This is an optimization exercise on Yosys and OpenROAD, whose aim is small area and a short achievable clock period, not a production implementation.
Where RTL was checked, it was by simulation tests only, not by an equivalence proof against the original.
Not every run is shown, and edits may drop behaviour that the tests do not exercise.
No functional check of the RTL was part of runs 2 to 7 and 11.

==> flow/design.v <==
`timescale 1ns / 1ps
module MUX_2x1 #(parameter W = 32) (
    input [W-1:0] in1,
    input [W-1:0] w1,
    input s,
    output [W-1:0] out
    );
	 assign out=s?w1:in1;
endmodule
`timescale 1ns / 1ps
module PC(
	 input clk,
	 input rst,
    input [7:0] in,
    output reg [7:0] out
    );
	always @(posedge clk)       
		begin
		if(rst)
			out<=0;
		else
			out<=in;          
		end
endmodule
`timescale 1ns / 1ps
module PC_incrementor(
    input [7:0] in,
    output [7:0] out
    );
	assign out=in+8'b00000001;   
endmodule
`timescale 1ns / 1ps
module IF_ID(
		input rst,
		input clock,
		input [31:0] In,
		input [7:0] NPCI,
		output reg [31:0] Out,
		output reg [7:0] NPCO
    );
	always @(posedge clock)      
			begin
			if(rst)
				begin
					NPCO<=0;
					Out<=0;
				end
			else
				begin
					NPCO<=NPCI;
					Out<=In;
				end				
			end
endmodule
`timescale 1ns / 1ps
module InstrFetch(
	input clock,
	input rst,
	input select,
	input [7:0] EN,
	output [7:0] imem_addr,
	input [31:0] imem_data,
	output [31:0] instruction,
	output [7:0] NPC
    );
	wire [7:0] npc,pc,npc_mux;
	MUX_2x1 #(8) M(npc,EN,select,npc_mux);
	PC P1(clock,rst,npc_mux,pc); 
	assign imem_addr = pc;           
	IF_ID if_id(rst,clock,imem_data,npc,instruction,NPC);
	PC_incrementor I(pc,npc);
endmodule
`timescale 1ns / 1ps
module InstDecode( 
    input [31:0] inst,
    output reg [2:0] opcode,
    output reg [4:0] rsA,
    output reg [4:0] rtA,
    output reg [4:0] shamt,
    output reg [3:0] func,
    output reg [21:0] immt,
    output reg [24:0] lbl,
   output reg MemWrite
    );
always @(*)
  begin
  opcode=inst[31:29];     
  if(opcode==3'b100)      
    begin
    rsA<=inst[28:24];
    rtA<=5'b0;
    shamt<=5'b0;
    func<=4'b0;
    immt<=22'b0;
    lbl<=25'b0;
    end
  else if(opcode==3'b011)  
    begin
    rsA<=5'b0;
    rtA<=5'b0;
    shamt<=5'b0;
    func<=inst[3:0];
    immt<=22'b0;
    lbl<=inst[28:4];
    end
  else if(opcode==3'b010) 
    begin
    rsA<=inst[28:24];
    rtA<=inst[23:19];
    shamt<=5'b0;
    func<={3'b0,inst[0]};
    immt<={5'b0,inst[18:1]};
    lbl<=25'b0;
    end
  else if(opcode==3'b001)     
    begin
    rsA<=inst[28:24];
    rtA<=5'b0;
    shamt<=5'b0;
    func<={2'b0,inst[1:0]};
    immt<=inst[23:2];
    lbl<=25'b0;
    end
  else if(opcode==3'b000)  
    begin
    rsA<=inst[28:24];
    rtA<=inst[23:19];
    shamt<=inst[18:14];
    func<=inst[13:10];
    immt<=22'b0;
    lbl<=25'b0;
    end
  else              
    begin
    rsA<=5'b0;
    rtA<=5'b0;
    shamt<=5'b0;
    func<=4'b0;
    immt<=22'b0;
    lbl<=25'b0;
    end
  end
always @(*)            
  begin
    if(opcode==3'd2 & func==4'd1)
      begin
      MemWrite<=1;
      end
    else
      MemWrite<=0;
  end
endmodule
`timescale 1ns / 1ps
module regBank(
  input rst,
  input clock,
  input RgW,       
  input [4:0] wrA,     
  input [31:0] wrD,       
  input [4:0] rdA,       
  output reg [31:0] rdDA,
  input [4:0] rdB,
  output reg [31:0] rdDB,
  output [31:0] rout
  );
  reg [31:0] r[31:0];
  assign rout=r[7];
  always @(*) 
    begin
      if(rdB<32)begin
          rdDB=r[rdB];           
        end 
      else begin
          rdDB=32'h0;        
        end
      if(rdA<32) begin
          rdDA=r[rdA];           
        end
      else begin
          rdDA=32'h0;
        end
    end
  always @(posedge clock)             
    begin
    if (RgW) begin
        r[wrA]=wrD;
        end
    end
endmodule
`timescale 1ns / 1ps
module writeAddress(
    input [2:0] opcode,
    input [3:0] fcode,
    input [4:0] rsA,
    input [4:0] rtA,
    input [31:0] ALUOut,
    input [31:0] ra,
    input [31:0] MemOut,
    output reg [4:0] wrA,
    output reg RegWrite,
    output reg [31:0] wrD
    );
always @(*)
  begin
    if(opcode==3'd3)     		 
		begin	
      if(fcode==4'd9)         
        begin
        RegWrite<=1;
        wrA<=5'b11111;
        wrD<=ra;
        end
      else
        begin               
          RegWrite<=0;
          wrA<=0;
          wrD<=0;
        end
      end
	 else if (opcode==3'd2)
		begin
        if(fcode==4'd0)
          begin
          RegWrite<=1;
          wrA<=rtA;
          wrD<=MemOut;       
          end
        else 
          begin
            RegWrite<=0;     
            wrA<=0;
            wrD<=0;
          end
      end
    else if(opcode==3'b000)   
      begin
		wrD<=ALUOut;      
      wrA<=rsA;
		RegWrite<=1;
      end
    else if(opcode==3'b001)     
      begin
		wrD<=ALUOut;      
      wrA<=rsA;
      RegWrite<=1;	
		end
    else 
    begin
      RegWrite<=0;         
      wrA<=0;
      wrD<=0;
    end
  end
endmodule
`timescale 1ns / 1ps
module assignInputs(
		input [31:0] rs,
		input [31:0] rt,
		input [4:0] shamt,
		input [21:0] immt,
		input [2:0] opcode,
		input [3:0] fcode,
		output reg [31:0] inp1,
		output reg [31:0] inp2
    );
always @(*)
	begin
		if(opcode==3'b1) 
			begin				
				inp1<=rs;
				if(immt[21]!=1'b1)
					inp2<={10'b0,immt};
				else inp2<={10'b1111111111,immt};
			end
		else if(opcode==3'd0)     
			begin      
				if(fcode==4'd0)		 
					begin
					inp1<=rs;
					inp2<=rt;
					end
				else if(fcode==4'd1)
					begin
					inp1<=rs;
					inp2<=rt;
					end
				else if(fcode==4'd2)
					begin
					inp2<=rt;
					inp1<=rs;
					end
				else if(fcode==4'd3)
					begin
					inp2<=rt;
					inp1<=rs;
					end
				else if(fcode==4'd4)
					begin
					inp2<=rt;
					inp1<=rs;
					end
				else if(fcode==4'd5)
					begin
					inp1<=rs;
					inp2<=rt;
					end
				else if(fcode==4'd6)
					begin
					inp2<=rt;
					inp1<=rs;
					end
				else if(fcode==4'd7)
					begin
					inp1<=rs;
					inp2<=rt;
					end
				else if(fcode==4'd8)
					begin
					inp1<=rs;
					inp2<=rt;
					end
				else if(fcode==4'd9)
					begin
					inp2<=rt;
					inp1<=rs;
					end
				else if(fcode==4'd10)
					begin
					inp1<=rs;
					inp2<=rt;
					end
				else if(fcode==4'd11)
					begin
					inp2<=rt;
					inp1<=rs;
					end		
				else    
					begin
					inp1<=rs;
					inp2<={27'b0,shamt};
					end
			end
		else                  
			begin
				inp1<=0;
				inp2<=0;
			end
	end
endmodule
`timescale 1ns / 1ps
module hybrid_adder(
    input [31:0] a,
    input [31:0] b,
    output [31:0] sum,
    output cout
    );
	 wire cin = 0;  
	 wire [7:0] c;			 
	 four_bit_CLA_adder Adder1(a[3:0], b[3:0], cin, sum[3:0], c[0]); 
	 four_bit_CLA_adder Adder2(a[7:4], b[7:4], c[0], sum[7:4], c[1]); 
	 four_bit_CLA_adder Adder3(a[11:8], b[11:8], c[1], sum[11:8], c[2]);
	 four_bit_CLA_adder Adder4(a[15:12], b[15:12], c[2], sum[15:12], c[3]);
	 four_bit_CLA_adder Adder5(a[19:16], b[19:16], c[3], sum[19:16], c[4]);
	 four_bit_CLA_adder Adder6(a[23:20], b[23:20], c[4], sum[23:20], c[5]);
	 four_bit_CLA_adder Adder7(a[27:24], b[27:24], c[5], sum[27:24], c[6]);
	 four_bit_CLA_adder Adder8(a[31:28], b[31:28], c[6], sum[31:28], cout);
endmodule
module four_bit_CLA_adder(input [3:0]a, input [3:0]b, input cin, output [3:0]sum, output cout);
	 wire [3:0]G,P,C; 	 
	 assign G = a&b; 		 
	 assign P = a^b;		 
	 assign C[0] = cin; 	 
	 assign C[1]=G[0] + (P[0]&C[0]);
	 assign C[2]=G[1] + (P[1]&G[0]) + (P[1]&P[0]&cin);
	 assign C[3]=G[2] + (P[2]&G[1]) + (P[2]&P[1]&G[0]) +  (P[2]&P[1]&P[0]&cin);
	 assign cout=G[3]+ (P[3]&G[2]) + (P[3]&P[2]&G[1]) +  (P[3]&P[2]&P[1]&G[0]) + (P[3]&P[2]&P[1]&P[0]&cin);	 
	 assign sum = P^C;
endmodule
`timescale 1ns / 1ps
module twos_complement(
    input [31:0] inp1,
    output [31:0] out
    );
	 wire c;
	 wire [31:0] one = 32'b00000000000000000000000000000001;
	 hybrid_adder HA1(~inp1,one,out,c);
endmodule
`timescale 1ns / 1ps
module twos_complement_64(
    input [63:0] inp1,
    output [63:0] out
    );
	 wire c;
	 wire [63:0] one = 64'b1;
	 assign out = ~inp1 + one;
endmodule
`timescale 1ns / 1ps
module Barrel_Shifter(
   input [31:0] in,
	input [4:0] shamt,
	input dir,
	output [31:0] out
	);
	 wire [31:0] w1;
	 wire [31:0] w2;
	 wire [31:0] w3;
	 wire [31:0] w4;
	 wire [31:0] w5;
	 wire [31:0] out1;
	 wire [31:0] out2;
	 wire [31:0] out3;
	 wire [31:0] out4;
	 assign w1=dir?{in[15:0],16'b0}:{16'b0,in[31:16]};
	 MUX_2x1 M1(in,w1,shamt[4],out1);
	 assign w2=dir?{out1[23:0],8'b0}:{8'b0,out1[31:8]};
	 MUX_2x1 M2(out1,w2,shamt[3],out2);
	 assign w3=dir?{out2[27:0],4'b0}:{4'b0,out2[31:4]};
	 MUX_2x1 M3(out2,w3,shamt[2],out3);
	 assign w4=dir?{out3[29:0],2'b0}:{2'b0,out3[31:2]};
	 MUX_2x1 M4(out3,w4,shamt[1],out4);
	 assign w5=dir?{out4[30:0],1'b0}:{1'b0,out4[31:1]};
	 MUX_2x1 M5(out4,w5,shamt[0],out);
endmodule
`timescale 1ns / 1ps
module Arithmetic_Barrel_Right_Shifter(
   input [31:0] in,
	input [4:0] shamt,
	output [31:0] out
	);
	 wire [31:0] w1;
	 wire [31:0] w2;
	 wire [31:0] w3;
	 wire [31:0] w4;
	 wire [31:0] w5;
	 wire [31:0] out1;
	 wire [31:0] out2;
	 wire [31:0] out3;
	 wire [31:0] out4;
	 assign w1=in[31]?{16'b1111111111111111,in[31:16]}:{16'b0,in[31:16]};
	 MUX_2x1 M1(in,w1,shamt[4],out1);
	 assign w2=out1[31]?{8'b11111111,out1[31:8]}:{8'b0,out1[31:8]};
	 MUX_2x1 M2(out1,w2,shamt[3],out2);
	 assign w3=out2[31]?{4'b1111,out2[31:4]}:{4'b0,out2[31:4]};
	 MUX_2x1 M3(out2,w3,shamt[2],out3);
	 assign w4=out3[31]?{2'b11,out3[31:2]}:{2'b0,out3[31:2]};
	 MUX_2x1 M4(out3,w4,shamt[1],out4);
	 assign w5=out4[31]?{1'b1,out4[31:1]}:{1'b0,out4[31:1]};
	 MUX_2x1 M5(out4,w5,shamt[0],out);
endmodule
`timescale 1ns / 1ps
module Combinational_32x32_Multiplier(
   input [31:0] inp1,
	input [31:0] inp2,
	output [63:0] result
		 );
	parameter size = 32;      
	wire [(2*size*size)-1:0] p;         
	genvar i;        
	assign p[(2*size)-1 : 0] = inp1[0] ? inp2 : 0;   
	generate          
	for (i = 1; i < size; i = i+1)      
		begin        
			assign p[(size*(4+(2*(i-1))))-1 : (size*2)*i] = (inp1[i]? inp2<<i :0)+ p[(size*(4+(2*(i-2))))-1:(size*2)*(i-1)];      
		end
	endgenerate
	assign result=p[(2*size*size)-1:(2*size)*(size-1)];      
endmodule
`timescale 1ns / 1ps
module ALU(
    input [31:0] inp1,
    input [31:0] inp2,
   input [2:0] opcode,
    input [3:0] fcode,
    output reg [31:0] out,
   output reg [31:0] ext_out,
   output reg cFlag,
   output reg zFlag,
   output reg sFlag,
   output reg oFlag
    );
reg c31, c32;
reg [31:0] mag1, mag2;
wire w_c31;
wire [31:0] in1;
wire [31:0] in2;
wire [31:0] w_sum_out;
wire [31:0] sr,sl,as;   
wire [63:0] p, p_comp, p_unsigned;  
wire [31:0] inp1_comp, inp2_comp;
twos_complement C1 (inp1,inp1_comp);
twos_complement C2 (inp2,inp2_comp);
assign in1 = mag1;
assign in2 = mag2;
hybrid_adder HA(inp1,inp2,w_sum_out,w_c31);
Barrel_Shifter BSR(inp1,inp2[4:0],1'b0,sr);
Barrel_Shifter BSL(inp1,inp2[4:0],1'b1,sl);
Arithmetic_Barrel_Right_Shifter ABRS(inp1, inp2[4:0], as);
Combinational_32x32_Multiplier Mult_32x32(in1, in2, p);
Combinational_32x32_Multiplier Mult_32x32_unsigned(inp1, inp2, p_unsigned);
twos_complement_64 C3(p, p_comp);
always @(*)
  begin
    mag1 = (inp1[31]) ? inp1_comp : inp1;
    mag2 = (inp2[31]) ? inp2_comp : inp2;
    out = 0;             
    ext_out = 0;
    cFlag = 1'b0;
    zFlag = 1'b0;
    sFlag = 1'b0;
    oFlag = 1'b0;
    case(opcode)  
       3'b001:
        begin
          case(fcode)             
            4'b0000:  begin        
              out = w_sum_out;
              cFlag=w_c31;
              ext_out = 0;
              oFlag=cFlag^out[31]^inp1[31]^inp2[31];
              zFlag=(out==0)?1'b1:1'b0;
              sFlag=out[31];
            end
            4'b0001:  begin
              out=inp2_comp;       
              oFlag=1'b0;
              cFlag=1'b0;
              zFlag=(out==0)?1'b1:1'b0;
              sFlag=out[31];
            end
          endcase
        end
      3'b000: begin              
          case(fcode)
            4'b1010: begin  
              {ext_out, out} = p_unsigned;
              oFlag=1'b0;
              cFlag=1'b0;
              zFlag=({ext_out,out}==0)?1'b1:1'b0;
              sFlag=0;
            end
            4'b1011: begin  
              zFlag=(p==0)?1'b1:1'b0;
              sFlag=(zFlag==1)?1'b0:(inp1[31]^inp2[31]);
              {ext_out, out}=(sFlag)? p_comp : p;
              oFlag=1'b0;
              cFlag=1'b0;
            end
            4'b1001:  begin  
              out=as;
              ext_out = 0;
              oFlag=1'b0;
              cFlag=1'b0;
              zFlag=(out==0)?1'b1:1'b0;
              sFlag=out[31];
            end
            4'b1000:  begin  
              out=as;
              ext_out = 0;
              oFlag=1'b0;
              cFlag=1'b0;
              zFlag=(out==0)?1'b1:1'b0;
              sFlag=out[31];
            end
            4'b0111:  begin  
              out=sr;
              ext_out = 0;
              oFlag=1'b0;
              cFlag=1'b0;
              zFlag=(out==0)?1'b1:1'b0;
              sFlag=out[31];
            end
            4'b0101:  begin  
              out=sr;
              ext_out = 0;
              oFlag=1'b0;
              cFlag=1'b0;
              zFlag=(out==0)?1'b1:1'b0;
              sFlag=out[31];
            end
            4'b0110:  begin  
              out=sl;
              ext_out = 0;
              oFlag=1'b0;
              cFlag=1'b0;
              zFlag=(out==0)?1'b1:1'b0;
              sFlag=out[31];
            end  
            4'b0100:  begin  
              out=sl;
              ext_out = 0;
              oFlag=1'b0;
              cFlag=1'b0;
              zFlag=(out==0)?1'b1:1'b0;
              sFlag=out[31];
            end
            4'b0011:  begin  
              out = w_sum_out;
              cFlag=w_c31;
              ext_out = 0;
              oFlag=cFlag^out[31]^inp1[31]^inp2[31];
              zFlag=(out==0)?1'b1:1'b0;
              sFlag=out[31];
            end
            4'b0010:  begin  
              out=inp2_comp;
              ext_out = 0;
              oFlag=1'b0;
              cFlag=1'b0;
              zFlag=(out==0)?1'b1:1'b0;
              sFlag=out[31];
            end
            4'b0001:  begin  
              out=inp1&inp2;
              ext_out = 0;
              oFlag=1'b0;
              cFlag=1'b0;
              zFlag=(out==0)?1'b1:1'b0;
              sFlag=out[31];
            end
            4'b0000: begin    
              out=inp1^inp2;
              ext_out = 0;
              oFlag=1'b0;
              cFlag=1'b0;
              zFlag=(out==0)?1'b1:1'b0;
              sFlag=out[31];
            end
          endcase
        end
      default:  
        begin               
          out=0;
        end
    endcase
  end
endmodule
`timescale 1ns / 1ps
module branch(
    input [2:0] opcode,
    input [3:0] fcode,
   input [24:0] lbl,
    input cFlag,
    input zFlag,
    input oFlag,
    input sFlag,
   input [7:0] PC,
    output reg [7:0] eN,
   output reg PCSrc,
   output reg [31:0] ra
    );
always @(*)
  begin
  ra<=0;     
      if(opcode==3'b011)      
        begin
        PCSrc<=1;
        eN<=lbl[7:0];
        end
      else if(opcode==3'b100)
        begin
        if(fcode==4'b0)
          begin        
            eN<=lbl[7:0];
            PCSrc<=1;
          end
        else if(fcode==4'b0001)
          begin        
            if(zFlag==1) 
              begin
                eN<=lbl[7:0];
                PCSrc<=1;
              end
            else 
              begin
                PCSrc<=0;
                eN<=0;
              end
          end
        else if(fcode==4'd2)
          begin    
            if(zFlag==0) 
              begin
                eN<=lbl[7:0];
                PCSrc<=1;
              end
            else 
              begin
                PCSrc<=0;
                eN<=0;
              end
          end
        else if(fcode==4'd3)
          begin    
            if(cFlag==1) 
              begin
                eN<=lbl[7:0];
                PCSrc<=1;
              end
            else 
              begin
                PCSrc<=0;
                eN<=0;
              end
          end
        else if(fcode==4'd4)
          begin    
            if(cFlag==0) 
              begin
                eN<=lbl[7:0];
                PCSrc<=1;
              end
            else 
              begin
                PCSrc<=0;
                eN<=0;
              end
          end
        else if(fcode==4'd5)
          begin    
            if(sFlag==1) 
              begin
                eN<=lbl[7:0];
                PCSrc<=1;
              end
            else 
              begin
                PCSrc<=0;
                eN<=0;
              end
          end
        else if(fcode==4'd6)
          begin  
            if(sFlag==0) 
              begin
                eN<=lbl[7:0];
                PCSrc<=1;
              end
            else 
              begin
                PCSrc<=0;
                eN<=0;
              end
          end
        else if(fcode==4'd7)
          begin  
            if(oFlag==1) 
              begin
                eN<=lbl[7:0];
                PCSrc<=1;
              end
            else 
              begin
                PCSrc<=0;
                eN<=0;
              end
          end
        else if(fcode==4'd8)
          begin  
            if(oFlag==0) 
              begin
                eN<=lbl[7:0];
                PCSrc<=1;
              end
            else 
              begin
                PCSrc<=0;
                eN<=0;
              end
          end
        else if(fcode==4'd9)
          begin    
            eN<=lbl[7:0];
            PCSrc<=1;
            ra<=PC;    
          end
        else if(fcode==4'd10)
            begin  
            eN<=ra[7:0];
            PCSrc<=1;
          end
        else    
          begin  
            PCSrc<=0;
            eN<=0;
          end
      end
      else
        begin
          eN<=0;
          PCSrc<=0;
        end
    end
endmodule
`timescale 1ns / 1ps
module KGP_RISC(
        input clock,
        input rst,
        output [7:0] imem_addr,
        input [31:0] imem_data,
        output [7:0] dmem_addr,
        output [31:0] dmem_wdata,
        output dmem_we,
        input [31:0] dmem_rdata,
        output [15:0] r
    );
wire [31:0] rout;
assign r = rout[15:0];
wire PCSrcIn,PCSrc;         
wire [7:0] eNI,eN;   
wire [7:0] npc,pc,npc_mux;   
wire [2:0] opcode;
wire [4:0] rsA,rtA,shamt,wrAddr;
wire [7:0] if_id_NPC;
wire [31:0] if_id_instr; 
wire [3:0] fcode;
wire [21:0] immt;
wire [24:0] lbl;
wire RegWrite;
wire [31:0] rsData,rtData,wrData;
wire [31:0] dout,ra;
wire MemWrite;
wire cFlag,oFlag,zFlag,sFlag;
wire [31:0] ALUOut,ALUExtOut,inp1,inp2;
wire [31:0] MemOut;
wire [31:0] MemAddrFull;
wire [7:0] MemAddr;
wire [31:0] rout2;
InstrFetch IF(clock,rst,PCSrc,eN,imem_addr,imem_data,if_id_instr,if_id_NPC);
InstDecode I_D(
     .inst(if_id_instr),
     .opcode(opcode),
     .rsA(rsA),
     .rtA(rtA),
     .shamt(shamt),
     .func(fcode),
     .immt(immt),
     .lbl(lbl),
     .MemWrite(MemWrite)
     );
writeAddress wa (
    .opcode(opcode), 
    .fcode(fcode), 
    .rsA(rsA),
     .rtA(rtA),
    .ALUOut(ALUOut), 
    .ra(ra), 
     .MemOut(MemOut),
    .wrA(wrAddr), 
    .RegWrite(RegWrite), 
    .wrD(wrData)
    );
assign rout = rout2;
regBank RB(
     .rst(rst),
    .clock(clock), 
    .RgW(RegWrite), 
    .wrA(wrAddr), 
    .wrD(wrData), 
    .rdA(rsA), 
    .rdDA(rsData), 
    .rdB(rtA), 
    .rdDB(rtData),
     .rout(rout2)
    );
assign MemAddrFull=rsData+immt;   
assign MemAddr=MemAddrFull[7:0];
assignInputs a_i (
    .rs(rsData), 
    .rt(rtData), 
    .shamt(shamt), 
    .immt(immt), 
    .opcode(opcode), 
    .fcode(fcode), 
    .inp1(inp1), 
    .inp2(inp2)
    ); 
ALU alu(
    .inp1(inp1), 
    .inp2(inp2), 
    .opcode(opcode), 
    .fcode(fcode), 
    .out(ALUOut),
     .ext_out(ALUExtOut),
    .cFlag(cFlag), 
    .zFlag(zFlag), 
    .sFlag(sFlag), 
    .oFlag(oFlag)
    );
branch b (
    .opcode(opcode), 
    .fcode(fcode), 
    .lbl(lbl), 
    .cFlag(cFlag), 
    .zFlag(zFlag), 
    .oFlag(oFlag), 
    .sFlag(sFlag), 
    .PC(if_id_NPC), 
    .eN(eN), 
    .PCSrc(PCSrc), 
    .ra(ra)
    );
assign dmem_addr = MemAddr;
assign dmem_wdata = rtData;
assign dmem_we = MemWrite;
assign MemOut = dmem_rdata;
endmodule
==> flow/run.sh <==
#!/bin/bash
# synth_recipe.tcl (not shown) runs the flow's synth.tcl, then flattens the netlist and writes it again
# the make line also repeats each setting of config.mk as NAME=value (left out here)
make -C /OpenROAD-flow-scripts/flow DESIGN_CONFIG=/design/flow/config.mk WORK_HOME=/design/flow/orfs CLKGATE_MAP_FILE= SYNTH_SCRIPT=/design/flow/synth_recipe.tcl finish
==> flow/config.mk <==
export PLATFORM = sky130hd
export DESIGN_NAME = KGP_RISC
export DESIGN_NICKNAME = KGP_RISC
export VERILOG_FILES = /design/flow/design.v
export SDC_FILE = /design/flow/constraint.sdc
export NUM_CORES = 4
export LEC_CHECK = 0
export CAP_MARGIN = 20
export CORE_MARGIN = 2
export CORE_UTILIZATION = 40
export SLEW_MARGIN = 20
==> flow/constraint.sdc <==
create_clock -name core_clock -period 22.0 [get_ports {clock}]
set_input_delay 4.4000 -clock core_clock [delete_from_list [all_inputs] [get_ports {clock}]]
set_output_delay 4.4000 -clock core_clock [all_outputs]
set_load 0.01 [all_outputs]
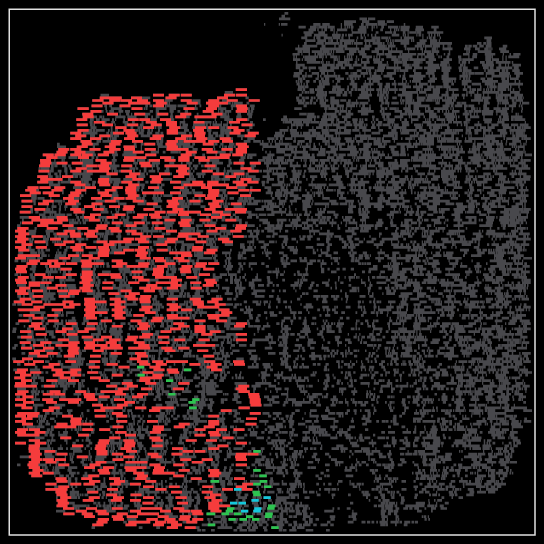
Figure 1: run 1, register map, names as in the netlist.
Drawn at 1 px/um. Other cells in grey.
`RB.r`: in red, flops 1024. `IF.P1.out`: in cyan, flops 8, where south. `IF.if_id.Out`: in green, flops 32, where south.

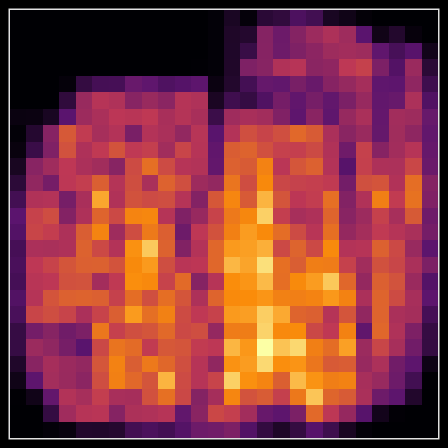
Figure 2: run 1, routed metal per tile.
26 x 26 tiles, from black (low) to pale yellow (high), scaled to the fullest tile. Values are wire area over tile area, all layers added.
The emptiest ninth of the die: north-west. 38% of the tiles are over half the peak. 12% of the tiles are nearly empty. The mean over all tiles is 0.31. The fullest tile reaches 0.75.

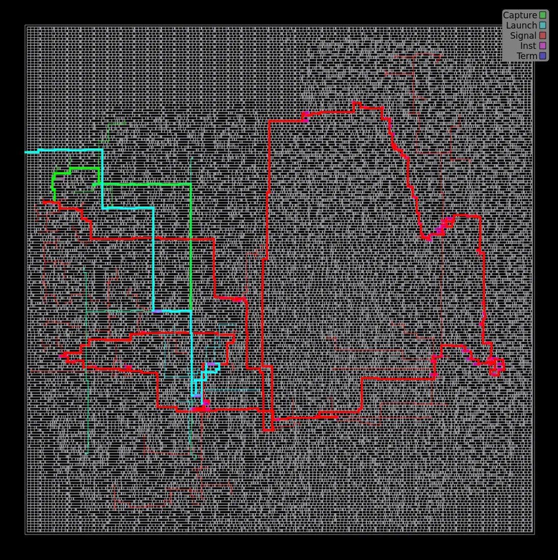
Figure 3: run 1, worst path highlighted.
total negative setup slack: 0 ps
worst path setup slack after routing: 1000 ps
fraction of the core area covered by cells at the end of the flow: 0.442
final worst path period need: 21000 ps

==> impl_metrics.py, run 1 <==
metrics = {
    "synth": {
        "synth_adder_area_share": 0.288,
        "synth_commonest_cells": "1716 x sky130_fd_sc_hd__nand2_1, 1349 x sky130_fd_sc_hd__inv_1, 1319 x sky130_fd_sc_hd__fa_1",
        "number_of_flip_flops_and_latches_in_the_synthesized_netlist": 1064,
        "synth.cell_area_um2": 108000,
        "synthCells": 11381,
        "synth_top_family_by_area": "adder cells",
        "ys_top_cells_by_area": "sky130_fd_sc_hd__edfxtp_1 28%, sky130_fd_sc_hd__fa_1 24%, sky130_fd_sc_hd__nand2_1 5.9%",
        "number_of_enable_type_register_cells_in_the_synthesized_netlist": 1024,
        "synthDistinctLibCells": 112,
        "synth-async-reset-ratio": 0,
        "post_synth_mux_area_share": 0.0405,
        "synth_xor_area_frac": 0.0188,
        "synth_simple_gate_area_share": 0.156,
        "yosys.area.top_type_share": 0.284,
    },
    "cells_and_area": {
        "inverters": 1357,
        "fillCellCount": 25802,
        "seqAreaFraction": 0.265,
        "post_route_cells_drive_above_1_share": 0.0935,
        "design.final.nets": 12952,
        "area_share_clock_buf_inv": 0.0292,
        "area.sequential_um2": 31600,
        "stdcell_area_um2": 119000,
        "number_of_clock_tree_buffers_in_the_layout": 121,
        "share_of_the_final_layout_cell_area_in_multi_input_gates": 0.580,
        "multi_input_comb_area_um2": 69200,
        "non_clock_buffer_count": 602,
        "multi_input_comb_cells": 8057,
        "synthToLayoutAreaGrowth_pct": 10.1,
    },
    "sta": {
        "final_min_period_over_clock_period": 0.954,
        "report.final.hold_viol_count": 0,
        "timing.hold.ws_ps": 609,
        "final.setup_skew_ps": 66.3,
        "clock.fmax_mhz": 47.6,
        "worst_slew_margin_rel": 0.0747,
        "slew_viol_final": 0,
        "final_setup_violations": 0,
    },
    "grt": {
        "first_global_vias": 93602,
        "grt_use_met1": 0.446,
        "grt_start_max_net_pins": 194,
        "grt_overflow": 0,
        "grt_first_pass_wirelength_mm": 687,
        "grt-busiest-layer": "met2",
        "met2_usage": 0.537,
    },
    "setup_path": {
        "startpoint": "IF.if_id.Out[31]",
        "reg2reg_slack_ps": 1000,
        "crit_family": "adder cells",
        "cp.arrival_ps": 21420,
        "start_kind": "register",
        "setup.worst_path.end_class": "register",
        "cell_count_along_the_critical_path": 77,
        "r2r_start": "IF.if_id.Out[31]",
        "worst_ep_required_time_ps": 22420,
        "critPathSlowestCell": "sky130_fd_sc_hd__buf_6",
        "worstPathBufferInverterCount": 14,
    },
    "route": {
        "wl_met1_mm": 182,
        "route.vias.total": 92849,
        "vias_per_cell": 6.25,
        "wire_per_inst_um": 32.6,
        "drt-pass1-iter-count": 7,
        "met3_wirelength_mm": 51.7,
    },
    "clock_tree": {
        "clkSlewWorstSetupHoldPaths_ps": 70,
        "cell_chosen_for_the_clock_root": "sky130_fd_sc_hd__clkbuf_16",
        "numClockSinks": 1064,
    },
    "die": {
        "n_tap_cell": 3570,
        "die_h_um": 524,
        "die_w_um": 524,
        "num_io_pins": 131,
        "core_area_um2": 270000,
    },
    "worst_hold_path": {
        "hold_path_class": "reg -> reg",
        "min_path_cells": 3,
    },
    "place": {
        "portBuffers": 130,
        "pre_cts_ws_ps": 608,
        "placed_area_um2": 115000,
        "dp.final_hpwl_mm": 343,
    },
    "job": {
        "timing.max_cap.violations": 0,
    },
    "status": {
        "run_status": "finished clean",
    },
}
--- run 2 (changed files replaced; the others as in run 1) ---
==> flow/design.v <==
`timescale 1ns / 1ps
module KGP_RISC(
        input clock,
        input rst,
        output [7:0] imem_addr,
        input [31:0] imem_data,
        output [7:0] dmem_addr,
        output [31:0] dmem_wdata,
        output dmem_we,
        input [31:0] dmem_rdata,
        output [15:0] r
    );
reg [7:0]  pc;
reg [31:0] rf [0:31];
reg [31:0] opa, opb;         
reg [22:0] e_imm;            
reg        e_xor, e_and, e_add, e_neg, e_shl, e_shr, e_sra, e_mul, e_ld;
reg        e_useimm, e_st, e_we, e_jmp, e_jlbl;
reg [4:0]  e_wa;
wire [31:0] nx = rst ? 32'd0 : imem_data;      
wire [2:0]  n_op = nx[31:29];
wire [4:0]  n_rs = nx[28:24];
wire [4:0]  n_rt = nx[23:19];
wire [3:0]  n_f  = nx[13:10];
wire [1:0]  n_fi = nx[1:0];
wire n_r = n_op == 3'd0;
wire n_i = n_op == 3'd1;
wire n_m = n_op == 3'd2;
wire n_j = n_op == 3'd3;
wire n_z = n_op == 3'd4;
wire [31:0] imm = {{10{e_imm[22]}}, e_imm[22:1]};
wire [31:0] y   = e_useimm ? imm : opb;
wire [31:0] sum = (e_neg ? 32'd0 : opa) + (e_neg ? ~y : y) + {31'd0, e_neg};
wire [4:0]  shamt = opb[4:0];
wire [31:0] opa_rev;
genvar gi;
generate for (gi = 0; gi < 32; gi = gi + 1) begin : g_rev
    assign opa_rev[gi] = opa[31-gi];
end endgenerate
wire [31:0] sh_in = e_shl ? opa_rev : opa;
wire        sh_fill = e_sra & opa[31];
wire [32:0] sh_full = $signed({sh_fill, sh_in}) >>> shamt;
wire [31:0] sh_r = sh_full[31:0];
wire [31:0] sh_rev;
generate for (gi = 0; gi < 32; gi = gi + 1) begin : g_rev2
    assign sh_rev[gi] = sh_r[31-gi];
end endgenerate
wire [31:0] shv = e_shl ? sh_rev : sh_r;
wire [31:0] prod = opa * opb;
wire [31:0] res = ({32{e_xor}} & (opa ^ opb))
                | ({32{e_and}} & (opa & opb))
                | ({32{e_add | e_neg}} & sum)
                | ({32{e_shl | e_shr | e_sra}} & shv)
                | ({32{e_mul}} & prod)
                | ({32{e_ld}} & dmem_rdata);
wire fwd_a = e_we && e_wa == n_rs;
wire fwd_b = e_we && e_wa == n_rt;
wire [31:0] rd_a = fwd_a ? res : rf[n_rs];
wire [31:0] rd_b = fwd_b ? res : rf[n_rt];
always @(posedge clock) begin
    if (e_we) rf[e_wa] <= res;
    opa <= rd_a;
    opb <= rd_b;
end
always @(posedge clock) begin
    e_imm    <= nx[23:1];
    e_xor    <= n_r && n_f == 4'd0;
    e_and    <= n_r && n_f == 4'd1;
    e_neg    <= (n_r && n_f == 4'd2) || (n_i && n_fi == 2'd1);
    e_add    <= (n_r && n_f == 4'd3) || (n_i && n_fi == 2'd0);
    e_shl    <= n_r && (n_f == 4'd4 || n_f == 4'd6);
    e_shr    <= n_r && (n_f == 4'd5 || n_f == 4'd7);
    e_sra    <= n_r && (n_f == 4'd8 || n_f == 4'd9);
    e_mul    <= n_r && (n_f == 4'd10 || n_f == 4'd11);
    e_ld     <= n_m && !nx[0];
    e_st     <= n_m && nx[0];
    e_useimm <= n_i;
    e_we     <= n_r || n_i || (n_m && !nx[0]) || (n_j && nx[3:0] == 4'd9);
    e_wa     <= n_m ? n_rt : (n_j ? 5'd31 : n_rs);
    e_jmp    <= n_j || n_z;
    e_jlbl   <= n_j;
end
always @(posedge clock) begin
    if (rst)
        pc <= 8'd0;
    else if (e_jmp)
        pc <= e_jlbl ? e_imm[10:3] : 8'd0;
    else
        pc <= pc + 8'd1;
end
assign imem_addr  = pc;
assign dmem_addr  = opa[7:0] + {e_imm[7:0]};
assign dmem_wdata = opb;
assign dmem_we    = e_st;
assign r          = rf[7][15:0];
endmodule
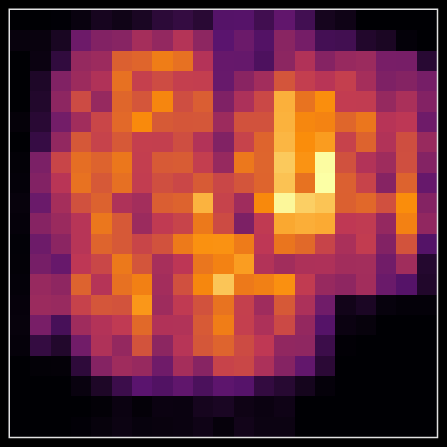
Figure 4: run 2, routed metal per tile.
Drawn at 1 px/um. 21 x 21 tiles, from black (low) to pale yellow (high), scaled to the fullest tile. Values are wire area over tile area, all layers added.
The fullest tile reaches 0.70. 18% of the tiles are nearly empty. The densest ninth of the die: centre. The mean over all tiles is 0.26.

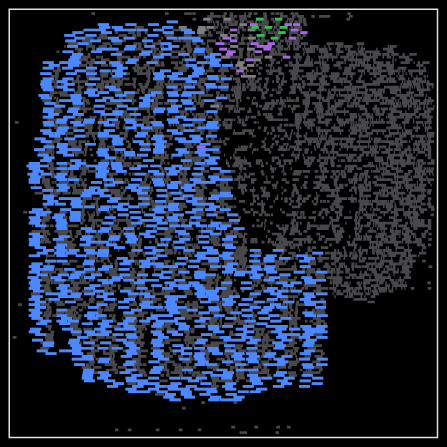
Figure 5: run 2, register map, names as in the netlist.
Drawn at 1 px/um. Other sequential cells in the stronger grey, the rest of the logic in the fainter grey.
`e_imm`: in purple, flops 23, where north. `pc`: in green, flops 8, where north. `rf`: in blue, flops 1024.
Another 24 sequential cells are not coloured.

==> impl_metrics.py, run 2 <==
metrics = {
    "grt": {
        "grt_start_max_net_pins": 98,
        "met2_usage": 0.467,
        "grt-busiest-layer": "met2",
        "first_global_vias": 50766,
        "grt_first_pass_wirelength_mm": 381,
        "grt_use_met1": 0.386,
        "grt_overflow": 0,
    },
    "route": {
        "dr_wl_met2_mm": 125,
        "route.vias.total": 50382,
        "wire_per_inst_um": 34.4,
        "drt-pass1-iter-count": 9,
        "vias_per_cell": 6.38,
        "wl_met1_mm": 101,
        "met3_wirelength_mm": 29.1,
    },
    "cells_and_area": {
        "num_antenna_cells": 6,
        "area_share_clock_buf_inv": 0.0433,
        "cell_kind_with_the_greatest_summed_area": "multi-input gates",
        "fin_util": 0.443,
        "multi_input_comb_area_um2": 35900,
        "inverters": 531,
        "non_clock_buffer_count": 316,
        "fillCellCount": 15987,
        "stdcell_area_um2": 78900,
        "number_of_clock_tree_buffers_in_the_layout": 127,
        "largest_register_ffs": 1024,
        "share_of_the_final_layout_cell_area_in_multi_input_gates": 0.455,
        "post_route_cells_drive_above_1_share": 0.156,
        "seqAreaFraction": 0.404,
        "synthToLayoutAreaGrowth_pct": 10.4,
        "design.final.nets": 6127,
        "area.sequential_um2": 31900,
        "multi_input_comb_cells": 3424,
        "sequential_cell_total": 1079,
    },
    "setup_path": {
        "cp.arrival_ps": 12730,
        "crit_family": "adder cells",
        "cell_count_along_the_critical_path": 34,
        "critPathSlowestCell": "sky130_fd_sc_hd__dfxtp_4",
        "worstPathBufferInverterCount": 8,
        "startpoint": "e_imm[18]",
        "r2r_start": "e_imm[18]",
        "worst_ep_required_time_ps": 22390,
        "reg2reg_slack_ps": 9660,
        "start_kind": "register",
        "critPathMaxFanout": 82,
        "setup.worst_path.end_class": "register",
        "critical_path.endpoint": "rf[9][30]",
    },
    "synth": {
        "seq_area_frac_synth": 0.446,
        "mappedNetlistNets": 6077,
        "number_of_enable_type_register_cells_in_the_synthesized_netlist": 1024,
        "synth_most_common_cell": "sky130_fd_sc_hd__edfxtp_1",
        "synth_adder_area_share": 0.149,
        "synth_xor_area_frac": 0.0192,
        "synth_commonest_cells": "1024 x sky130_fd_sc_hd__edfxtp_1, 510 x sky130_fd_sc_hd__inv_1, 459 x sky130_fd_sc_hd__mux2i_1",
        "number_of_flip_flops_and_latches_in_the_synthesized_netlist": 1079,
        "synth_top_family_by_area": "multiplexers",
        "yosys.area.top_type_share": 0.430,
        "post_synth_mux_area_share": 0.187,
        "synth.cell_area_um2": 71500,
        "ys_top_cells_by_area": "sky130_fd_sc_hd__edfxtp_1 43%, sky130_fd_sc_hd__mux4_2 12%, sky130_fd_sc_hd__fa_1 11%",
        "synth.yosys.warnings": 1,
        "synthCells": 5408,
        "synthDistinctLibCells": 98,
        "synth_simple_gate_area_share": 0.0724,
        "synth-async-reset-ratio": 0,
        "yosys_most_used_dff": "sky130_fd_sc_hd__edfxtp_1",
    },
    "worst_hold_path": {
        "hold_path_class": "reg -> reg",
        "holdPathEnd": "pc[6]",
        "min_path_cells": 2,
    },
    "sta": {
        "slew_viol_final": 0,
        "clock.fmax_mhz": 81.0,
        "worst_slack_ps": 9660,
        "final_min_period_over_clock_period": 0.561,
        "period_needed_ps": 12340,
        "report.final.hold_viol_count": 0,
        "timing.setup.tns_ps": 0,
        "max_slew.worst_pin.slew_ps": 1310,
        "final.setup_skew_ps": 39.4,
        "final_setup_violations": 0,
        "timing.hold.ws_ps": 506,
        "worst_slew_margin_rel": 0.130,
    },
    "clock_tree": {
        "post_cts.resized_instances": 0,
        "cts.hold.buffers_added": 0,
        "clkSlewWorstSetupHoldPaths_ps": 60,
        "cell_chosen_for_the_clock_root": "sky130_fd_sc_hd__clkbuf_16",
        "post_cts.repair.setup_buffers": 0,
        "numClockSinks": 1079,
    },
    "status": {
        "run_status": "finished clean",
    },
    "die": {
        "die_w_um": 427,
        "core_area_um2": 178000,
        "start_util": 0.401,
        "num_io_pins": 131,
        "n_tap_cell": 2355,
        "die_area_um2": 182000,
        "die_h_um": 427,
    },
    "place": {
        "pre_cts_ws_ps": 9800,
        "placed_cells": 7704,
        "gp_congestion": 1.03,
        "placed_area_um2": 75400,
        "dp.final_hpwl_mm": 175,
        "portBuffers": 130,
    },
    "job": {
        "timing.max_cap.violations": 0,
    },
}
==> run 3: too many edits to list; what changed since run 2 <==
flow/design.v: 96 -> 917 lines; modules unchanged: 0
  mul32lo: new, 806 lines
  KGP_RISC: edited, 95 -> 110 lines
==> module KGP_RISC as of run 3 <==
module KGP_RISC(
        input clock,
        input rst,
        output [7:0] imem_addr,
        input [31:0] imem_data,
        output [7:0] dmem_addr,
        output [31:0] dmem_wdata,
        output dmem_we,
        input [31:0] dmem_rdata,
        output [15:0] r
    );
reg [7:0]  pc;
reg [1023:0] rf;            
reg [31:0] opa, opb;         
reg [22:0] e_imm;            
reg        e_xor, e_and, e_add, e_neg, e_shl, e_shr, e_sra, e_mul, e_ld;
reg        e_useimm, e_st, e_we, e_jmp, e_jlbl;
reg [4:0]  e_wa;
wire [31:0] nx = rst ? 32'd0 : imem_data;      
wire [2:0]  n_op = nx[31:29];
wire [4:0]  n_rs = nx[28:24];
wire [4:0]  n_rt = nx[23:19];
wire [3:0]  n_f  = nx[13:10];
wire [1:0]  n_fi = nx[1:0];
wire n_r = n_op == 3'd0;
wire n_i = n_op == 3'd1;
wire n_m = n_op == 3'd2;
wire n_j = n_op == 3'd3;
wire n_z = n_op == 3'd4;
wire [31:0] imm = {{10{e_imm[22]}}, e_imm[22:1]};
wire [31:0] y   = e_useimm ? imm : opb;
wire [31:0] sum = (e_neg ? 32'd0 : opa) + (e_neg ? ~y : y) + {31'd0, e_neg};
wire [4:0]  shamt = opb[4:0];
wire [31:0] opa_rev;
genvar gi;
generate for (gi = 0; gi < 32; gi = gi + 1) begin : g_rev
    assign opa_rev[gi] = opa[31-gi];
end endgenerate
wire [31:0] sh_in = e_shl ? opa_rev : opa;
wire        sh_fill = e_sra & opa[31];
wire [32:0] sh_full = $signed({sh_fill, sh_in}) >>> shamt;
wire [31:0] sh_r = sh_full[31:0];
wire [31:0] sh_rev;
generate for (gi = 0; gi < 32; gi = gi + 1) begin : g_rev2
    assign sh_rev[gi] = sh_r[31-gi];
end endgenerate
wire [31:0] shv = e_shl ? sh_rev : sh_r;
wire [31:0] prod;
mul32lo u_mul(.a(opa), .b(opb), .p(prod));
wire [31:0] res = ({32{e_xor}} & (opa ^ opb))
                | ({32{e_and}} & (opa & opb))
                | ({32{e_add | e_neg}} & sum)
                | ({32{e_shl | e_shr | e_sra}} & shv)
                | ({32{e_mul}} & prod)
                | ({32{e_ld}} & dmem_rdata);
wire fwd_a = e_we && e_wa == n_rs;
wire fwd_b = e_we && e_wa == n_rt;
wire [31:0] dec_a = 32'd1 << n_rs;
wire [31:0] dec_b = 32'd1 << n_rt;
reg  [31:0] rf_a, rf_b;
integer j;
always @(*) begin
    rf_a = 32'd0;
    rf_b = 32'd0;
    for (j = 0; j < 32; j = j + 1) begin
        rf_a = rf_a | ({32{dec_a[j]}} & rf[32*j +: 32]);
        rf_b = rf_b | ({32{dec_b[j]}} & rf[32*j +: 32]);
    end
end
wire [31:0] rd_a = fwd_a ? res : rf_a;
wire [31:0] rd_b = fwd_b ? res : rf_b;
integer k;
always @(posedge clock) begin
    for (k = 0; k < 32; k = k + 1)
        if (e_we && e_wa == k) rf[32*k +: 32] <= res;
    opa <= rd_a;
    opb <= rd_b;
end
always @(posedge clock) begin
    e_imm    <= nx[23:1];
    e_xor    <= n_r && n_f == 4'd0;
    e_and    <= n_r && n_f == 4'd1;
    e_neg    <= (n_r && n_f == 4'd2) || (n_i && n_fi == 2'd1);
    e_add    <= (n_r && n_f == 4'd3) || (n_i && n_fi == 2'd0);
    e_shl    <= n_r && (n_f == 4'd4 || n_f == 4'd6);
    e_shr    <= n_r && (n_f == 4'd5 || n_f == 4'd7);
    e_sra    <= n_r && (n_f == 4'd8 || n_f == 4'd9);
    e_mul    <= n_r && (n_f == 4'd10 || n_f == 4'd11);
    e_ld     <= n_m && !nx[0];
    e_st     <= n_m && nx[0];
    e_useimm <= n_i;
    e_we     <= n_r || n_i || (n_m && !nx[0]) || (n_j && nx[3:0] == 4'd9);
    e_wa     <= n_m ? n_rt : (n_j ? 5'd31 : n_rs);
    e_jmp    <= n_j || n_z;
    e_jlbl   <= n_j;
end
always @(posedge clock) begin
    if (rst)
        pc <= 8'd0;
    else if (e_jmp)
        pc <= e_jlbl ? e_imm[10:3] : 8'd0;
    else
        pc <= pc + 8'd1;
end
assign imem_addr  = pc;
assign dmem_addr  = opa[7:0] + {e_imm[7:0]};
assign dmem_wdata = opb;
assign dmem_we    = e_st;
assign r          = rf[32*7 +: 16];
endmodule
--- a/flow/config.mk
+++ b/flow/config.mk
@@ -6,4 +6,5 @@
 export NUM_CORES = 4
 export LEC_CHECK = 0
+export ABC_AREA = 1
 export CAP_MARGIN = 20
 export CORE_MARGIN = 2
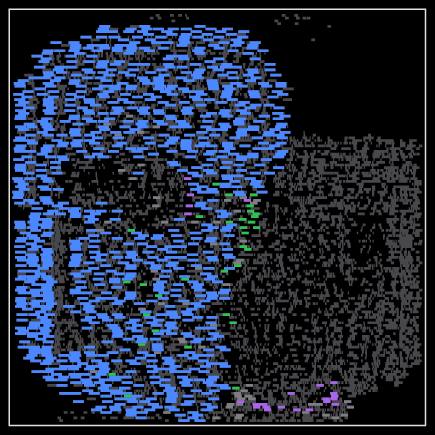
Figure 6: run 3, register map, names as in the netlist.
Drawn at 1 px/um. Other sequential cells in the stronger grey, the rest of the logic in the fainter grey.
`e_imm`: in purple, flops 23. `rf`: in blue, flops 1024. `opa`: in green, flops 32.
sequential fraction of total cell area: 0.435
fraction of the core area covered by cells at the end of the flow: 0.453
total area of sequential cells: 33000 um^2

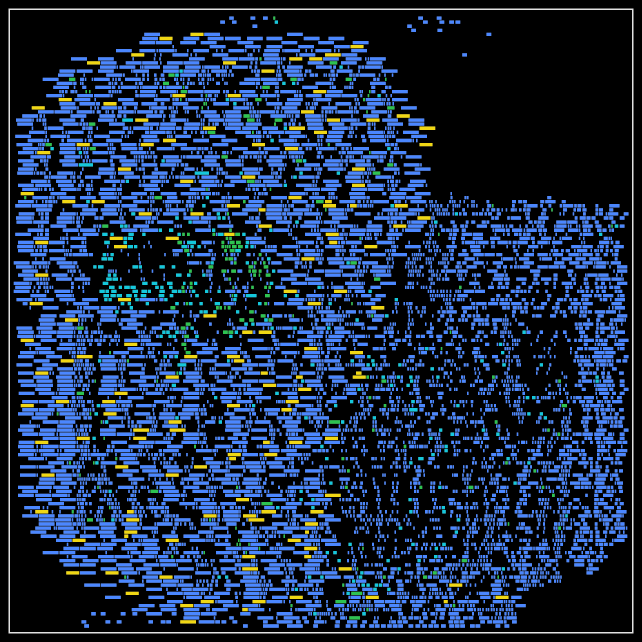
Figure 7: run 3, drive-strength map.
Drawn at 1.5 px/um.
drive 3 to 4: in cyan, cells 287, most used buf_4. drive 1 or less: in blue, cells 6675, most used nand2_1. drive 6 and up: in yellow, cells 149, most used clkbuf_16. drive 2: in green, cells 207, most used inv_2.

==> impl_metrics.py, run 3 <==
metrics = {
    "status": {
        "run_status": "finished clean",
    },
    "cells_and_area": {
        "multi_input_comb_area_um2": 29800,
        "num_antenna_cells": 9,
        "non_clock_buffer_count": 366,
        "fillCellCount": 15928,
        "stdcell_area_um2": 75900,
        "sequential_cell_total": 1138,
        "multi_input_comb_cells": 4687,
        "cell_kind_with_the_greatest_summed_area": "sequential cells",
        "post_route_cells_drive_above_1_share": 0.0879,
        "share_of_the_final_layout_cell_area_in_multi_input_gates": 0.392,
        "synthToLayoutAreaGrowth_pct": 12.5,
        "number_of_clock_tree_buffers_in_the_layout": 157,
        "area_share_clock_buf_inv": 0.0501,
        "design.final.nets": 7605,
        "inverters": 911,
        "largest_register_ffs": 1024,
    },
    "synth": {
        "yosys.area.top_type_share": 0.456,
        "mappedNetlistNets": 7497,
        "synthDistinctLibCells": 66,
        "number_of_flip_flops_and_latches_in_the_synthesized_netlist": 1138,
        "ys_top_cells_by_area": "sky130_fd_sc_hd__edfxtp_1 46%, sky130_fd_sc_hd__nand2_1 8.0%, sky130_fd_sc_hd__fa_1 5.6%",
        "synth_top_family_by_area": "compound AO/OA/AOI/OAI gates",
        "synth-async-reset-ratio": 0,
        "number_of_enable_type_register_cells_in_the_synthesized_netlist": 1024,
        "yosys_most_used_dff": "sky130_fd_sc_hd__edfxtp_1",
        "synth.yosys.warnings": 1,
        "mean_area_per_synthesized_cell_um2": 9.49,
        "synth.cell_area_um2": 67500,
        "synth_xor_area_frac": 0.0402,
        "synth_adder_area_share": 0.0805,
        "synth_most_common_cell": "sky130_fd_sc_hd__nand2_1",
        "seq_area_frac_synth": 0.489,
        "synth_simple_gate_area_share": 0.154,
        "synthCells": 7111,
        "post_synth_mux_area_share": 0.00400,
        "synth_commonest_cells": "1437 x sky130_fd_sc_hd__nand2_1, 1024 x sky130_fd_sc_hd__edfxtp_1, 834 x sky130_fd_sc_hd__inv_1",
    },
    "job": {
        "timing.max_cap.violations": 0,
    },
    "die": {
        "die_h_um": 415,
        "core_area_um2": 167000,
        "die_w_um": 415,
        "start_util": 0.403,
        "num_io_pins": 131,
        "die_area_um2": 172000,
    },
    "sta": {
        "final_setup_violations": 0,
        "timing.hold.ws_ps": 478,
        "worst_slew_margin_rel": 0.125,
        "final.setup_skew_ps": 33.3,
        "clock.fmax_mhz": 114,
        "report.final.hold_viol_count": 0,
        "timing.setup.tns_ps": 0,
        "final_min_period_over_clock_period": 0.400,
        "slew_viol_final": 0,
        "max_slew.worst_pin.slew_ps": 1300,
        "worst_slack_ps": 13210,
        "period_needed_ps": 8790,
    },
    "route": {
        "met3_wirelength_mm": 38.2,
        "dr_wl_met2_mm": 135,
        "route.vias.total": 60348,
        "wl_met1_mm": 115,
        "wire_per_inst_um": 33.2,
        "route.antenna.remaining_nets": 0,
        "vias_per_cell": 6.33,
        "drt-pass1-iter-count": 7,
    },
    "grt": {
        "grt_first_pass_wirelength_mm": 434,
        "grt_use_met1": 0.449,
        "met2_usage": 0.529,
        "grt-busiest-layer": "met2",
        "grt_overflow": 0,
        "first_global_vias": 56078,
        "grt_start_max_net_pins": 98,
    },
    "worst_hold_path": {
        "holdPathEnd": "pc[5]",
        "min_path_cells": 2,
        "hold_path_class": "reg -> reg",
    },
    "setup_path": {
        "startpoint": "opb[5]",
        "reg2reg_depth": 26,
        "cell_count_along_the_critical_path": 26,
        "cp.arrival_ps": 8970,
        "worst_ep_required_time_ps": 22180,
        "critPathSlowestCell": "sky130_fd_sc_hd__nand3_2",
        "crit_family": "adder cells",
        "setup.worst_path.end_class": "register",
        "reg2reg_slack_ps": 13210,
        "critical_path.endpoint": "rf[447]",
        "r2r_start": "opb[5]",
        "start_kind": "register",
        "worstPathBufferInverterCount": 8,
    },
    "clock_tree": {
        "cell_chosen_for_the_clock_root": "sky130_fd_sc_hd__clkbuf_16",
        "numClockSinks": 1138,
        "post_cts.repair.setup_buffers": 0,
        "clkSlewWorstSetupHoldPaths_ps": 60,
        "cts.hold.buffers_added": 0,
        "cts-htree-levels": 3,
        "post_cts.resized_instances": 0,
    },
    "place": {
        "pre_cts_ws_ps": 13200,
        "portBuffers": 130,
        "dp.final_hpwl_mm": 218,
        "placed_area_um2": 72000,
        "gp_congestion": 1.06,
        "placed_cells": 9304,
    },
}
--- run 4 (diff from run 3) ---
==> flow/flow/run.sh (new file) <==
#!/bin/bash
# Standard ORFS layout (standard.sh), with repair_timing asked to
# leave a setup margin so that it keeps improving paths well below the
# (loose) clock period. The SDC and the clock period are unchanged.
set -euo pipefail
export SETUP_SLACK_MARGIN=14
bash standard.sh synth > synth.log 2>&1
bash standard.sh finish > layout.log 2>&1
==> flow/standard.sh (new file) <==
#!/bin/bash
# synth_recipe.tcl (not shown) runs the flow's synth.tcl, then flattens the netlist and writes it again
# the make line also repeats each setting of config.mk as NAME=value (left out here)
make -C /OpenROAD-flow-scripts/flow DESIGN_CONFIG=/design/flow/config.mk WORK_HOME=/design/flow/orfs CLKGATE_MAP_FILE= SYNTH_SCRIPT=/design/flow/synth_recipe.tcl "${@:-finish}"
removed: flow/run.sh
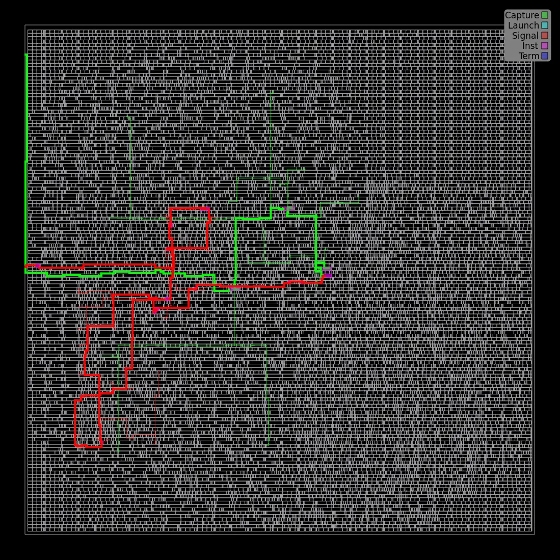
Figure 8: run 4, worst path highlighted.
final worst path period need: 7950 ps
final cell count without fillers: 9538

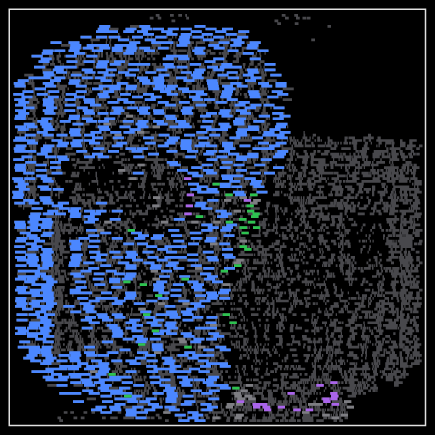
Figure 9: run 4, register map, names as in the netlist.
Drawn at 1 px/um. Other sequential cells in the stronger grey, the rest of the logic in the fainter grey.
`e_imm`: in purple, flops 23. `rf`: in blue, flops 1024. `opa`: in green, flops 32.
Another 59 sequential cells are not coloured.
total area of sequential cells: 33000 um^2
fraction of the core area covered by cells at the end of the flow: 0.455
sequential fraction of total cell area: 0.434

==> impl_metrics.py, run 4 <==
metrics = {
    "cells_and_area": {
        "post_route_cells_drive_above_1_share": 0.0918,
        "num_antenna_cells": 6,
        "design.final.nets": 7615,
        "number_of_clock_tree_buffers_in_the_layout": 157,
        "sequential_cell_total": 1138,
        "area_share_clock_buf_inv": 0.0500,
        "inverters": 912,
    },
    "synth": {
        "ys_top_cells_by_area": "sky130_fd_sc_hd__edfxtp_1 46%, sky130_fd_sc_hd__nand2_1 8.0%, sky130_fd_sc_hd__fa_1 5.6%",
        "yosys.area.top_type_share": 0.456,
        "yosys_most_used_dff": "sky130_fd_sc_hd__edfxtp_1",
        "synth-async-reset-ratio": 0,
        "synth_most_common_cell": "sky130_fd_sc_hd__nand2_1",
        "number_of_flip_flops_and_latches_in_the_synthesized_netlist": 1138,
        "synth_top_family_by_area": "compound AO/OA/AOI/OAI gates",
        "synth.cell_area_um2": 67500,
        "synth_xor_area_frac": 0.0402,
        "synth.yosys.warnings": 1,
        "number_of_enable_type_register_cells_in_the_synthesized_netlist": 1024,
        "synthCells": 7111,
        "post_synth_mux_area_share": 0.00400,
        "synth_simple_gate_area_share": 0.154,
    },
    "die": {
        "die_h_um": 415,
        "num_io_pins": 131,
        "die_area_um2": 172000,
        "start_util": 0.403,
        "core_area_um2": 167000,
    },
    "status": {
        "run_status": "finished clean",
    },
    "grt": {
        "grt_first_pass_wirelength_mm": 435,
        "met2_usage": 0.529,
        "grt_overflow": 0,
        "grt-busiest-layer": "met2",
    },
    "place": {
        "placed_area_um2": 72000,
        "placed_cells": 9304,
        "portBuffers": 130,
    },
    "setup_path": {
        "startpoint": "imem_data[28]",
        "r2r_start": "opb[7]",
        "cell_count_along_the_critical_path": 12,
        "crit_family": "buffers and inverters",
        "reg2reg_slack_ps": 14080,
        "reg2reg_depth": 26,
        "cp.arrival_ps": 8560,
        "start_kind": "input port",
    },
    "sta": {
        "slew_viol_final": 0,
        "final_min_period_over_clock_period": 0.361,
        "timing.hold.ws_ps": 477,
        "worst_slew_margin_rel": 0.122,
    },
    "route": {
        "route.antenna.remaining_nets": 0,
        "route.vias.total": 60489,
        "met3_wirelength_mm": 38.4,
        "wire_per_inst_um": 33.4,
        "dr_wl_met2_mm": 134,
    },
    "clock_tree": {
        "post_cts.resized_instances": 18,
        "cell_chosen_for_the_clock_root": "sky130_fd_sc_hd__clkbuf_16",
        "cts-htree-levels": 3,
    },
}
--- run 5 (diff from run 4) ---
--- a/flow/design.v
+++ b/flow/design.v
@@ -1,3 +1,156 @@
+module add32bk(input [31:0] a, input [31:0] b, input cin, output [31:0] s);
+wire [31:0] p = a ^ b;
+wire [31:0] g = a & b;
+wire gc0 = g[0] | (p[0] & cin);
+wire G1 = g[1] | (p[1] & gc0);
+wire P1 = p[1] & p[0];
+wire G2 = g[3] | (p[3] & g[2]);
+wire P2 = p[3] & p[2];
+wire G3 = g[5] | (p[5] & g[4]);
+wire P3 = p[5] & p[4];
+wire G4 = g[7] | (p[7] & g[6]);
+wire P4 = p[7] & p[6];
+wire G5 = g[9] | (p[9] & g[8]);
+wire P5 = p[9] & p[8];
+wire G6 = g[11] | (p[11] & g[10]);
+wire P6 = p[11] & p[10];
+wire G7 = g[13] | (p[13] & g[12]);
+wire P7 = p[13] & p[12];
+wire G8 = g[15] | (p[15] & g[14]);
+wire P8 = p[15] & p[14];
+wire G9 = g[17] | (p[17] & g[16]);
+wire P9 = p[17] & p[16];
+wire G10 = g[19] | (p[19] & g[18]);
+wire P10 = p[19] & p[18];
+wire G11 = g[21] | (p[21] & g[20]);
+wire P11 = p[21] & p[20];
+wire G12 = g[23] | (p[23] & g[22]);
+wire P12 = p[23] & p[22];
+wire G13 = g[25] | (p[25] & g[24]);
+wire P13 = p[25] & p[24];
+wire G14 = g[27] | (p[27] & g[26]);
+wire P14 = p[27] & p[26];
+wire G15 = g[29] | (p[29] & g[28]);
+wire P15 = p[29] & p[28];
+wire G16 = g[31] | (p[31] & g[30]);
+wire P16 = p[31] & p[30];
+wire G17 = G2 | (P2 & G1);
+wire P17 = P2 & P1;
+wire G18 = G4 | (P4 & G3);
+wire P18 = P4 & P3;
+wire G19 = G6 | (P6 & G5);
+wire P19 = P6 & P5;
+wire G20 = G8 | (P8 & G7);
+wire P20 = P8 & P7;
+wire G21 = G10 | (P10 & G9);
+wire P21 = P10 & P9;
+wire G22 = G12 | (P12 & G11);
+wire P22 = P12 & P11;
+wire G23 = G14 | (P14 & G13);
+wire P23 = P14 & P13;
+wire G24 = G16 | (P16 & G15);
+wire P24 = P16 & P15;
+wire G25 = G18 | (P18 & G17);
+wire P25 = P18 & P17;
+wire G26 = G20 | (P20 & G19);
+wire P26 = P20 & P19;
+wire G27 = G22 | (P22 & G21);
+wire P27 = P22 & P21;
+wire G28 = G24 | (P24 & G23);
+wire P28 = P24 & P23;
+wire G29 = G26 | (P26 & G25);
+wire P29 = P26 & P25;
+wire G30 = G28 | (P28 & G27);
+wire P30 = P28 & P27;
+wire G31 = G30 | (P30 & G29);
+wire P31 = P30 & P29;
+wire G32 = G27 | (P27 & G29);
+wire P32 = P27 & P29;
+wire G33 = G19 | (P19 & G25);
+wire P33 = P19 & P25;
+wire G34 = G21 | (P21 & G29);
+wire P34 = P21 & P29;
+wire G35 = G23 | (P23 & G32);
+wire P35 = P23 & P32;
+wire G36 = G3 | (P3 & G17);
+wire P36 = P3 & P17;
+wire G37 = G5 | (P5 & G25);
+wire P37 = P5 & P25;
+wire G38 = G7 | (P7 & G33);
+wire P38 = P7 & P33;
+wire G39 = G9 | (P9 & G29);
+wire P39 = P9 & P29;
+wire G40 = G11 | (P11 & G34);
+wire P40 = P11 & P34;
+wire G41 = G13 | (P13 & G32);
+wire P41 = P13 & P32;
+wire G42 = G15 | (P15 & G35);
+wire P42 = P15 & P35;
+wire G43 = g[2] | (p[2] & G1);
+wire P43 = p[2] & P1;
+wire G44 = g[4] | (p[4] & G17);
+wire P44 = p[4] & P17;
+wire G45 = g[6] | (p[6] & G36);
+wire P45 = p[6] & P36;
+wire G46 = g[8] | (p[8] & G25);
+wire P46 = p[8] & P25;
+wire G47 = g[10] | (p[10] & G37);
+wire P47 = p[10] & P37;
+wire G48 = g[12] | (p[12] & G33);
+wire P48 = p[12] & P33;
+wire G49 = g[14] | (p[14] & G38);
+wire P49 = p[14] & P38;
+wire G50 = g[16] | (p[16] & G29);
+wire P50 = p[16] & P29;
+wire G51 = g[18] | (p[18] & G39);
+wire P51 = p[18] & P39;
+wire G52 = g[20] | (p[20] & G34);
+wire P52 = p[20] & P34;
+wire G53 = g[22] | (p[22] & G40);
+wire P53 = p[22] & P40;
+wire G54 = g[24] | (p[24] & G32);
+wire P54 = p[24] & P32;
+wire G55 = g[26] | (p[26] & G41);
+wire P55 = p[26] & P41;
+wire G56 = g[28] | (p[28] & G35);
+wire P56 = p[28] & P35;
+wire G57 = g[30] | (p[30] & G42);
+wire P57 = p[30] & P42;
+wire [31:0] c;
+assign c[0] = cin;
+assign c[1] = gc0;
+assign c[2] = G1;
+assign c[3] = G43;
+assign c[4] = G17;
+assign c[5] = G44;
+assign c[6] = G36;
+assign c[7] = G45;
+assign c[8] = G25;
+assign c[9] = G46;
+assign c[10] = G37;
+assign c[11] = G47;
+assign c[12] = G33;
+assign c[13] = G48;
+assign c[14] = G38;
+assign c[15] = G49;
+assign c[16] = G29;
+assign c[17] = G50;
+assign c[18] = G39;
+assign c[19] = G51;
+assign c[20] = G34;
+assign c[21] = G52;
+assign c[22] = G40;
+assign c[23] = G53;
+assign c[24] = G32;
+assign c[25] = G54;
+assign c[26] = G41;
+assign c[27] = G55;
+assign c[28] = G35;
+assign c[29] = G56;
+assign c[30] = G42;
+assign c[31] = G57;
+assign s = p ^ c;
+endmodule
 module mul32lo(input [31:0] a, input [31:0] b, output [31:0] p);
 wire neg0 = b[1];
 wire one0 = b[0] ^ 1'b0;
@@ -836,7 +989,8 @@
 wire n_z = n_op == 3'd4;
 wire [31:0] imm = {{10{e_imm[22]}}, e_imm[22:1]};
 wire [31:0] y   = e_useimm ? imm : opb;
-wire [31:0] sum = (e_neg ? 32'd0 : opa) + (e_neg ? ~y : y) + {31'd0, e_neg};
+wire [31:0] sum;
+add32bk u_add(.a(e_neg ? 32'd0 : opa), .b(e_neg ? ~y : y), .cin(e_neg), .s(sum));
 wire [4:0]  shamt = opb[4:0];
 wire [31:0] opa_rev;
 genvar gi;
==> flow/run.sh (new file) <==
#!/bin/bash
# synth_recipe.tcl (not shown) runs the flow's synth.tcl, then flattens the netlist and writes it again
# the make line also repeats each setting of config.mk as NAME=value (left out here)
make -C /OpenROAD-flow-scripts/flow DESIGN_CONFIG=/design/flow/config.mk WORK_HOME=/design/flow/orfs CLKGATE_MAP_FILE= SYNTH_SCRIPT=/design/flow/synth_recipe.tcl finish
--- a/flow/config.mk
+++ b/flow/config.mk
@@ -8,5 +8,6 @@
 export ABC_AREA = 1
 export CAP_MARGIN = 20
 export CORE_MARGIN = 2
-export CORE_UTILIZATION = 40
+export CORE_UTILIZATION = 50
+export CTS_BUF_LIST = sky130_fd_sc_hd__clkbuf_8
 export SLEW_MARGIN = 20
removed: flow/flow/run.sh
removed: flow/standard.sh
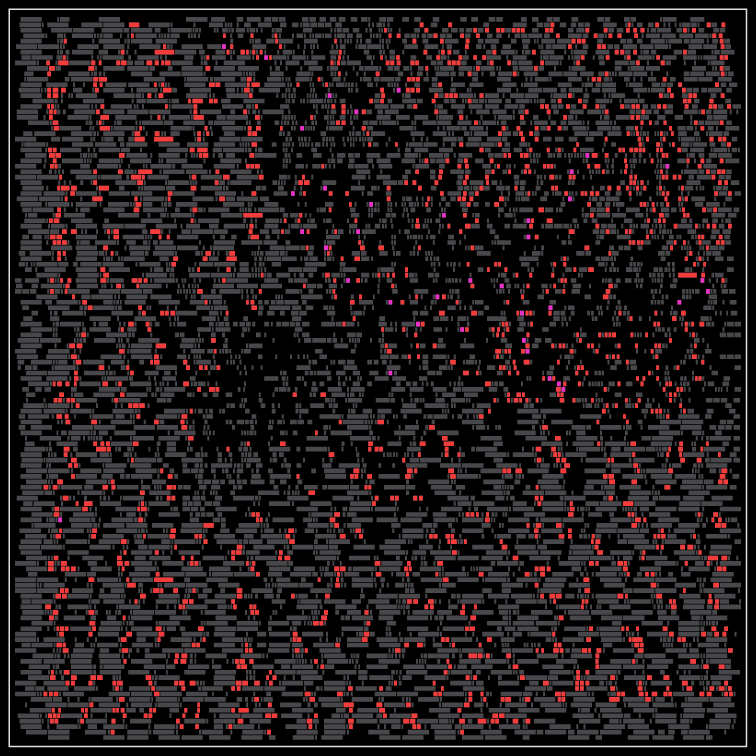
Figure 10: run 5, logic cells by family.
Drawn at 2 px/um.
inverting AOI/OAI gates: in red, cells 1470, where spread over the die. AND and OR gates: in magenta, cells 38.

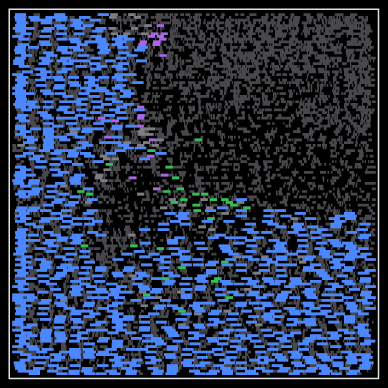
Figure 11: run 5, register map, names as in the netlist.
Drawn at 1 px/um. Other sequential cells in the stronger grey, the rest of the logic in the fainter grey.
`e_imm`: in purple, flops 23. `rf`: in blue, flops 1024, where spread over the die. `opa`: in green, flops 32, where centre.
total area of sequential cells: 33000 um^2

==> impl_metrics.py, run 5 <==
metrics = {
    "status": {
        "run_status": "finished clean",
    },
    "route": {
        "met3_wirelength_mm": 50.8,
        "drt-pass1-iter-count": 7,
        "wl_met1_mm": 117,
        "dr.max_layer_used": "met5",
        "count_of_unresolved_drc_violations_after_routing": 0,
        "route.antenna.remaining_nets": 0,
        "total_wirelength_of_the_detailed_routed_design_mm": 319,
        "vias_per_cell": 6.63,
        "drt_iter0_drc": 10148,
        "dr_wl_met2_mm": 129,
        "route.vias.total": 59326,
        "wire_per_inst_um": 35.7,
    },
    "synth": {
        "synth_commonest_cells": "1346 x sky130_fd_sc_hd__nand2_1, 1024 x sky130_fd_sc_hd__edfxtp_1, 794 x sky130_fd_sc_hd__inv_1",
        "synth_adder_area_share": 0.0862,
        "seq_area_frac_synth": 0.499,
        "synth_xor_area_frac": 0.0422,
        "synth.cell_area_um2": 66200,
        "number_of_flip_flops_and_latches_in_the_synthesized_netlist": 1138,
        "mappedNetlistNets": 7232,
        "synthCells": 6833,
        "yosys.area.top_type_share": 0.465,
        "synthDistinctLibCells": 59,
        "synth_simple_gate_area_share": 0.140,
        "post_synth_mux_area_share": 0.00544,
        "yosys_most_used_dff": "sky130_fd_sc_hd__edfxtp_1",
        "synth.yosys.warnings": 1,
        "yosysTopAreaCell": "sky130_fd_sc_hd__edfxtp_1",
        "synth_top_family_by_area": "compound AO/OA/AOI/OAI gates",
        "synth_most_common_cell": "sky130_fd_sc_hd__nand2_1",
        "mean_area_per_synthesized_cell_um2": 9.69,
        "ys_top_cells_by_area": "sky130_fd_sc_hd__edfxtp_1 46%, sky130_fd_sc_hd__nand2_1 7.6%, sky130_fd_sc_hd__fa_1 6.2%",
        "number_of_enable_type_register_cells_in_the_synthesized_netlist": 1024,
        "synth-async-reset-ratio": 0,
        "post_synthesis_compound_gate_area_fraction": 0.154,
    },
    "job": {
        "timing.max_cap.violations": 0,
    },
    "place": {
        "placed_area_um2": 70600,
        "pre_cts_ws_ps": 12810,
        "portBuffers": 130,
        "gp_congestion": 1.06,
        "placed_cells": 8584,
        "dp.final_hpwl_mm": 219,
    },
    "sta": {
        "report.final.hold_viol_count": 0,
        "worst_slack_ps": 12940,
        "timing.hold.ws_ps": 520,
        "clock.fmax_mhz": 110,
        "final_min_period_over_clock_period": 0.412,
        "timing.setup.tns_ps": 0,
        "period_needed_ps": 9060,
        "final_setup_violations": 0,
        "final.setup_skew_ps": 99.5,
        "worst_slew_margin_rel": 0.0580,
        "max_slew.worst_pin.slew_ps": 1410,
        "slew_viol_final": 0,
    },
    "cells_and_area": {
        "final_cell_count_no_fill": 8944,
        "multi_input_comb_area_um2": 29000,
        "stdcell_area_um2": 74300,
        "largest_register_ffs": 1024,
        "sequential_cell_total": 1138,
        "area_share_clock_buf_inv": 0.0491,
        "fillCellCount": 11630,
        "non_clock_buffer_count": 375,
        "number_of_clock_tree_buffers_in_the_layout": 203,
        "inverters": 874,
        "final_cell_mix": "1346 x sky130_fd_sc_hd__nand2_1, 1024 x sky130_fd_sc_hd__edfxtp_1, 857 x sky130_fd_sc_hd__inv_1",
        "share_of_the_final_layout_cell_area_in_multi_input_gates": 0.390,
        "multi_input_comb_cells": 4445,
        "post_route_cells_drive_above_1_share": 0.0995,
        "seqAreaFraction": 0.444,
        "fin_util": 0.566,
        "num_antenna_cells": 11,
        "synthToLayoutAreaGrowth_pct": 12.3,
        "design.final.nets": 7418,
        "final_common_cell": "sky130_fd_sc_hd__nand2_1",
        "cell_kind_with_the_greatest_summed_area": "sequential cells",
    },
    "clock_tree": {
        "cts_made_buffers": 185,
        "clk_latency_ps": 980,
        "cell_chosen_for_the_clock_root": "sky130_fd_sc_hd__clkbuf_8",
        "cts-htree-levels": 4,
        "cts.hold.buffers_added": 0,
        "cts_max_path_buffers": 3,
        "numClockSinks": 1138,
        "clkSlewWorstSetupHoldPaths_ps": 60,
        "post_cts.resized_instances": 0,
        "post_cts.repair.setup_buffers": 0,
        "cts_tree": "built",
    },
    "worst_hold_path": {
        "hold_path_class": "reg -> reg",
        "min_path_cells": 2,
        "holdPathEnd": "pc[0]",
    },
    "die": {
        "die_area_um2": 135000,
        "die_w_um": 368,
        "number_of_placement_rows": 133,
        "start_util": 0.503,
        "core_area_um2": 131000,
        "num_io_pins": 131,
        "die_h_um": 368,
        "n_tap_cell": 1755,
    },
    "grt": {
        "grt_start_max_net_pins": 99,
        "grt_overflow": 0,
        "grt_use_total": 0.463,
        "first_global_vias": 55030,
        "grt-busiest-layer": "met2",
        "grt_use_met1": 0.612,
        "grt_first_pass_wirelength_mm": 435,
        "met2_usage": 0.638,
        "grt_antenna_before_repair": 34,
        "met3_track_usage_gr": 0.186,
    },
    "setup_path": {
        "critPathSlowestCell": "sky130_fd_sc_hd__nand3_2",
        "critPathMaxFanout": 34,
        "cpPeakStageDelay_ps": 950,
        "worst_ep_required_time_ps": 22270,
        "worst_path_most_repeated_cell": "sky130_fd_sc_hd__fa_1",
        "r2r_start": "opb[1]",
        "worst-setup-path-type": "reg -> reg",
        "reg2reg_slack_ps": 12940,
        "worstPathBufferInverterCount": 5,
        "crit_path_cell_trace": "inv_1, nand2_1, nand2_1, nand2_1, buf_4, o22ai_1, xor2_1, ha_1, fa_1, inv_1, fa_1, fa_1, inv_1, fa_1, fa_1, ha_1, a21oi_1, inv_1, a21oi_1, o21ai_0, a21oi_1, o21ai_0, o21ai_0, nand3_2",
        "reg2reg_depth": 24,
        "start_kind": "register",
        "startpoint": "opb[1]",
        "critical_path.endpoint": "rf[601]",
        "cp.arrival_ps": 9330,
        "cell_count_along_the_critical_path": 24,
        "crit_family": "adder cells",
        "setup.worst_path.end_class": "register",
    },
}
--- run 6 (diff from run 5) ---
==> flow/flow/run.sh (new file) <==
#!/bin/bash
# Standard ORFS layout (standard.sh), with repair_timing asked to
# leave a setup margin so that it keeps improving paths well below the
# (loose) clock period. The SDC and the clock period are unchanged.
set -euo pipefail
export SETUP_SLACK_MARGIN=15.5
bash standard.sh synth > synth.log 2>&1
bash standard.sh finish > layout.log 2>&1
==> flow/standard.sh (new file) <==
#!/bin/bash
# synth_recipe.tcl (not shown) runs the flow's synth.tcl, then flattens the netlist and writes it again
# the make line also repeats each setting of config.mk as NAME=value (left out here)
make -C /OpenROAD-flow-scripts/flow DESIGN_CONFIG=/design/flow/config.mk WORK_HOME=/design/flow/orfs CLKGATE_MAP_FILE= SYNTH_SCRIPT=/design/flow/synth_recipe.tcl "${@:-finish}"
--- a/flow/config.mk
+++ b/flow/config.mk
@@ -8,6 +8,5 @@
 export ABC_AREA = 1
 export CAP_MARGIN = 20
 export CORE_MARGIN = 2
-export CORE_UTILIZATION = 50
-export CTS_BUF_LIST = sky130_fd_sc_hd__clkbuf_8
+export CORE_UTILIZATION = 40
 export SLEW_MARGIN = 20
removed: flow/run.sh
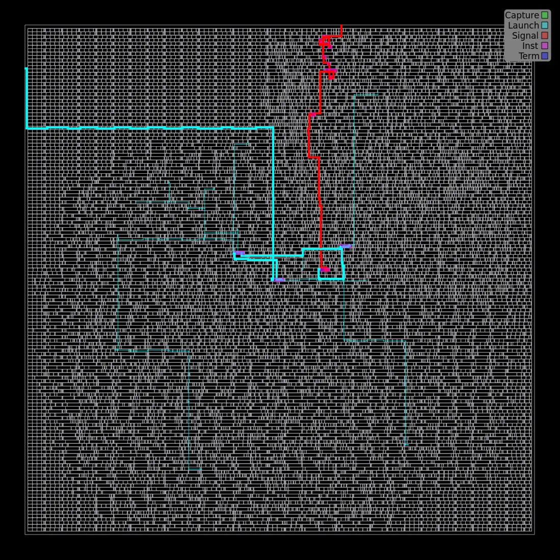
Figure 12: run 6, worst path highlighted.
worst path setup slack after routing: 15020 ps
fraction of the core area covered by cells at the end of the flow: 0.501

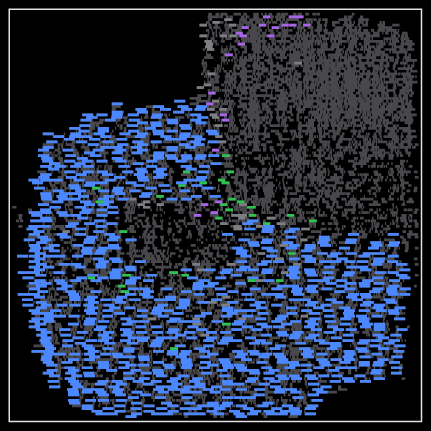
Figure 13: run 6, register map, names as in the netlist.
Drawn at 1 px/um. Other sequential cells in the stronger grey, the rest of the logic in the fainter grey.
`rf`: in blue, flops 1024. `e_imm`: in purple, flops 23. `opa`: in green, flops 32, where centre.
Another 59 sequential cells are not coloured.
sequential fraction of total cell area: 0.402
total area of sequential cells: 33100 um^2

==> impl_metrics.py, run 6 <==
metrics = {
    "grt": {
        "grt_start_max_net_pins": 59,
        "grt_use_total": 0.378,
        "first_global_vias": 56439,
        "grt_antenna_before_repair": 36,
        "grt_overflow": 0,
        "grt-busiest-layer": "met2",
        "grt_first_pass_wirelength_mm": 447,
        "met2_usage": 0.524,
    },
    "setup_path": {
        "reg2reg_slack_ps": 15240,
        "worst_ep_required_time_ps": 17600,
        "worst-setup-path-type": "reg -> out",
        "cp.arrival_ps": 2580,
        "startpoint": "opa[1]",
        "start_kind": "register",
        "crit_path_cell_trace": "buf_6, ha_4, a21oi_2, nand2_2, a21oi_2, inv_1, a21oi_2, nor2_1, nor2_1, nor2_1, nor2_1, xor2_1, buf_2",
        "critical_path.endpoint": "dmem_addr[7]",
        "r2r_start": "opb[0]",
        "cpPeakStageDelay_ps": 400,
        "worst_path_most_repeated_cell": "sky130_fd_sc_hd__nor2_1",
        "critPathSlowestCell": "sky130_fd_sc_hd__dfxtp_4",
        "reg2reg_depth": 25,
        "cell_count_along_the_critical_path": 13,
        "setup.worst_path.end_class": "primary output",
        "crit_family": "compound AO/OA/AOI/OAI gates",
        "worstPathBufferInverterCount": 3,
    },
    "synth": {
        "mappedNetlistNets": 7232,
        "yosys.area.top_type_share": 0.465,
        "synth_top_family_by_area": "compound AO/OA/AOI/OAI gates",
        "synthDistinctLibCells": 59,
        "post_synthesis_compound_gate_area_fraction": 0.154,
        "yosysTopAreaCell": "sky130_fd_sc_hd__edfxtp_1",
        "synth.yosys.warnings": 1,
        "synth_xor_area_frac": 0.0422,
        "synth_simple_gate_area_share": 0.140,
        "number_of_flip_flops_and_latches_in_the_synthesized_netlist": 1138,
        "synth_most_common_cell": "sky130_fd_sc_hd__nand2_1",
        "yosys_most_used_dff": "sky130_fd_sc_hd__edfxtp_1",
        "mean_area_per_synthesized_cell_um2": 9.69,
        "synth.cell_area_um2": 66200,
        "synth_adder_area_share": 0.0862,
        "post_synth_mux_area_share": 0.00544,
        "synth_commonest_cells": "1346 x sky130_fd_sc_hd__nand2_1, 1024 x sky130_fd_sc_hd__edfxtp_1, 794 x sky130_fd_sc_hd__inv_1",
        "seq_area_frac_synth": 0.499,
        "synth-async-reset-ratio": 0,
        "synthCells": 6833,
        "number_of_enable_type_register_cells_in_the_synthesized_netlist": 1024,
    },
    "cells_and_area": {
        "cell_kind_with_the_greatest_summed_area": "sequential cells",
        "stdcell_area_um2": 82400,
        "post_route_cells_drive_above_1_share": 0.194,
        "largest_register_ffs": 1024,
        "final_cell_count_no_fill": 9577,
        "area_share_clock_buf_inv": 0.0462,
        "fillCellCount": 14662,
        "final_common_cell": "sky130_fd_sc_hd__nand2_1",
        "multi_input_comb_area_um2": 31800,
        "design.final.nets": 7672,
        "inverters": 881,
        "sequential_cell_total": 1138,
        "share_of_the_final_layout_cell_area_in_multi_input_gates": 0.385,
        "multi_input_comb_cells": 4460,
        "non_clock_buffer_count": 674,
        "final_cell_mix": "1273 x sky130_fd_sc_hd__nand2_1, 1024 x sky130_fd_sc_hd__edfxtp_1, 741 x sky130_fd_sc_hd__inv_1",
        "number_of_clock_tree_buffers_in_the_layout": 157,
    },
    "sta": {
        "slew_viol_final": 0,
        "final.setup_skew_ps": 106,
        "report.final.hold_viol_count": 0,
        "max_slew.worst_pin.slew_ps": 1360,
        "timing.setup.tns_ps": 0,
        "final_setup_violations": 0,
        "worst_slew_margin_rel": 0.0928,
        "period_needed_ps": 6980,
        "timing.hold.ws_ps": 549,
        "clock.fmax_mhz": 143,
        "final_min_period_over_clock_period": 0.317,
    },
    "clock_tree": {
        "clkSlewWorstSetupHoldPaths_ps": 90,
        "cts-htree-levels": 3,
        "cts_tree": "built",
        "clk_latency_ps": 820,
        "cell_chosen_for_the_clock_root": "sky130_fd_sc_hd__clkbuf_16",
        "post_cts.resized_instances": 675,
        "post_cts.repair.setup_buffers": 182,
        "numClockSinks": 1138,
        "cts.hold.buffers_added": 0,
    },
    "place": {
        "portBuffers": 130,
        "gp_congestion": 1.06,
        "placed_area_um2": 70800,
        "pre_cts_ws_ps": 13290,
        "dp.final_hpwl_mm": 209,
        "placed_cells": 8988,
    },
    "route": {
        "count_of_unresolved_drc_violations_after_routing": 0,
        "vias_per_cell": 6.46,
        "wl_met1_mm": 118,
        "route.antenna.remaining_nets": 0,
        "met3_wirelength_mm": 56.5,
        "drt_iter0_drc": 11999,
        "drt-pass1-iter-count": 8,
        "dr_wl_met2_mm": 134,
        "wire_per_inst_um": 35.2,
        "total_wirelength_of_the_detailed_routed_design_mm": 337,
        "dr.max_layer_used": "met5",
    },
    "worst_hold_path": {
        "min_path_cells": 2,
        "holdPathEnd": "pc[7]",
        "hold_path_class": "reg -> reg",
    },
    "die": {
        "num_io_pins": 131,
        "die_area_um2": 169000,
        "die_h_um": 411,
        "start_util": 0.402,
        "die_w_um": 411,
        "n_tap_cell": 2189,
        "number_of_placement_rows": 149,
    },
    "status": {
        "run_status": "finished clean",
    },
    "job": {
        "timing.max_cap.violations": 0,
    },
}
--- run 7 (diff from run 6) ---
==> flow/flow/run.sh (replaced) <==
#!/bin/bash
# Standard ORFS layout (standard.sh) with three changes to how the
# layout is made; the SDC, the clock period and the synthesis are unchanged:
# - repair_timing is asked to leave a setup margin, so that it keeps
#   improving paths well below the (loose) clock period;
# - every port still gets a buffer, but a plain buf_2 rather than the delay
#   cell buffer_ports picks by default;
# - clock tree: larger sink clusters and no dummy loads.
set -euo pipefail
export SETUP_SLACK_MARGIN=15.5
export BUFFER_PORTS_ARGS="-buffer_cell sky130_fd_sc_hd__buf_2"
export CTS_ARGS="-sink_clustering_enable -repair_clock_nets -dont_use_dummy_load -sink_clustering_size 24 -sink_clustering_max_diameter 80"
bash standard.sh synth > synth.log 2>&1
bash standard.sh finish > layout.log 2>&1
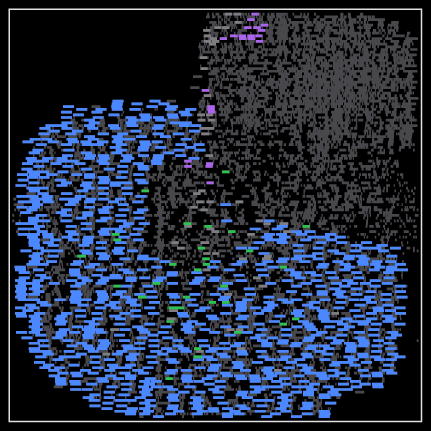
Figure 14: run 7, register map, names as in the netlist.
Drawn at 1 px/um. Other sequential cells in the stronger grey, the rest of the logic in the fainter grey.
`e_imm`: in purple, flops 23. `rf`: in blue, flops 1024. `opa`: in green, flops 32.
total area of sequential cells: 33100 um^2
fraction of the core area covered by cells at the end of the flow: 0.483

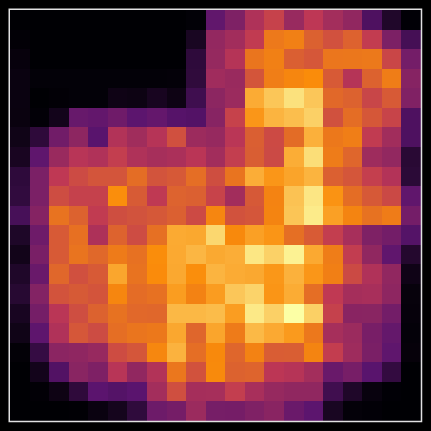
Figure 15: run 7, routed metal per tile.
Drawn at 1 px/um. 21 x 21 tiles, from black (low) to pale yellow (high), scaled to the fullest tile. Values are wire area over tile area, all layers added.
The mean over all tiles is 0.38. 14% of the tiles are nearly empty. 49% of the tiles are over half the peak. The fullest tile reaches 0.85. The emptiest ninth of the die: north-west.
total wirelength of the detailed-routed design: 342 mm
GRT Resource Usage Total: 0.382
via count: 61525
Routed wire per std cell: 36.4 um

==> impl_metrics.py, run 7 <==
metrics = {
    "cells_and_area": {
        "final_common_cell": "sky130_fd_sc_hd__nand2_1",
        "multi_input_comb_cells": 4455,
        "cell_kind_with_the_greatest_summed_area": "sequential cells",
        "synthToLayoutAreaGrowth_pct": 20.1,
        "share_of_the_final_layout_cell_area_in_multi_input_gates": 0.397,
        "final_cell_mix": "1276 x sky130_fd_sc_hd__nand2_1, 1024 x sky130_fd_sc_hd__edfxtp_1, 739 x sky130_fd_sc_hd__inv_1",
        "area_share_clock_buf_inv": 0.0227,
        "stdcell_area_um2": 79500,
        "sequential_cell_total": 1138,
        "seqAreaFraction": 0.417,
        "non_clock_buffer_count": 644,
        "fillCellCount": 14975,
        "post_route_cells_drive_above_1_share": 0.189,
        "largest_register_ffs": 1024,
        "number_of_clock_tree_buffers_in_the_layout": 72,
    },
    "sta": {
        "final_setup_violations": 0,
        "worst_slew_margin_rel": 0.169,
        "timing.hold.ws_ps": 530,
        "max_slew.worst_pin.slew_ps": 1240,
        "slew_viol_final": 0,
        "final.setup_skew_ps": 145,
        "worst_slack_ps": 14850,
        "clock.fmax_mhz": 140,
        "final_min_period_over_clock_period": 0.325,
        "report.final.hold_viol_count": 0,
        "period_needed_ps": 7150,
    },
    "setup_path": {
        "worst-setup-path-type": "reg -> out",
        "critical_path.endpoint": "dmem_addr[7]",
        "worst_path_most_repeated_cell": "sky130_fd_sc_hd__nor2_1",
        "setup.worst_path.end_class": "primary output",
        "r2r_start": "opa[26]",
        "reg2reg_slack_ps": 15110,
        "crit_family": "simple AND/OR/NAND/NOR gates",
        "cp.arrival_ps": 2750,
        "startpoint": "opa[1]",
        "cell_count_along_the_critical_path": 13,
        "worstPathBufferInverterCount": 3,
        "critPathMaxFanout": 7,
    },
    "synth": {
        "seq_area_frac_synth": 0.499,
        "number_of_flip_flops_and_latches_in_the_synthesized_netlist": 1138,
        "synthCells": 6833,
        "number_of_enable_type_register_cells_in_the_synthesized_netlist": 1024,
        "yosysTopAreaCell": "sky130_fd_sc_hd__edfxtp_1",
        "synthDistinctLibCells": 59,
        "synth.cell_area_um2": 66200,
        "yosys.area.top_type_share": 0.465,
        "post_synthesis_compound_gate_area_fraction": 0.154,
        "post_synth_mux_area_share": 0.00544,
        "synth-async-reset-ratio": 0,
        "synth.yosys.warnings": 1,
        "ys_top_cells_by_area": "sky130_fd_sc_hd__edfxtp_1 46%, sky130_fd_sc_hd__nand2_1 7.6%, sky130_fd_sc_hd__fa_1 6.2%",
        "mean_area_per_synthesized_cell_um2": 9.69,
        "synth_commonest_cells": "1346 x sky130_fd_sc_hd__nand2_1, 1024 x sky130_fd_sc_hd__edfxtp_1, 794 x sky130_fd_sc_hd__inv_1",
        "yosys_most_used_dff": "sky130_fd_sc_hd__edfxtp_1",
        "mappedNetlistNets": 7232,
        "synth_simple_gate_area_share": 0.140,
    },
    "place": {
        "placed_area_um2": 70300,
        "gp_congestion": 1.02,
        "dp.final_hpwl_mm": 217,
        "placed_cells": 8997,
        "pre_cts_ws_ps": 12640,
    },
    "clock_tree": {
        "cts-htree-levels": 3,
        "clkSlewWorstSetupHoldPaths_ps": 100,
        "cts_tree": "built",
        "post_cts.resized_instances": 610,
        "post_cts.repair.setup_buffers": 163,
        "cell_chosen_for_the_clock_root": "sky130_fd_sc_hd__clkbuf_16",
        "numClockSinks": 1138,
        "cts.hold.buffers_added": 0,
    },
    "route": {
        "drt-pass1-iter-count": 10,
        "route.antenna.remaining_nets": 0,
        "dr.max_layer_used": "met5",
        "drt_iter0_drc": 10970,
        "vias_per_cell": 6.55,
        "count_of_unresolved_drc_violations_after_routing": 0,
    },
    "worst_hold_path": {
        "hold_path_class": "reg -> reg",
        "holdPathEnd": "pc[6]",
    },
    "die": {
        "number_of_placement_rows": 149,
        "die_w_um": 411,
        "n_tap_cell": 2189,
        "die_area_um2": 169000,
        "core_area_um2": 165000,
        "start_util": 0.402,
        "num_io_pins": 131,
    },
    "grt": {
        "first_global_vias": 55664,
        "grt_first_pass_wirelength_mm": 449,
        "grt-busiest-layer": "met2",
        "grt_overflow": 0,
        "met2_usage": 0.524,
        "grt_use_met1": 0.498,
    },
    "status": {
        "run_status": "finished clean",
    },
    "job": {
        "timing.max_cap.violations": 0,
    },
}
--- run 8 (diff from run 7) ---
--- a/flow/design.v
+++ b/flow/design.v
@@ -999,8 +999,8 @@
 end endgenerate
 wire [31:0] sh_in = e_shl ? opa_rev : opa;
 wire        sh_fill = e_sra & opa[31];
-wire [32:0] sh_full = $signed({sh_fill, sh_in}) >>> shamt;
-wire [31:0] sh_r = sh_full[31:0];
+wire [31:0] sh_mask = 32'hffffffff >> shamt;       
+wire [31:0] sh_r = (sh_in >> shamt) | ({32{sh_fill}} & ~sh_mask);
 wire [31:0] sh_rev;
 generate for (gi = 0; gi < 32; gi = gi + 1) begin : g_rev2
     assign sh_rev[gi] = sh_r[31-gi];
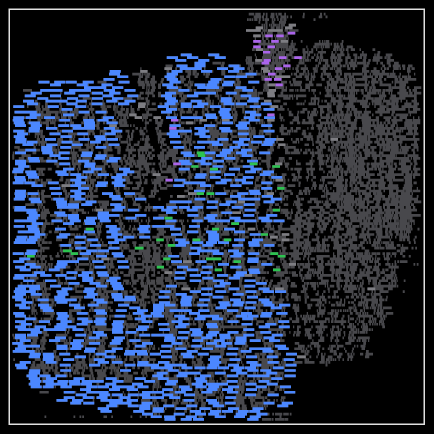
Figure 16: run 8, register map, names as in the netlist.
Drawn at 1 px/um. Other sequential cells in the stronger grey, the rest of the logic in the fainter grey.
`rf`: in blue, flops 1024. `opa`: in green, flops 32, where centre. `e_imm`: in purple, flops 23.
Another 59 sequential cells are not coloured.
fraction of the core area covered by cells at the end of the flow: 0.494
sequential fraction of total cell area: 0.402
total area of sequential cells: 33100 um^2

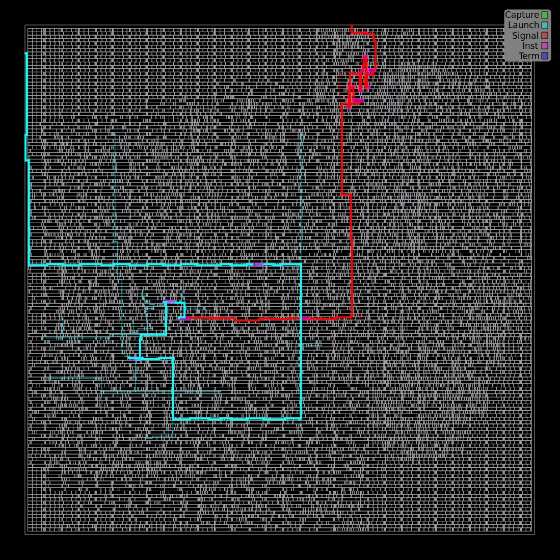
Figure 17: run 8, worst path highlighted.
final worst path period need: 7200 ps
final cell count without fillers: 9777
worst path setup slack after routing: 14800 ps

==> impl_metrics.py, run 8 <==
metrics = {
    "sta": {
        "timing.setup.tns_ps": 0,
        "clock.fmax_mhz": 139,
        "final_min_period_over_clock_period": 0.327,
        "timing.hold.ws_ps": 533,
        "worst_slew_margin_rel": -0.150,
        "report.final.hold_viol_count": 0,
        "slew_viol_final": 6,
    },
    "clock_tree": {
        "cts_max_path_buffers": 3,
        "cts_made_buffers": 69,
        "post_cts.repair.setup_buffers": 234,
        "clkSlewWorstSetupHoldPaths_ps": 80,
        "numClockSinks": 1138,
        "cell_chosen_for_the_clock_root": "sky130_fd_sc_hd__clkbuf_16",
        "cts_tree": "built",
        "cts-htree-levels": 3,
    },
    "synth": {
        "synth_adder_area_share": 0.0858,
        "mappedNetlistNets": 7477,
        "mean_area_per_synthesized_cell_um2": 9.48,
        "synth.cell_area_um2": 67100,
        "synth.yosys.warnings": 1,
        "post_synth_mux_area_share": 0.000895,
        "synth_commonest_cells": "1488 x sky130_fd_sc_hd__nand2_1, 1024 x sky130_fd_sc_hd__edfxtp_1, 866 x sky130_fd_sc_hd__inv_1",
        "synth_most_common_cell": "sky130_fd_sc_hd__nand2_1",
        "yosys_most_used_dff": "sky130_fd_sc_hd__edfxtp_1",
    },
    "setup_path": {
        "worstPathBufferInverterCount": 7,
        "critPathSlowestCell": "sky130_fd_sc_hd__dfxtp_4",
        "cpPeakStageDelay_ps": 380,
        "startpoint": "opa[2]",
        "reg2reg_depth": 26,
        "setup.worst_path.end_class": "primary output",
        "critPathMaxFanout": 3,
        "crit_path_cell_trace": "buf_12, ha_4, a21oi_2, nand2_2, a21oi_2, inv_1, a21oi_2, buf_4, buf_6, buf_6, buf_6, xor2_2, buf_2",
        "worst-setup-path-type": "reg -> out",
        "crit_family": "buffers and inverters",
        "worst_ep_required_time_ps": 17600,
    },
    "grt": {
        "grt_start_max_net_pins": 71,
        "grt_use_total": 0.398,
        "grt_use_met1": 0.449,
        "met3_track_usage_gr": 0.159,
        "grt_antenna_before_repair": 29,
        "grt_overflow": 0,
    },
    "status": {
        "run_status": "failed layout checks",
        "checkFailReasons": "max-capacitance violations, max-slew violations",
    },
    "die": {
        "num_io_pins": 131,
        "number_of_placement_rows": 150,
        "n_tap_cell": 2204,
        "core_area_um2": 167000,
    },
    "route": {
        "drt-pass1-iter-count": 10,
        "count_of_unresolved_drc_violations_after_routing": 0,
        "dr_wl_met2_mm": 148,
        "total_wirelength_of_the_detailed_routed_design_mm": 354,
        "route.antenna.remaining_nets": 0,
        "wl_met1_mm": 114,
        "drt_iter0_drc": 10656,
    },
    "cells_and_area": {
        "post_route_cells_drive_above_1_share": 0.208,
        "num_antenna_cells": 31,
        "fillCellCount": 15050,
        "non_clock_buffer_count": 744,
        "multi_input_comb_area_um2": 33000,
        "area_share_clock_buf_inv": 0.0210,
        "final_cell_mix": "1423 x sky130_fd_sc_hd__nand2_1, 1024 x sky130_fd_sc_hd__edfxtp_1, 808 x sky130_fd_sc_hd__inv_1",
        "sequential_cell_total": 1138,
        "stdcell_area_um2": 82300,
    },
    "place": {
        "placed_cells": 9264,
        "gp_congestion": 1.06,
        "portBuffers": 130,
    },
    "job": {
        "timing.max_cap.violations": 2,
    },
    "worst_hold_path": {
        "holdPathEnd": "pc[6]",
        "hold_path_class": "reg -> reg",
        "min_path_cells": 2,
    },
}
--- run 9 (diff from run 8) ---
--- a/flow/design.v
+++ b/flow/design.v
@@ -973,10 +973,13 @@
 reg [1023:0] rf;            
 reg [31:0] opa, opb;         
 reg [22:0] e_imm;            
+reg [3:0]  e_alo;            
+reg        e_ac4;            
+reg [3:0]  e_ahi, e_ohi;     
 reg        e_xor, e_and, e_add, e_neg, e_shl, e_shr, e_sra, e_mul, e_ld;
 reg        e_useimm, e_st, e_we, e_jmp, e_jlbl;
 reg [4:0]  e_wa;
-wire [31:0] nx = rst ? 32'd0 : imem_data;      
+wire [31:0] nx = imem_data;                    
 wire [2:0]  n_op = nx[31:29];
 wire [4:0]  n_rs = nx[28:24];
 wire [4:0]  n_rt = nx[23:19];
@@ -1030,29 +1033,34 @@
 end
 wire [31:0] rd_a = fwd_a ? res : rf_a;
 wire [31:0] rd_b = fwd_b ? res : rf_b;
+wire [4:0] alo_n = rd_a[3:0] + nx[4:1];
 integer k;
 always @(posedge clock) begin
     for (k = 0; k < 32; k = k + 1)
         if (e_we && e_wa == k) rf[32*k +: 32] <= res;
     opa <= rd_a;
     opb <= rd_b;
+    e_alo <= alo_n[3:0];
+    e_ac4 <= alo_n[4];
+    e_ahi <= rd_a[7:4];
+    e_ohi <= nx[8:5];
 end
 always @(posedge clock) begin
     e_imm    <= nx[23:1];
-    e_xor    <= n_r && n_f == 4'd0;
-    e_and    <= n_r && n_f == 4'd1;
-    e_neg    <= (n_r && n_f == 4'd2) || (n_i && n_fi == 2'd1);
-    e_add    <= (n_r && n_f == 4'd3) || (n_i && n_fi == 2'd0);
-    e_shl    <= n_r && (n_f == 4'd4 || n_f == 4'd6);
-    e_shr    <= n_r && (n_f == 4'd5 || n_f == 4'd7);
-    e_sra    <= n_r && (n_f == 4'd8 || n_f == 4'd9);
-    e_mul    <= n_r && (n_f == 4'd10 || n_f == 4'd11);
-    e_ld     <= n_m && !nx[0];
-    e_st     <= n_m && nx[0];
+    e_xor    <= !rst && n_r && n_f == 4'd0;
+    e_and    <= !rst && n_r && n_f == 4'd1;
+    e_neg    <= !rst && ((n_r && n_f == 4'd2) || (n_i && n_fi == 2'd1));
+    e_add    <= !rst && ((n_r && n_f == 4'd3) || (n_i && n_fi == 2'd0));
+    e_shl    <= !rst && n_r && (n_f == 4'd4 || n_f == 4'd6);
+    e_shr    <= !rst && n_r && (n_f == 4'd5 || n_f == 4'd7);
+    e_sra    <= !rst && n_r && (n_f == 4'd8 || n_f == 4'd9);
+    e_mul    <= !rst && n_r && (n_f == 4'd10 || n_f == 4'd11);
+    e_ld     <= !rst && n_m && !nx[0];
+    e_st     <= !rst && n_m && nx[0];
     e_useimm <= n_i;
-    e_we     <= n_r || n_i || (n_m && !nx[0]) || (n_j && nx[3:0] == 4'd9);
-    e_wa     <= n_m ? n_rt : (n_j ? 5'd31 : n_rs);
-    e_jmp    <= n_j || n_z;
+    e_we     <= rst || n_r || n_i || (n_m && !nx[0]) || (n_j && nx[3:0] == 4'd9);
+    e_wa     <= rst ? 5'd0 : n_m ? n_rt : (n_j ? 5'd31 : n_rs);
+    e_jmp    <= !rst && (n_j || n_z);
     e_jlbl   <= n_j;
 end
 always @(posedge clock) begin
@@ -1064,7 +1072,7 @@
         pc <= pc + 8'd1;
 end
 assign imem_addr  = pc;
-assign dmem_addr  = opa[7:0] + {e_imm[7:0]};
+assign dmem_addr  = {e_ahi + e_ohi + {3'd0, e_ac4}, e_alo};
 assign dmem_wdata = opb;
 assign dmem_we    = e_st;
 assign r          = rf[32*7 +: 16];
==> flow/flow/run.sh (replaced) <==
#!/bin/bash
# Standard ORFS layout (standard.sh) with these changes to how the
# layout is made; the SDC, the clock period and the synthesis are unchanged:
# - repair_timing is asked to leave a setup margin, so that it keeps
#   improving paths well below the (loose) clock period;
# - every port still gets a buffer, but a plain buf_2 rather than the delay
#   cell buffer_ports picks by default;
# - clock tree: larger sink clusters and no dummy loads.
set -euo pipefail
export SETUP_SLACK_MARGIN=15.2
export BUFFER_PORTS_ARGS="-buffer_cell sky130_fd_sc_hd__buf_2"
export CTS_ARGS="-sink_clustering_enable -repair_clock_nets -dont_use_dummy_load -sink_clustering_size 24 -sink_clustering_max_diameter 80"
bash standard.sh synth > synth.log 2>&1
bash standard.sh finish > layout.log 2>&1
--- a/flow/config.mk
+++ b/flow/config.mk
@@ -10,3 +10,4 @@
 export CORE_MARGIN = 2
 export CORE_UTILIZATION = 40
 export SLEW_MARGIN = 20
+export TNS_END_PERCENT = 5
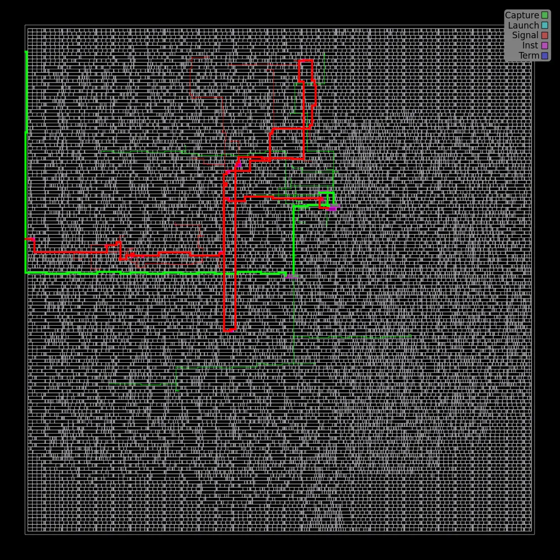
Figure 18: run 9, worst path highlighted.
worst path setup slack after routing: 14710 ps
final cell count without fillers: 9181

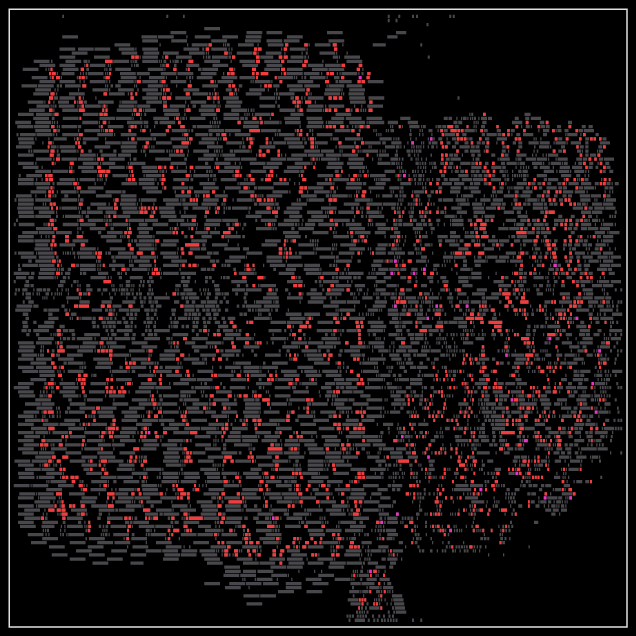
Figure 19: run 9, logic cells by family.
Drawn at 1.5 px/um.
inverting AOI/OAI gates: in red, cells 1506, where spread over the die. AND and OR gates: in magenta, cells 33.
most common cell after layout, fill and taps aside: sky130_fd_sc_hd__nand2_1
share of the final layout cell area in multi-input gates: 0.398

==> impl_metrics.py, run 9 <==
metrics = {
    "cells_and_area": {
        "largest_register_ffs": 1024,
        "final_cell_mix": "1340 x sky130_fd_sc_hd__nand2_1, 1024 x sky130_fd_sc_hd__edfxtp_1, 713 x sky130_fd_sc_hd__inv_1",
        "fillCellCount": 15446,
        "seqAreaFraction": 0.438,
        "area_share_clock_buf_inv": 0.0245,
        "multi_input_comb_cells": 4444,
        "num_antenna_cells": 13,
        "post_route_cells_drive_above_1_share": 0.145,
        "inverters": 820,
        "area.sequential_um2": 33200,
        "cell_kind_with_the_greatest_summed_area": "sequential cells",
        "fin_util": 0.459,
        "design.final.nets": 7385,
        "stdcell_area_um2": 75600,
    },
    "clock_tree": {
        "post_cts.repair.setup_buffers": 34,
        "clkSlewWorstSetupHoldPaths_ps": 100,
        "post_cts.resized_instances": 163,
        "cts_max_path_buffers": 3,
    },
    "die": {
        "number_of_placement_rows": 149,
        "die_area_um2": 169000,
        "num_io_pins": 131,
        "start_util": 0.402,
        "die_h_um": 411,
        "core_area_um2": 165000,
    },
    "place": {
        "pre_cts_ws_ps": 13050,
        "placed_area_um2": 70100,
        "placed_cells": 8926,
        "gp_congestion": 1.07,
    },
    "status": {
        "run_status": "failed layout checks",
        "checkFailReasons": "max-capacitance violations, max-slew violations",
    },
    "setup_path": {
        "worstPathBufferInverterCount": 5,
        "setup.worst_path.end_class": "register",
        "worst_path_most_repeated_cell": "sky130_fd_sc_hd__inv_1",
        "crit_family": "buffers and inverters",
        "critPathSlowestCell": "sky130_fd_sc_hd__nor3_1",
        "worst-setup-path-type": "in -> reg",
        "cpPeakStageDelay_ps": 600,
        "cell_count_along_the_critical_path": 12,
        "start_kind": "input port",
        "reg2reg_depth": 18,
        "crit_path_cell_trace": "clkbuf_4, inv_2, nor2_1, inv_1, nor2_2, buf_4, inv_1, o22ai_1, a211oi_2, nand4_1, nor3_1, o21ai_1",
        "reg2reg_slack_ps": 14850,
    },
    "sta": {
        "slew_viol_final": 3,
        "max_slew.worst_pin.slew_ps": 1990,
        "report.final.hold_viol_count": 0,
        "final.setup_skew_ps": 137,
        "timing.hold.ws_ps": 529,
        "timing.setup.tns_ps": 0,
        "final_min_period_over_clock_period": 0.331,
        "final_setup_violations": 0,
    },
    "grt": {
        "grt_overflow": 0,
        "grt_start_max_net_pins": 59,
        "grt_first_pass_wirelength_mm": 432,
        "met3_track_usage_gr": 0.127,
        "grt_use_total": 0.367,
        "grt-busiest-layer": "met2",
    },
    "synth": {
        "mappedNetlistNets": 7168,
        "synthCells": 6764,
        "number_of_enable_type_register_cells_in_the_synthesized_netlist": 1024,
        "seq_area_frac_synth": 0.500,
        "yosys.area.top_type_share": 0.464,
        "synth-async-reset-ratio": 0,
        "ys_top_cells_by_area": "sky130_fd_sc_hd__edfxtp_1 46%, sky130_fd_sc_hd__nand2_1 7.7%, sky130_fd_sc_hd__fa_1 6.3%",
        "synthDistinctLibCells": 69,
        "number_of_flip_flops_and_latches_in_the_synthesized_netlist": 1142,
        "synth_commonest_cells": "1358 x sky130_fd_sc_hd__nand2_1, 1024 x sky130_fd_sc_hd__edfxtp_1, 740 x sky130_fd_sc_hd__inv_1",
    },
    "worst_hold_path": {
        "hold_path_class": "reg -> reg",
        "holdPathEnd": "pc[7]",
    },
    "route": {
        "drt-pass1-iter-count": 7,
        "drt_iter0_drc": 10275,
        "met3_wirelength_mm": 48.1,
        "wl_met1_mm": 115,
        "dr.max_layer_used": "met5",
        "dr_wl_met2_mm": 134,
    },
    "job": {
        "timing.max_cap.violations": 1,
    },
}
--- run 10 (diff from run 9) ---
==> flow/flow/run.sh (replaced) <==
#!/bin/bash
# Standard ORFS layout (standard.sh) with three changes to how the
# layout is made; the SDC, the clock period and the synthesis are unchanged:
# - repair_timing is asked to leave a setup margin, so that it keeps
#   improving paths well below the (loose) clock period;
# - every port still gets a buffer, but a plain buf_2 rather than the delay
#   cell buffer_ports picks by default;
# - clock tree: larger sink clusters and no dummy loads.
set -euo pipefail
export SETUP_SLACK_MARGIN=16
export BUFFER_PORTS_ARGS="-buffer_cell sky130_fd_sc_hd__buf_2"
export CTS_ARGS="-sink_clustering_enable -repair_clock_nets -dont_use_dummy_load -sink_clustering_size 24 -sink_clustering_max_diameter 80"
bash standard.sh synth > synth.log 2>&1
bash standard.sh finish > layout.log 2>&1
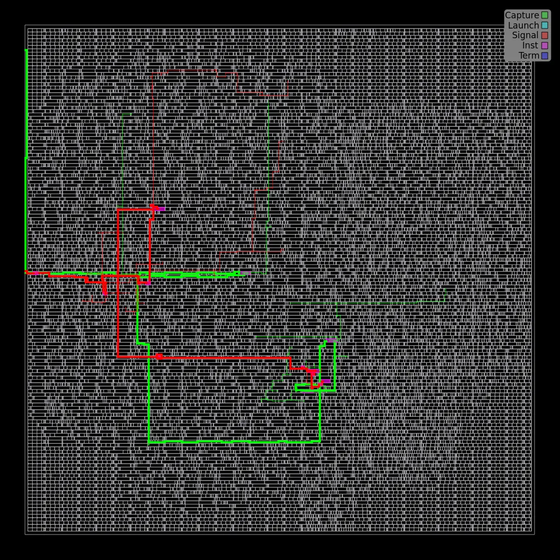
Figure 20: run 10, worst path highlighted.
fraction of the core area covered by cells at the end of the flow: 0.470
worst path setup slack after routing: 15110 ps
final cell count without fillers: 9246

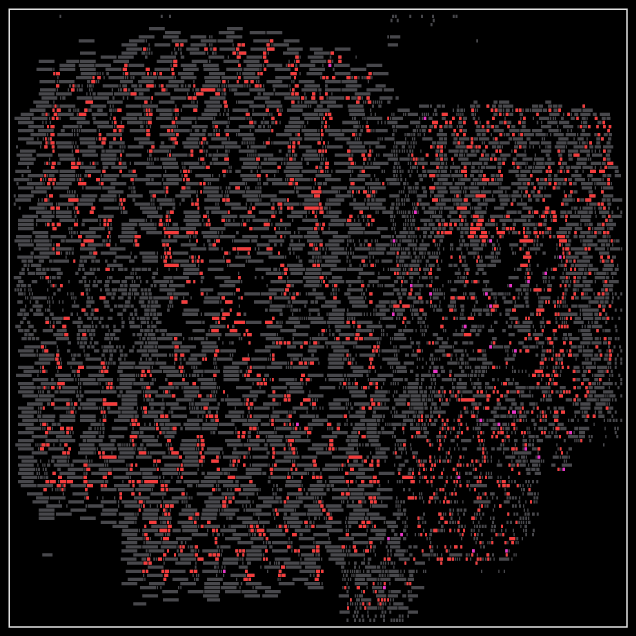
Figure 21: run 10, logic cells by family.
Drawn at 1.5 px/um.
inverting AOI/OAI gates: in red, cells 1506, where spread over the die. AND and OR gates: in magenta, cells 33.
share of the final layout cell area in multi-input gates: 0.399

==> impl_metrics.py, run 10 <==
metrics = {
    "setup_path": {
        "cell_count_along_the_critical_path": 13,
        "worst-setup-path-type": "in -> reg",
        "r2r_start": "opa[26]",
        "critical_path.endpoint": "e_alo[3]",
        "startpoint": "imem_data[28]",
        "worst_ep_required_time_ps": 22620,
        "crit_path_cell_trace": "buf_6, inv_6, nand3_1, buf_6, o21ai_0, a2111oi_4, nand4_1, nand2_1, inv_1, ha_4, a21oi_1, nand2_1, xor2_1",
        "critPathMaxFanout": 21,
        "cpPeakStageDelay_ps": 700,
        "crit_family": "compound AO/OA/AOI/OAI gates",
        "setup.worst_path.end_class": "register",
        "reg2reg_depth": 21,
        "start_kind": "input port",
    },
    "synth": {
        "mean_area_per_synthesized_cell_um2": 9.79,
        "synth.yosys.warnings": 1,
        "yosys_most_used_dff": "sky130_fd_sc_hd__edfxtp_1",
        "synth.cell_area_um2": 66200,
        "synth_top_family_by_area": "compound AO/OA/AOI/OAI gates",
        "synth_commonest_cells": "1358 x sky130_fd_sc_hd__nand2_1, 1024 x sky130_fd_sc_hd__edfxtp_1, 740 x sky130_fd_sc_hd__inv_1",
        "synth_simple_gate_area_share": 0.144,
        "synth_most_common_cell": "sky130_fd_sc_hd__nand2_1",
        "yosys.area.top_type_share": 0.464,
    },
    "cells_and_area": {
        "area_share_clock_buf_inv": 0.0217,
        "multi_input_comb_cells": 4448,
        "final_cell_mix": "1318 x sky130_fd_sc_hd__nand2_1, 1024 x sky130_fd_sc_hd__edfxtp_1, 695 x sky130_fd_sc_hd__inv_1",
        "fillCellCount": 15175,
        "multi_input_comb_area_um2": 30900,
        "sequential_cell_total": 1142,
        "largest_register_ffs": 1024,
        "area.sequential_um2": 33200,
        "non_clock_buffer_count": 556,
        "seqAreaFraction": 0.429,
        "inverters": 820,
        "num_antenna_cells": 24,
        "post_route_cells_drive_above_1_share": 0.169,
    },
    "sta": {
        "final_min_period_over_clock_period": 0.313,
        "max_slew.worst_pin.slew_ps": 1400,
        "worst_slew_margin_rel": 0.0580,
        "report.final.hold_viol_count": 0,
        "final.setup_skew_ps": 108,
        "slew_viol_final": 0,
        "final_setup_violations": 0,
        "clock.fmax_mhz": 145,
    },
    "route": {
        "drt_iter0_drc": 10400,
        "route.antenna.remaining_nets": 0,
        "route.vias.total": 60486,
        "count_of_unresolved_drc_violations_after_routing": 0,
        "dr.max_layer_used": "met5",
        "wire_per_inst_um": 36.1,
        "dr_wl_met2_mm": 137,
        "vias_per_cell": 6.54,
        "wl_met1_mm": 114,
        "total_wirelength_of_the_detailed_routed_design_mm": 334,
        "met3_wirelength_mm": 49.2,
    },
    "grt": {
        "grt_antenna_before_repair": 30,
        "first_global_vias": 56182,
        "met2_usage": 0.546,
        "met3_track_usage_gr": 0.133,
        "grt_start_max_net_pins": 97,
        "grt_use_total": 0.381,
    },
    "clock_tree": {
        "cts.hold.buffers_added": 0,
        "post_cts.resized_instances": 368,
        "post_cts.repair.setup_buffers": 130,
        "numClockSinks": 1142,
        "cts_tree": "built",
        "clk_latency_ps": 740,
        "clkSlewWorstSetupHoldPaths_ps": 100,
        "cts_max_path_buffers": 3,
        "cts-htree-levels": 3,
        "cell_chosen_for_the_clock_root": "sky130_fd_sc_hd__clkbuf_16",
    },
    "worst_hold_path": {
        "holdPathEnd": "pc[0]",
        "min_path_cells": 2,
    },
    "place": {
        "placed_cells": 8922,
        "portBuffers": 130,
        "placed_area_um2": 70300,
        "gp_congestion": 1.04,
    },
    "die": {
        "num_io_pins": 131,
        "number_of_placement_rows": 149,
        "die_w_um": 411,
        "start_util": 0.402,
    },
    "job": {
        "timing.max_cap.violations": 0,
    },
    "status": {
        "run_status": "finished clean",
    },
}
--- run 11 (diff from run 10) ---
--- a/flow/design.v
+++ b/flow/design.v
@@ -972,11 +972,12 @@
 reg [7:0]  pc;
 reg [1023:0] rf;            
 reg [31:0] opa, opb;         
+reg [31:0] mpa, mpb;         
 reg [22:0] e_imm;            
 reg [3:0]  e_alo;            
 reg        e_ac4;            
-reg [3:0]  e_ahi, e_ohi;     
-reg        e_xor, e_and, e_add, e_neg, e_shl, e_shr, e_sra, e_mul, e_ld;
+reg [3:0]  e_ahi0, e_ahi1;   
+reg        e_xor, e_and, e_add, e_neg, e_shl, e_shr, e_sra, e_ld;
 reg        e_useimm, e_st, e_we, e_jmp, e_jlbl;
 reg [4:0]  e_wa;
 wire [31:0] nx = imem_data;                    
@@ -990,6 +991,7 @@
 wire n_m = n_op == 3'd2;
 wire n_j = n_op == 3'd3;
 wire n_z = n_op == 3'd4;
+wire n_mul = !rst && n_r && (n_f == 4'd10 || n_f == 4'd11);
 wire [31:0] imm = {{10{e_imm[22]}}, e_imm[22:1]};
 wire [31:0] y   = e_useimm ? imm : opb;
 wire [31:0] sum;
@@ -1009,13 +1011,13 @@
     assign sh_rev[gi] = sh_r[31-gi];
 end endgenerate
 wire [31:0] shv = e_shl ? sh_rev : sh_r;
-wire [31:0] prod;
-mul32lo u_mul(.a(opa), .b(opb), .p(prod));
+wire [31:0] prod;             
+mul32lo u_mul(.a(mpa), .b(mpb), .p(prod));
 wire [31:0] res = ({32{e_xor}} & (opa ^ opb))
                 | ({32{e_and}} & (opa & opb))
                 | ({32{e_add | e_neg}} & sum)
                 | ({32{e_shl | e_shr | e_sra}} & shv)
-                | ({32{e_mul}} & prod)
+                | prod
                 | ({32{e_ld}} & dmem_rdata);
 wire fwd_a = e_we && e_wa == n_rs;
 wire fwd_b = e_we && e_wa == n_rt;
@@ -1033,17 +1035,23 @@
 end
 wire [31:0] rd_a = fwd_a ? res : rf_a;
 wire [31:0] rd_b = fwd_b ? res : rf_b;
-wire [4:0] alo_n = rd_a[3:0] + nx[4:1];
+wire [4:0] alo_n  = rd_a[3:0] + nx[4:1];
+wire [3:0] ahi0_n = rd_a[7:4] + nx[8:5];
+wire [3:0] ohi_p1 = {nx[8] ^ (nx[7] & nx[6] & nx[5]), nx[7] ^ (nx[6] & nx[5]),
+                     nx[6] ^ nx[5], ~nx[5]};    
+wire [3:0] ahi1_n = rd_a[7:4] + ohi_p1;
 integer k;
 always @(posedge clock) begin
     for (k = 0; k < 32; k = k + 1)
         if (e_we && e_wa == k) rf[32*k +: 32] <= res;
     opa <= rd_a;
     opb <= rd_b;
+    mpa <= rd_a & {32{n_mul}};
+    mpb <= rd_b & {32{n_mul}};
     e_alo <= alo_n[3:0];
     e_ac4 <= alo_n[4];
-    e_ahi <= rd_a[7:4];
-    e_ohi <= nx[8:5];
+    e_ahi0 <= ahi0_n;
+    e_ahi1 <= ahi1_n;
 end
 always @(posedge clock) begin
     e_imm    <= nx[23:1];
@@ -1054,7 +1062,6 @@
     e_shl    <= !rst && n_r && (n_f == 4'd4 || n_f == 4'd6);
     e_shr    <= !rst && n_r && (n_f == 4'd5 || n_f == 4'd7);
     e_sra    <= !rst && n_r && (n_f == 4'd8 || n_f == 4'd9);
-    e_mul    <= !rst && n_r && (n_f == 4'd10 || n_f == 4'd11);
     e_ld     <= !rst && n_m && !nx[0];
     e_st     <= !rst && n_m && nx[0];
     e_useimm <= n_i;
@@ -1072,7 +1079,7 @@
         pc <= pc + 8'd1;
 end
 assign imem_addr  = pc;
-assign dmem_addr  = {e_ahi + e_ohi + {3'd0, e_ac4}, e_alo};
+assign dmem_addr  = {e_ac4 ? e_ahi1 : e_ahi0, e_alo};
 assign dmem_wdata = opb;
 assign dmem_we    = e_st;
 assign r          = rf[32*7 +: 16];
==> flow/flow/run.sh (replaced) <==
#!/bin/bash
# Standard ORFS layout (standard.sh) with these changes to how the
# layout is made; the SDC, the clock period and the synthesis are unchanged:
# - repair_timing is asked to leave a setup margin, so that it keeps
#   improving paths well below the (loose) clock period;
# - every port still gets a buffer, but a plain buf_2 rather than the delay
#   cell buffer_ports picks by default;
# - clock tree: larger sink clusters and no dummy loads;
# - no gate cloning in repair_timing (clones late in the flow can overload
#   the net that drives them, after the last repair_design).
set -euo pipefail
export SETUP_SLACK_MARGIN=16
export BUFFER_PORTS_ARGS="-buffer_cell sky130_fd_sc_hd__buf_2"
export SKIP_GATE_CLONING=1
export CTS_ARGS="-sink_clustering_enable -repair_clock_nets -dont_use_dummy_load -sink_clustering_size 24 -sink_clustering_max_diameter 80"
bash standard.sh synth > synth.log 2>&1
bash standard.sh finish > layout.log 2>&1
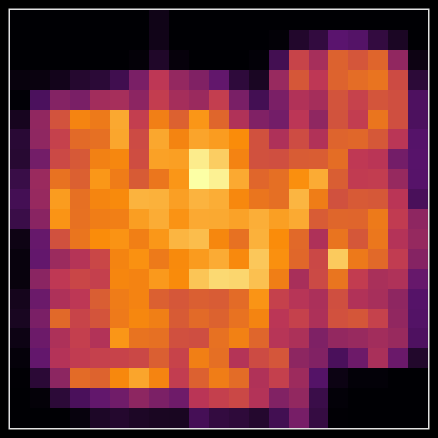
Figure 22: run 11, routed metal per tile.
Drawn at 1 px/um. 21 x 21 tiles, from black (low) to pale yellow (high), scaled to the fullest tile. Values are wire area over tile area, all layers added.
The mean over all tiles is 0.34. 15% of the tiles are nearly empty. The fullest tile reaches 0.79. The densest ninth of the die: centre. The emptiest ninth of the die: north-west. 49% of the tiles are over half the peak.

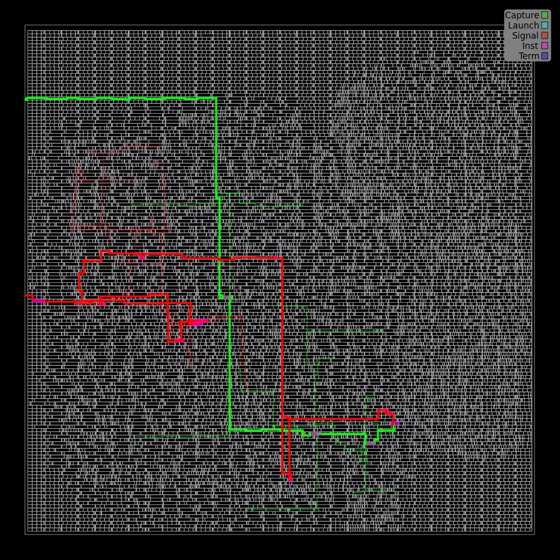
Figure 23: run 11, worst path highlighted.
final worst path period need: 6860 ps
final cell count without fillers: 9673
worst path setup slack after routing: 15140 ps
fraction of the core area covered by cells at the end of the flow: 0.481

==> impl_metrics.py, run 11 <==
metrics = {
    "status": {
        "run_status": "finished clean",
    },
    "setup_path": {
        "crit_path_cell_trace": "buf_16, clkinv_16, clkbuf_16, nand2_8, inv_2, buf_6, nand2_1, o21ai_0, a21oi_1, nand3b_1, nor3_2, nand4_1, nand2_1, nand2_1, nand2_1, inv_1",
        "worst_path_most_repeated_cell": "sky130_fd_sc_hd__nand2_1",
        "r2r_start": "mpb[9]",
        "setup.worst_path.end_class": "register",
        "cpPeakStageDelay_ps": 480,
        "worstPathBufferInverterCount": 6,
        "worst_ep_required_time_ps": 22650,
        "critPathMaxFanout": 22,
        "critical_path.endpoint": "e_ahi0[3]",
        "worst-setup-path-type": "in -> reg",
    },
    "grt": {
        "grt_antenna_before_repair": 25,
        "grt-busiest-layer": "met2",
        "grt_use_met1": 0.460,
        "grt_start_max_net_pins": 95,
        "grt_overflow": 0,
    },
    "sta": {
        "final.setup_skew_ps": 62.9,
        "final_setup_violations": 0,
        "slew_viol_final": 0,
        "clock.fmax_mhz": 146,
    },
    "synth": {
        "mappedNetlistNets": 7442,
        "ys_top_cells_by_area": "sky130_fd_sc_hd__edfxtp_1 45%, sky130_fd_sc_hd__nand2_1 8.2%, sky130_fd_sc_hd__fa_1 6.0%",
        "synth_simple_gate_area_share": 0.152,
        "synthCells": 7036,
        "synth-async-reset-ratio": 0,
        "post_synth_mux_area_share": 0.00197,
        "synth.yosys.warnings": 1,
        "yosys_most_used_dff": "sky130_fd_sc_hd__edfxtp_1",
        "synth_adder_area_share": 0.0847,
    },
    "cells_and_area": {
        "multi_input_comb_area_um2": 32400,
        "stdcell_area_um2": 81700,
        "post_route_cells_drive_above_1_share": 0.186,
        "final_cell_mix": "1439 x sky130_fd_sc_hd__nand2_1, 1024 x sky130_fd_sc_hd__edfxtp_1, 716 x sky130_fd_sc_hd__inv_1",
        "number_of_clock_tree_buffers_in_the_layout": 59,
        "cell_kind_with_the_greatest_summed_area": "sequential cells",
        "num_antenna_cells": 17,
        "seqAreaFraction": 0.423,
        "share_of_the_final_layout_cell_area_in_multi_input_gates": 0.397,
    },
    "die": {
        "num_io_pins": 131,
        "core_area_um2": 170000,
        "die_h_um": 418,
    },
    "clock_tree": {
        "cts_max_path_buffers": 3,
        "cts_made_buffers": 59,
        "clk_latency_ps": 750,
        "post_cts.resized_instances": 547,
        "numClockSinks": 1213,
        "cts_tree": "built",
    },
    "route": {
        "wl_met1_mm": 118,
        "dr_wl_met2_mm": 139,
        "wire_per_inst_um": 34.2,
        "drt_iter0_drc": 10998,
        "drt-pass1-iter-count": 9,
    },
    "worst_hold_path": {
        "holdPathEnd": "pc[7]",
        "min_path_cells": 2,
    },
    "place": {
        "pre_cts_ws_ps": 13220,
    },
}

==> gallery <==
Routed metal per tile.
(a)
Drawn at 1 px/um. 21 x 21 tiles, from black (low) to pale yellow (high), scaled to the fullest tile. Values are wire area over tile area, all layers added.
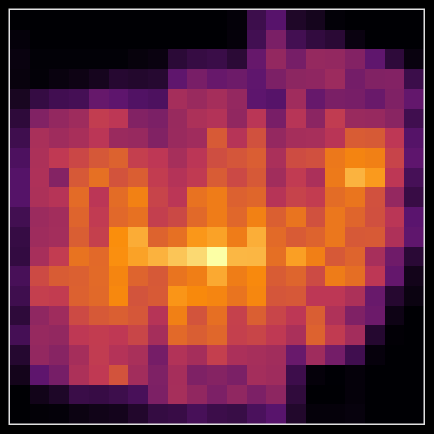
(b)
Drawn at 1 px/um. 21 x 21 tiles, from black (low) to pale yellow (high), scaled to the fullest tile. Values are wire area over tile area, all layers added.
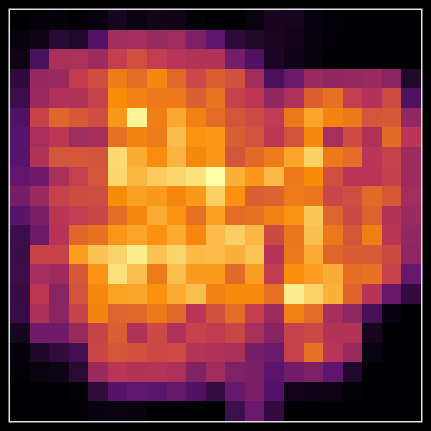
(c)
Drawn at 1 px/um. 21 x 21 tiles, from black (low) to pale yellow (high), scaled to the fullest tile. Values are wire area over tile area, all layers added.
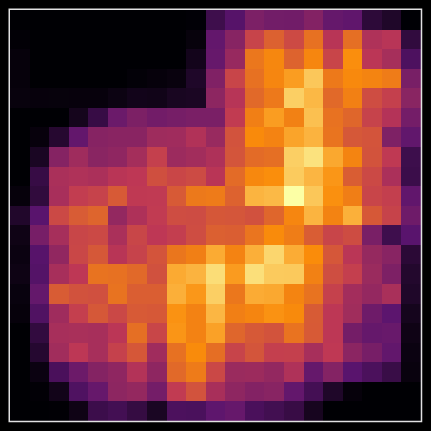
(d)
Drawn at 1 px/um. 21 x 21 tiles, from black (low) to pale yellow (high), scaled to the fullest tile. Values are wire area over tile area, all layers added.
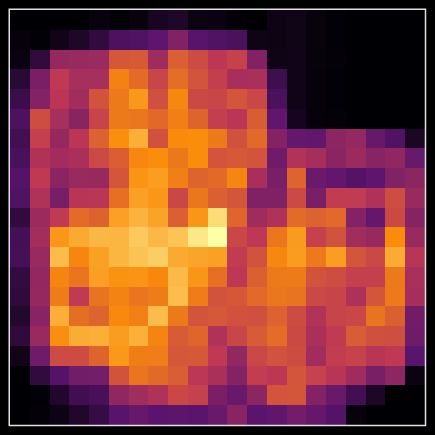
(e)
Drawn at 1 px/um. 37 x 37 tiles, from black (low) to pale yellow (high), scaled to the fullest tile. Values are wire area over tile area, all layers added.
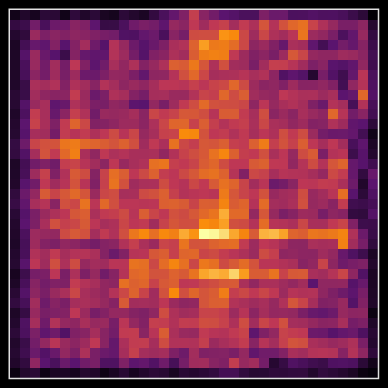
(f)
Drawn at 1 px/um. 21 x 21 tiles, from black (low) to pale yellow (high), scaled to the fullest tile. Values are wire area over tile area, all layers added.
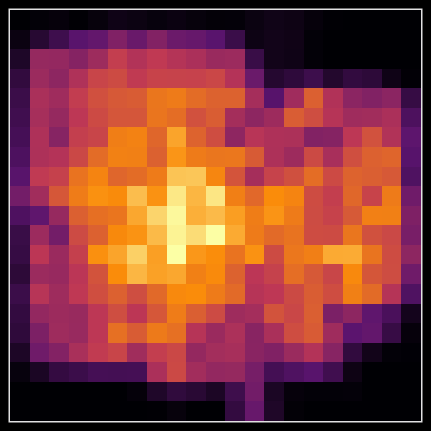
(e): run 5
(d): run 3
(a): run 8
(f): run 9
(b): run 10
(c): run 6
- smallest die: (e)

Key to (a):
15% of the tiles are nearly empty. The emptiest ninth of the die: north-west. 35% of the tiles are over half the peak. The densest ninth of the die: centre. The mean over all tiles is 0.39.

## what the ideal ports hide
The results above use ideal ports. As a check the final layouts listed here were re-extracted and re-timed, cells and wires unchanged. Step 1, drivers: a clkbuf_16 drives clock and a buf_2 each remaining input, both assumed. Step 2 moves the port delays by t, midway between the first and last clock arrival at a register: inputs arrive t later, outputs are due t later. That takes back most of the time a late clock gives input paths. a / b / c = ideal / step 1 / step 2; a / b = the first two.
run	shift t [ns]	setup WS [ns]	latest minus earliest clock arrival (ns)	slew at the worst register clock pin (ns)
run 1	0.799	1.004 / 1.004 / 1.004	0.066 / 0.067	0.07 / 0.07
run 2	0.806	9.657 / 9.657 / 9.657	0.039 / 0.039	0.07 / 0.07
run 3	0.835	13.207 / 13.207 / 12.528	0.034 / 0.033	0.07 / 0.07
run 4	0.828	14.054 / 14.015 / 13.222	0.040 / 0.040	0.07 / 0.07
run 5	1.014	12.938 / 12.938 / 12.106	0.100 / 0.100	0.07 / 0.07
run 6	0.844	15.020 / 14.946 / 14.565	0.106 / 0.106	0.09 / 0.09
run 7	0.754	14.854 / 14.776 / 14.436	0.145 / 0.145	0.10 / 0.10
run 8	0.769	14.803 / 14.717 / 14.496	0.110 / 0.110	0.11 / 0.11
run 9	0.769	14.712 / 14.768 / 13.999	0.137 / 0.138	0.10 / 0.10
run 10	0.761	15.113 / 15.126 / 14.365	0.108 / 0.109	0.10 / 0.10
run 11	0.795	15.140 / 15.132 / 14.337	0.064 / 0.064	0.11 / 0.11
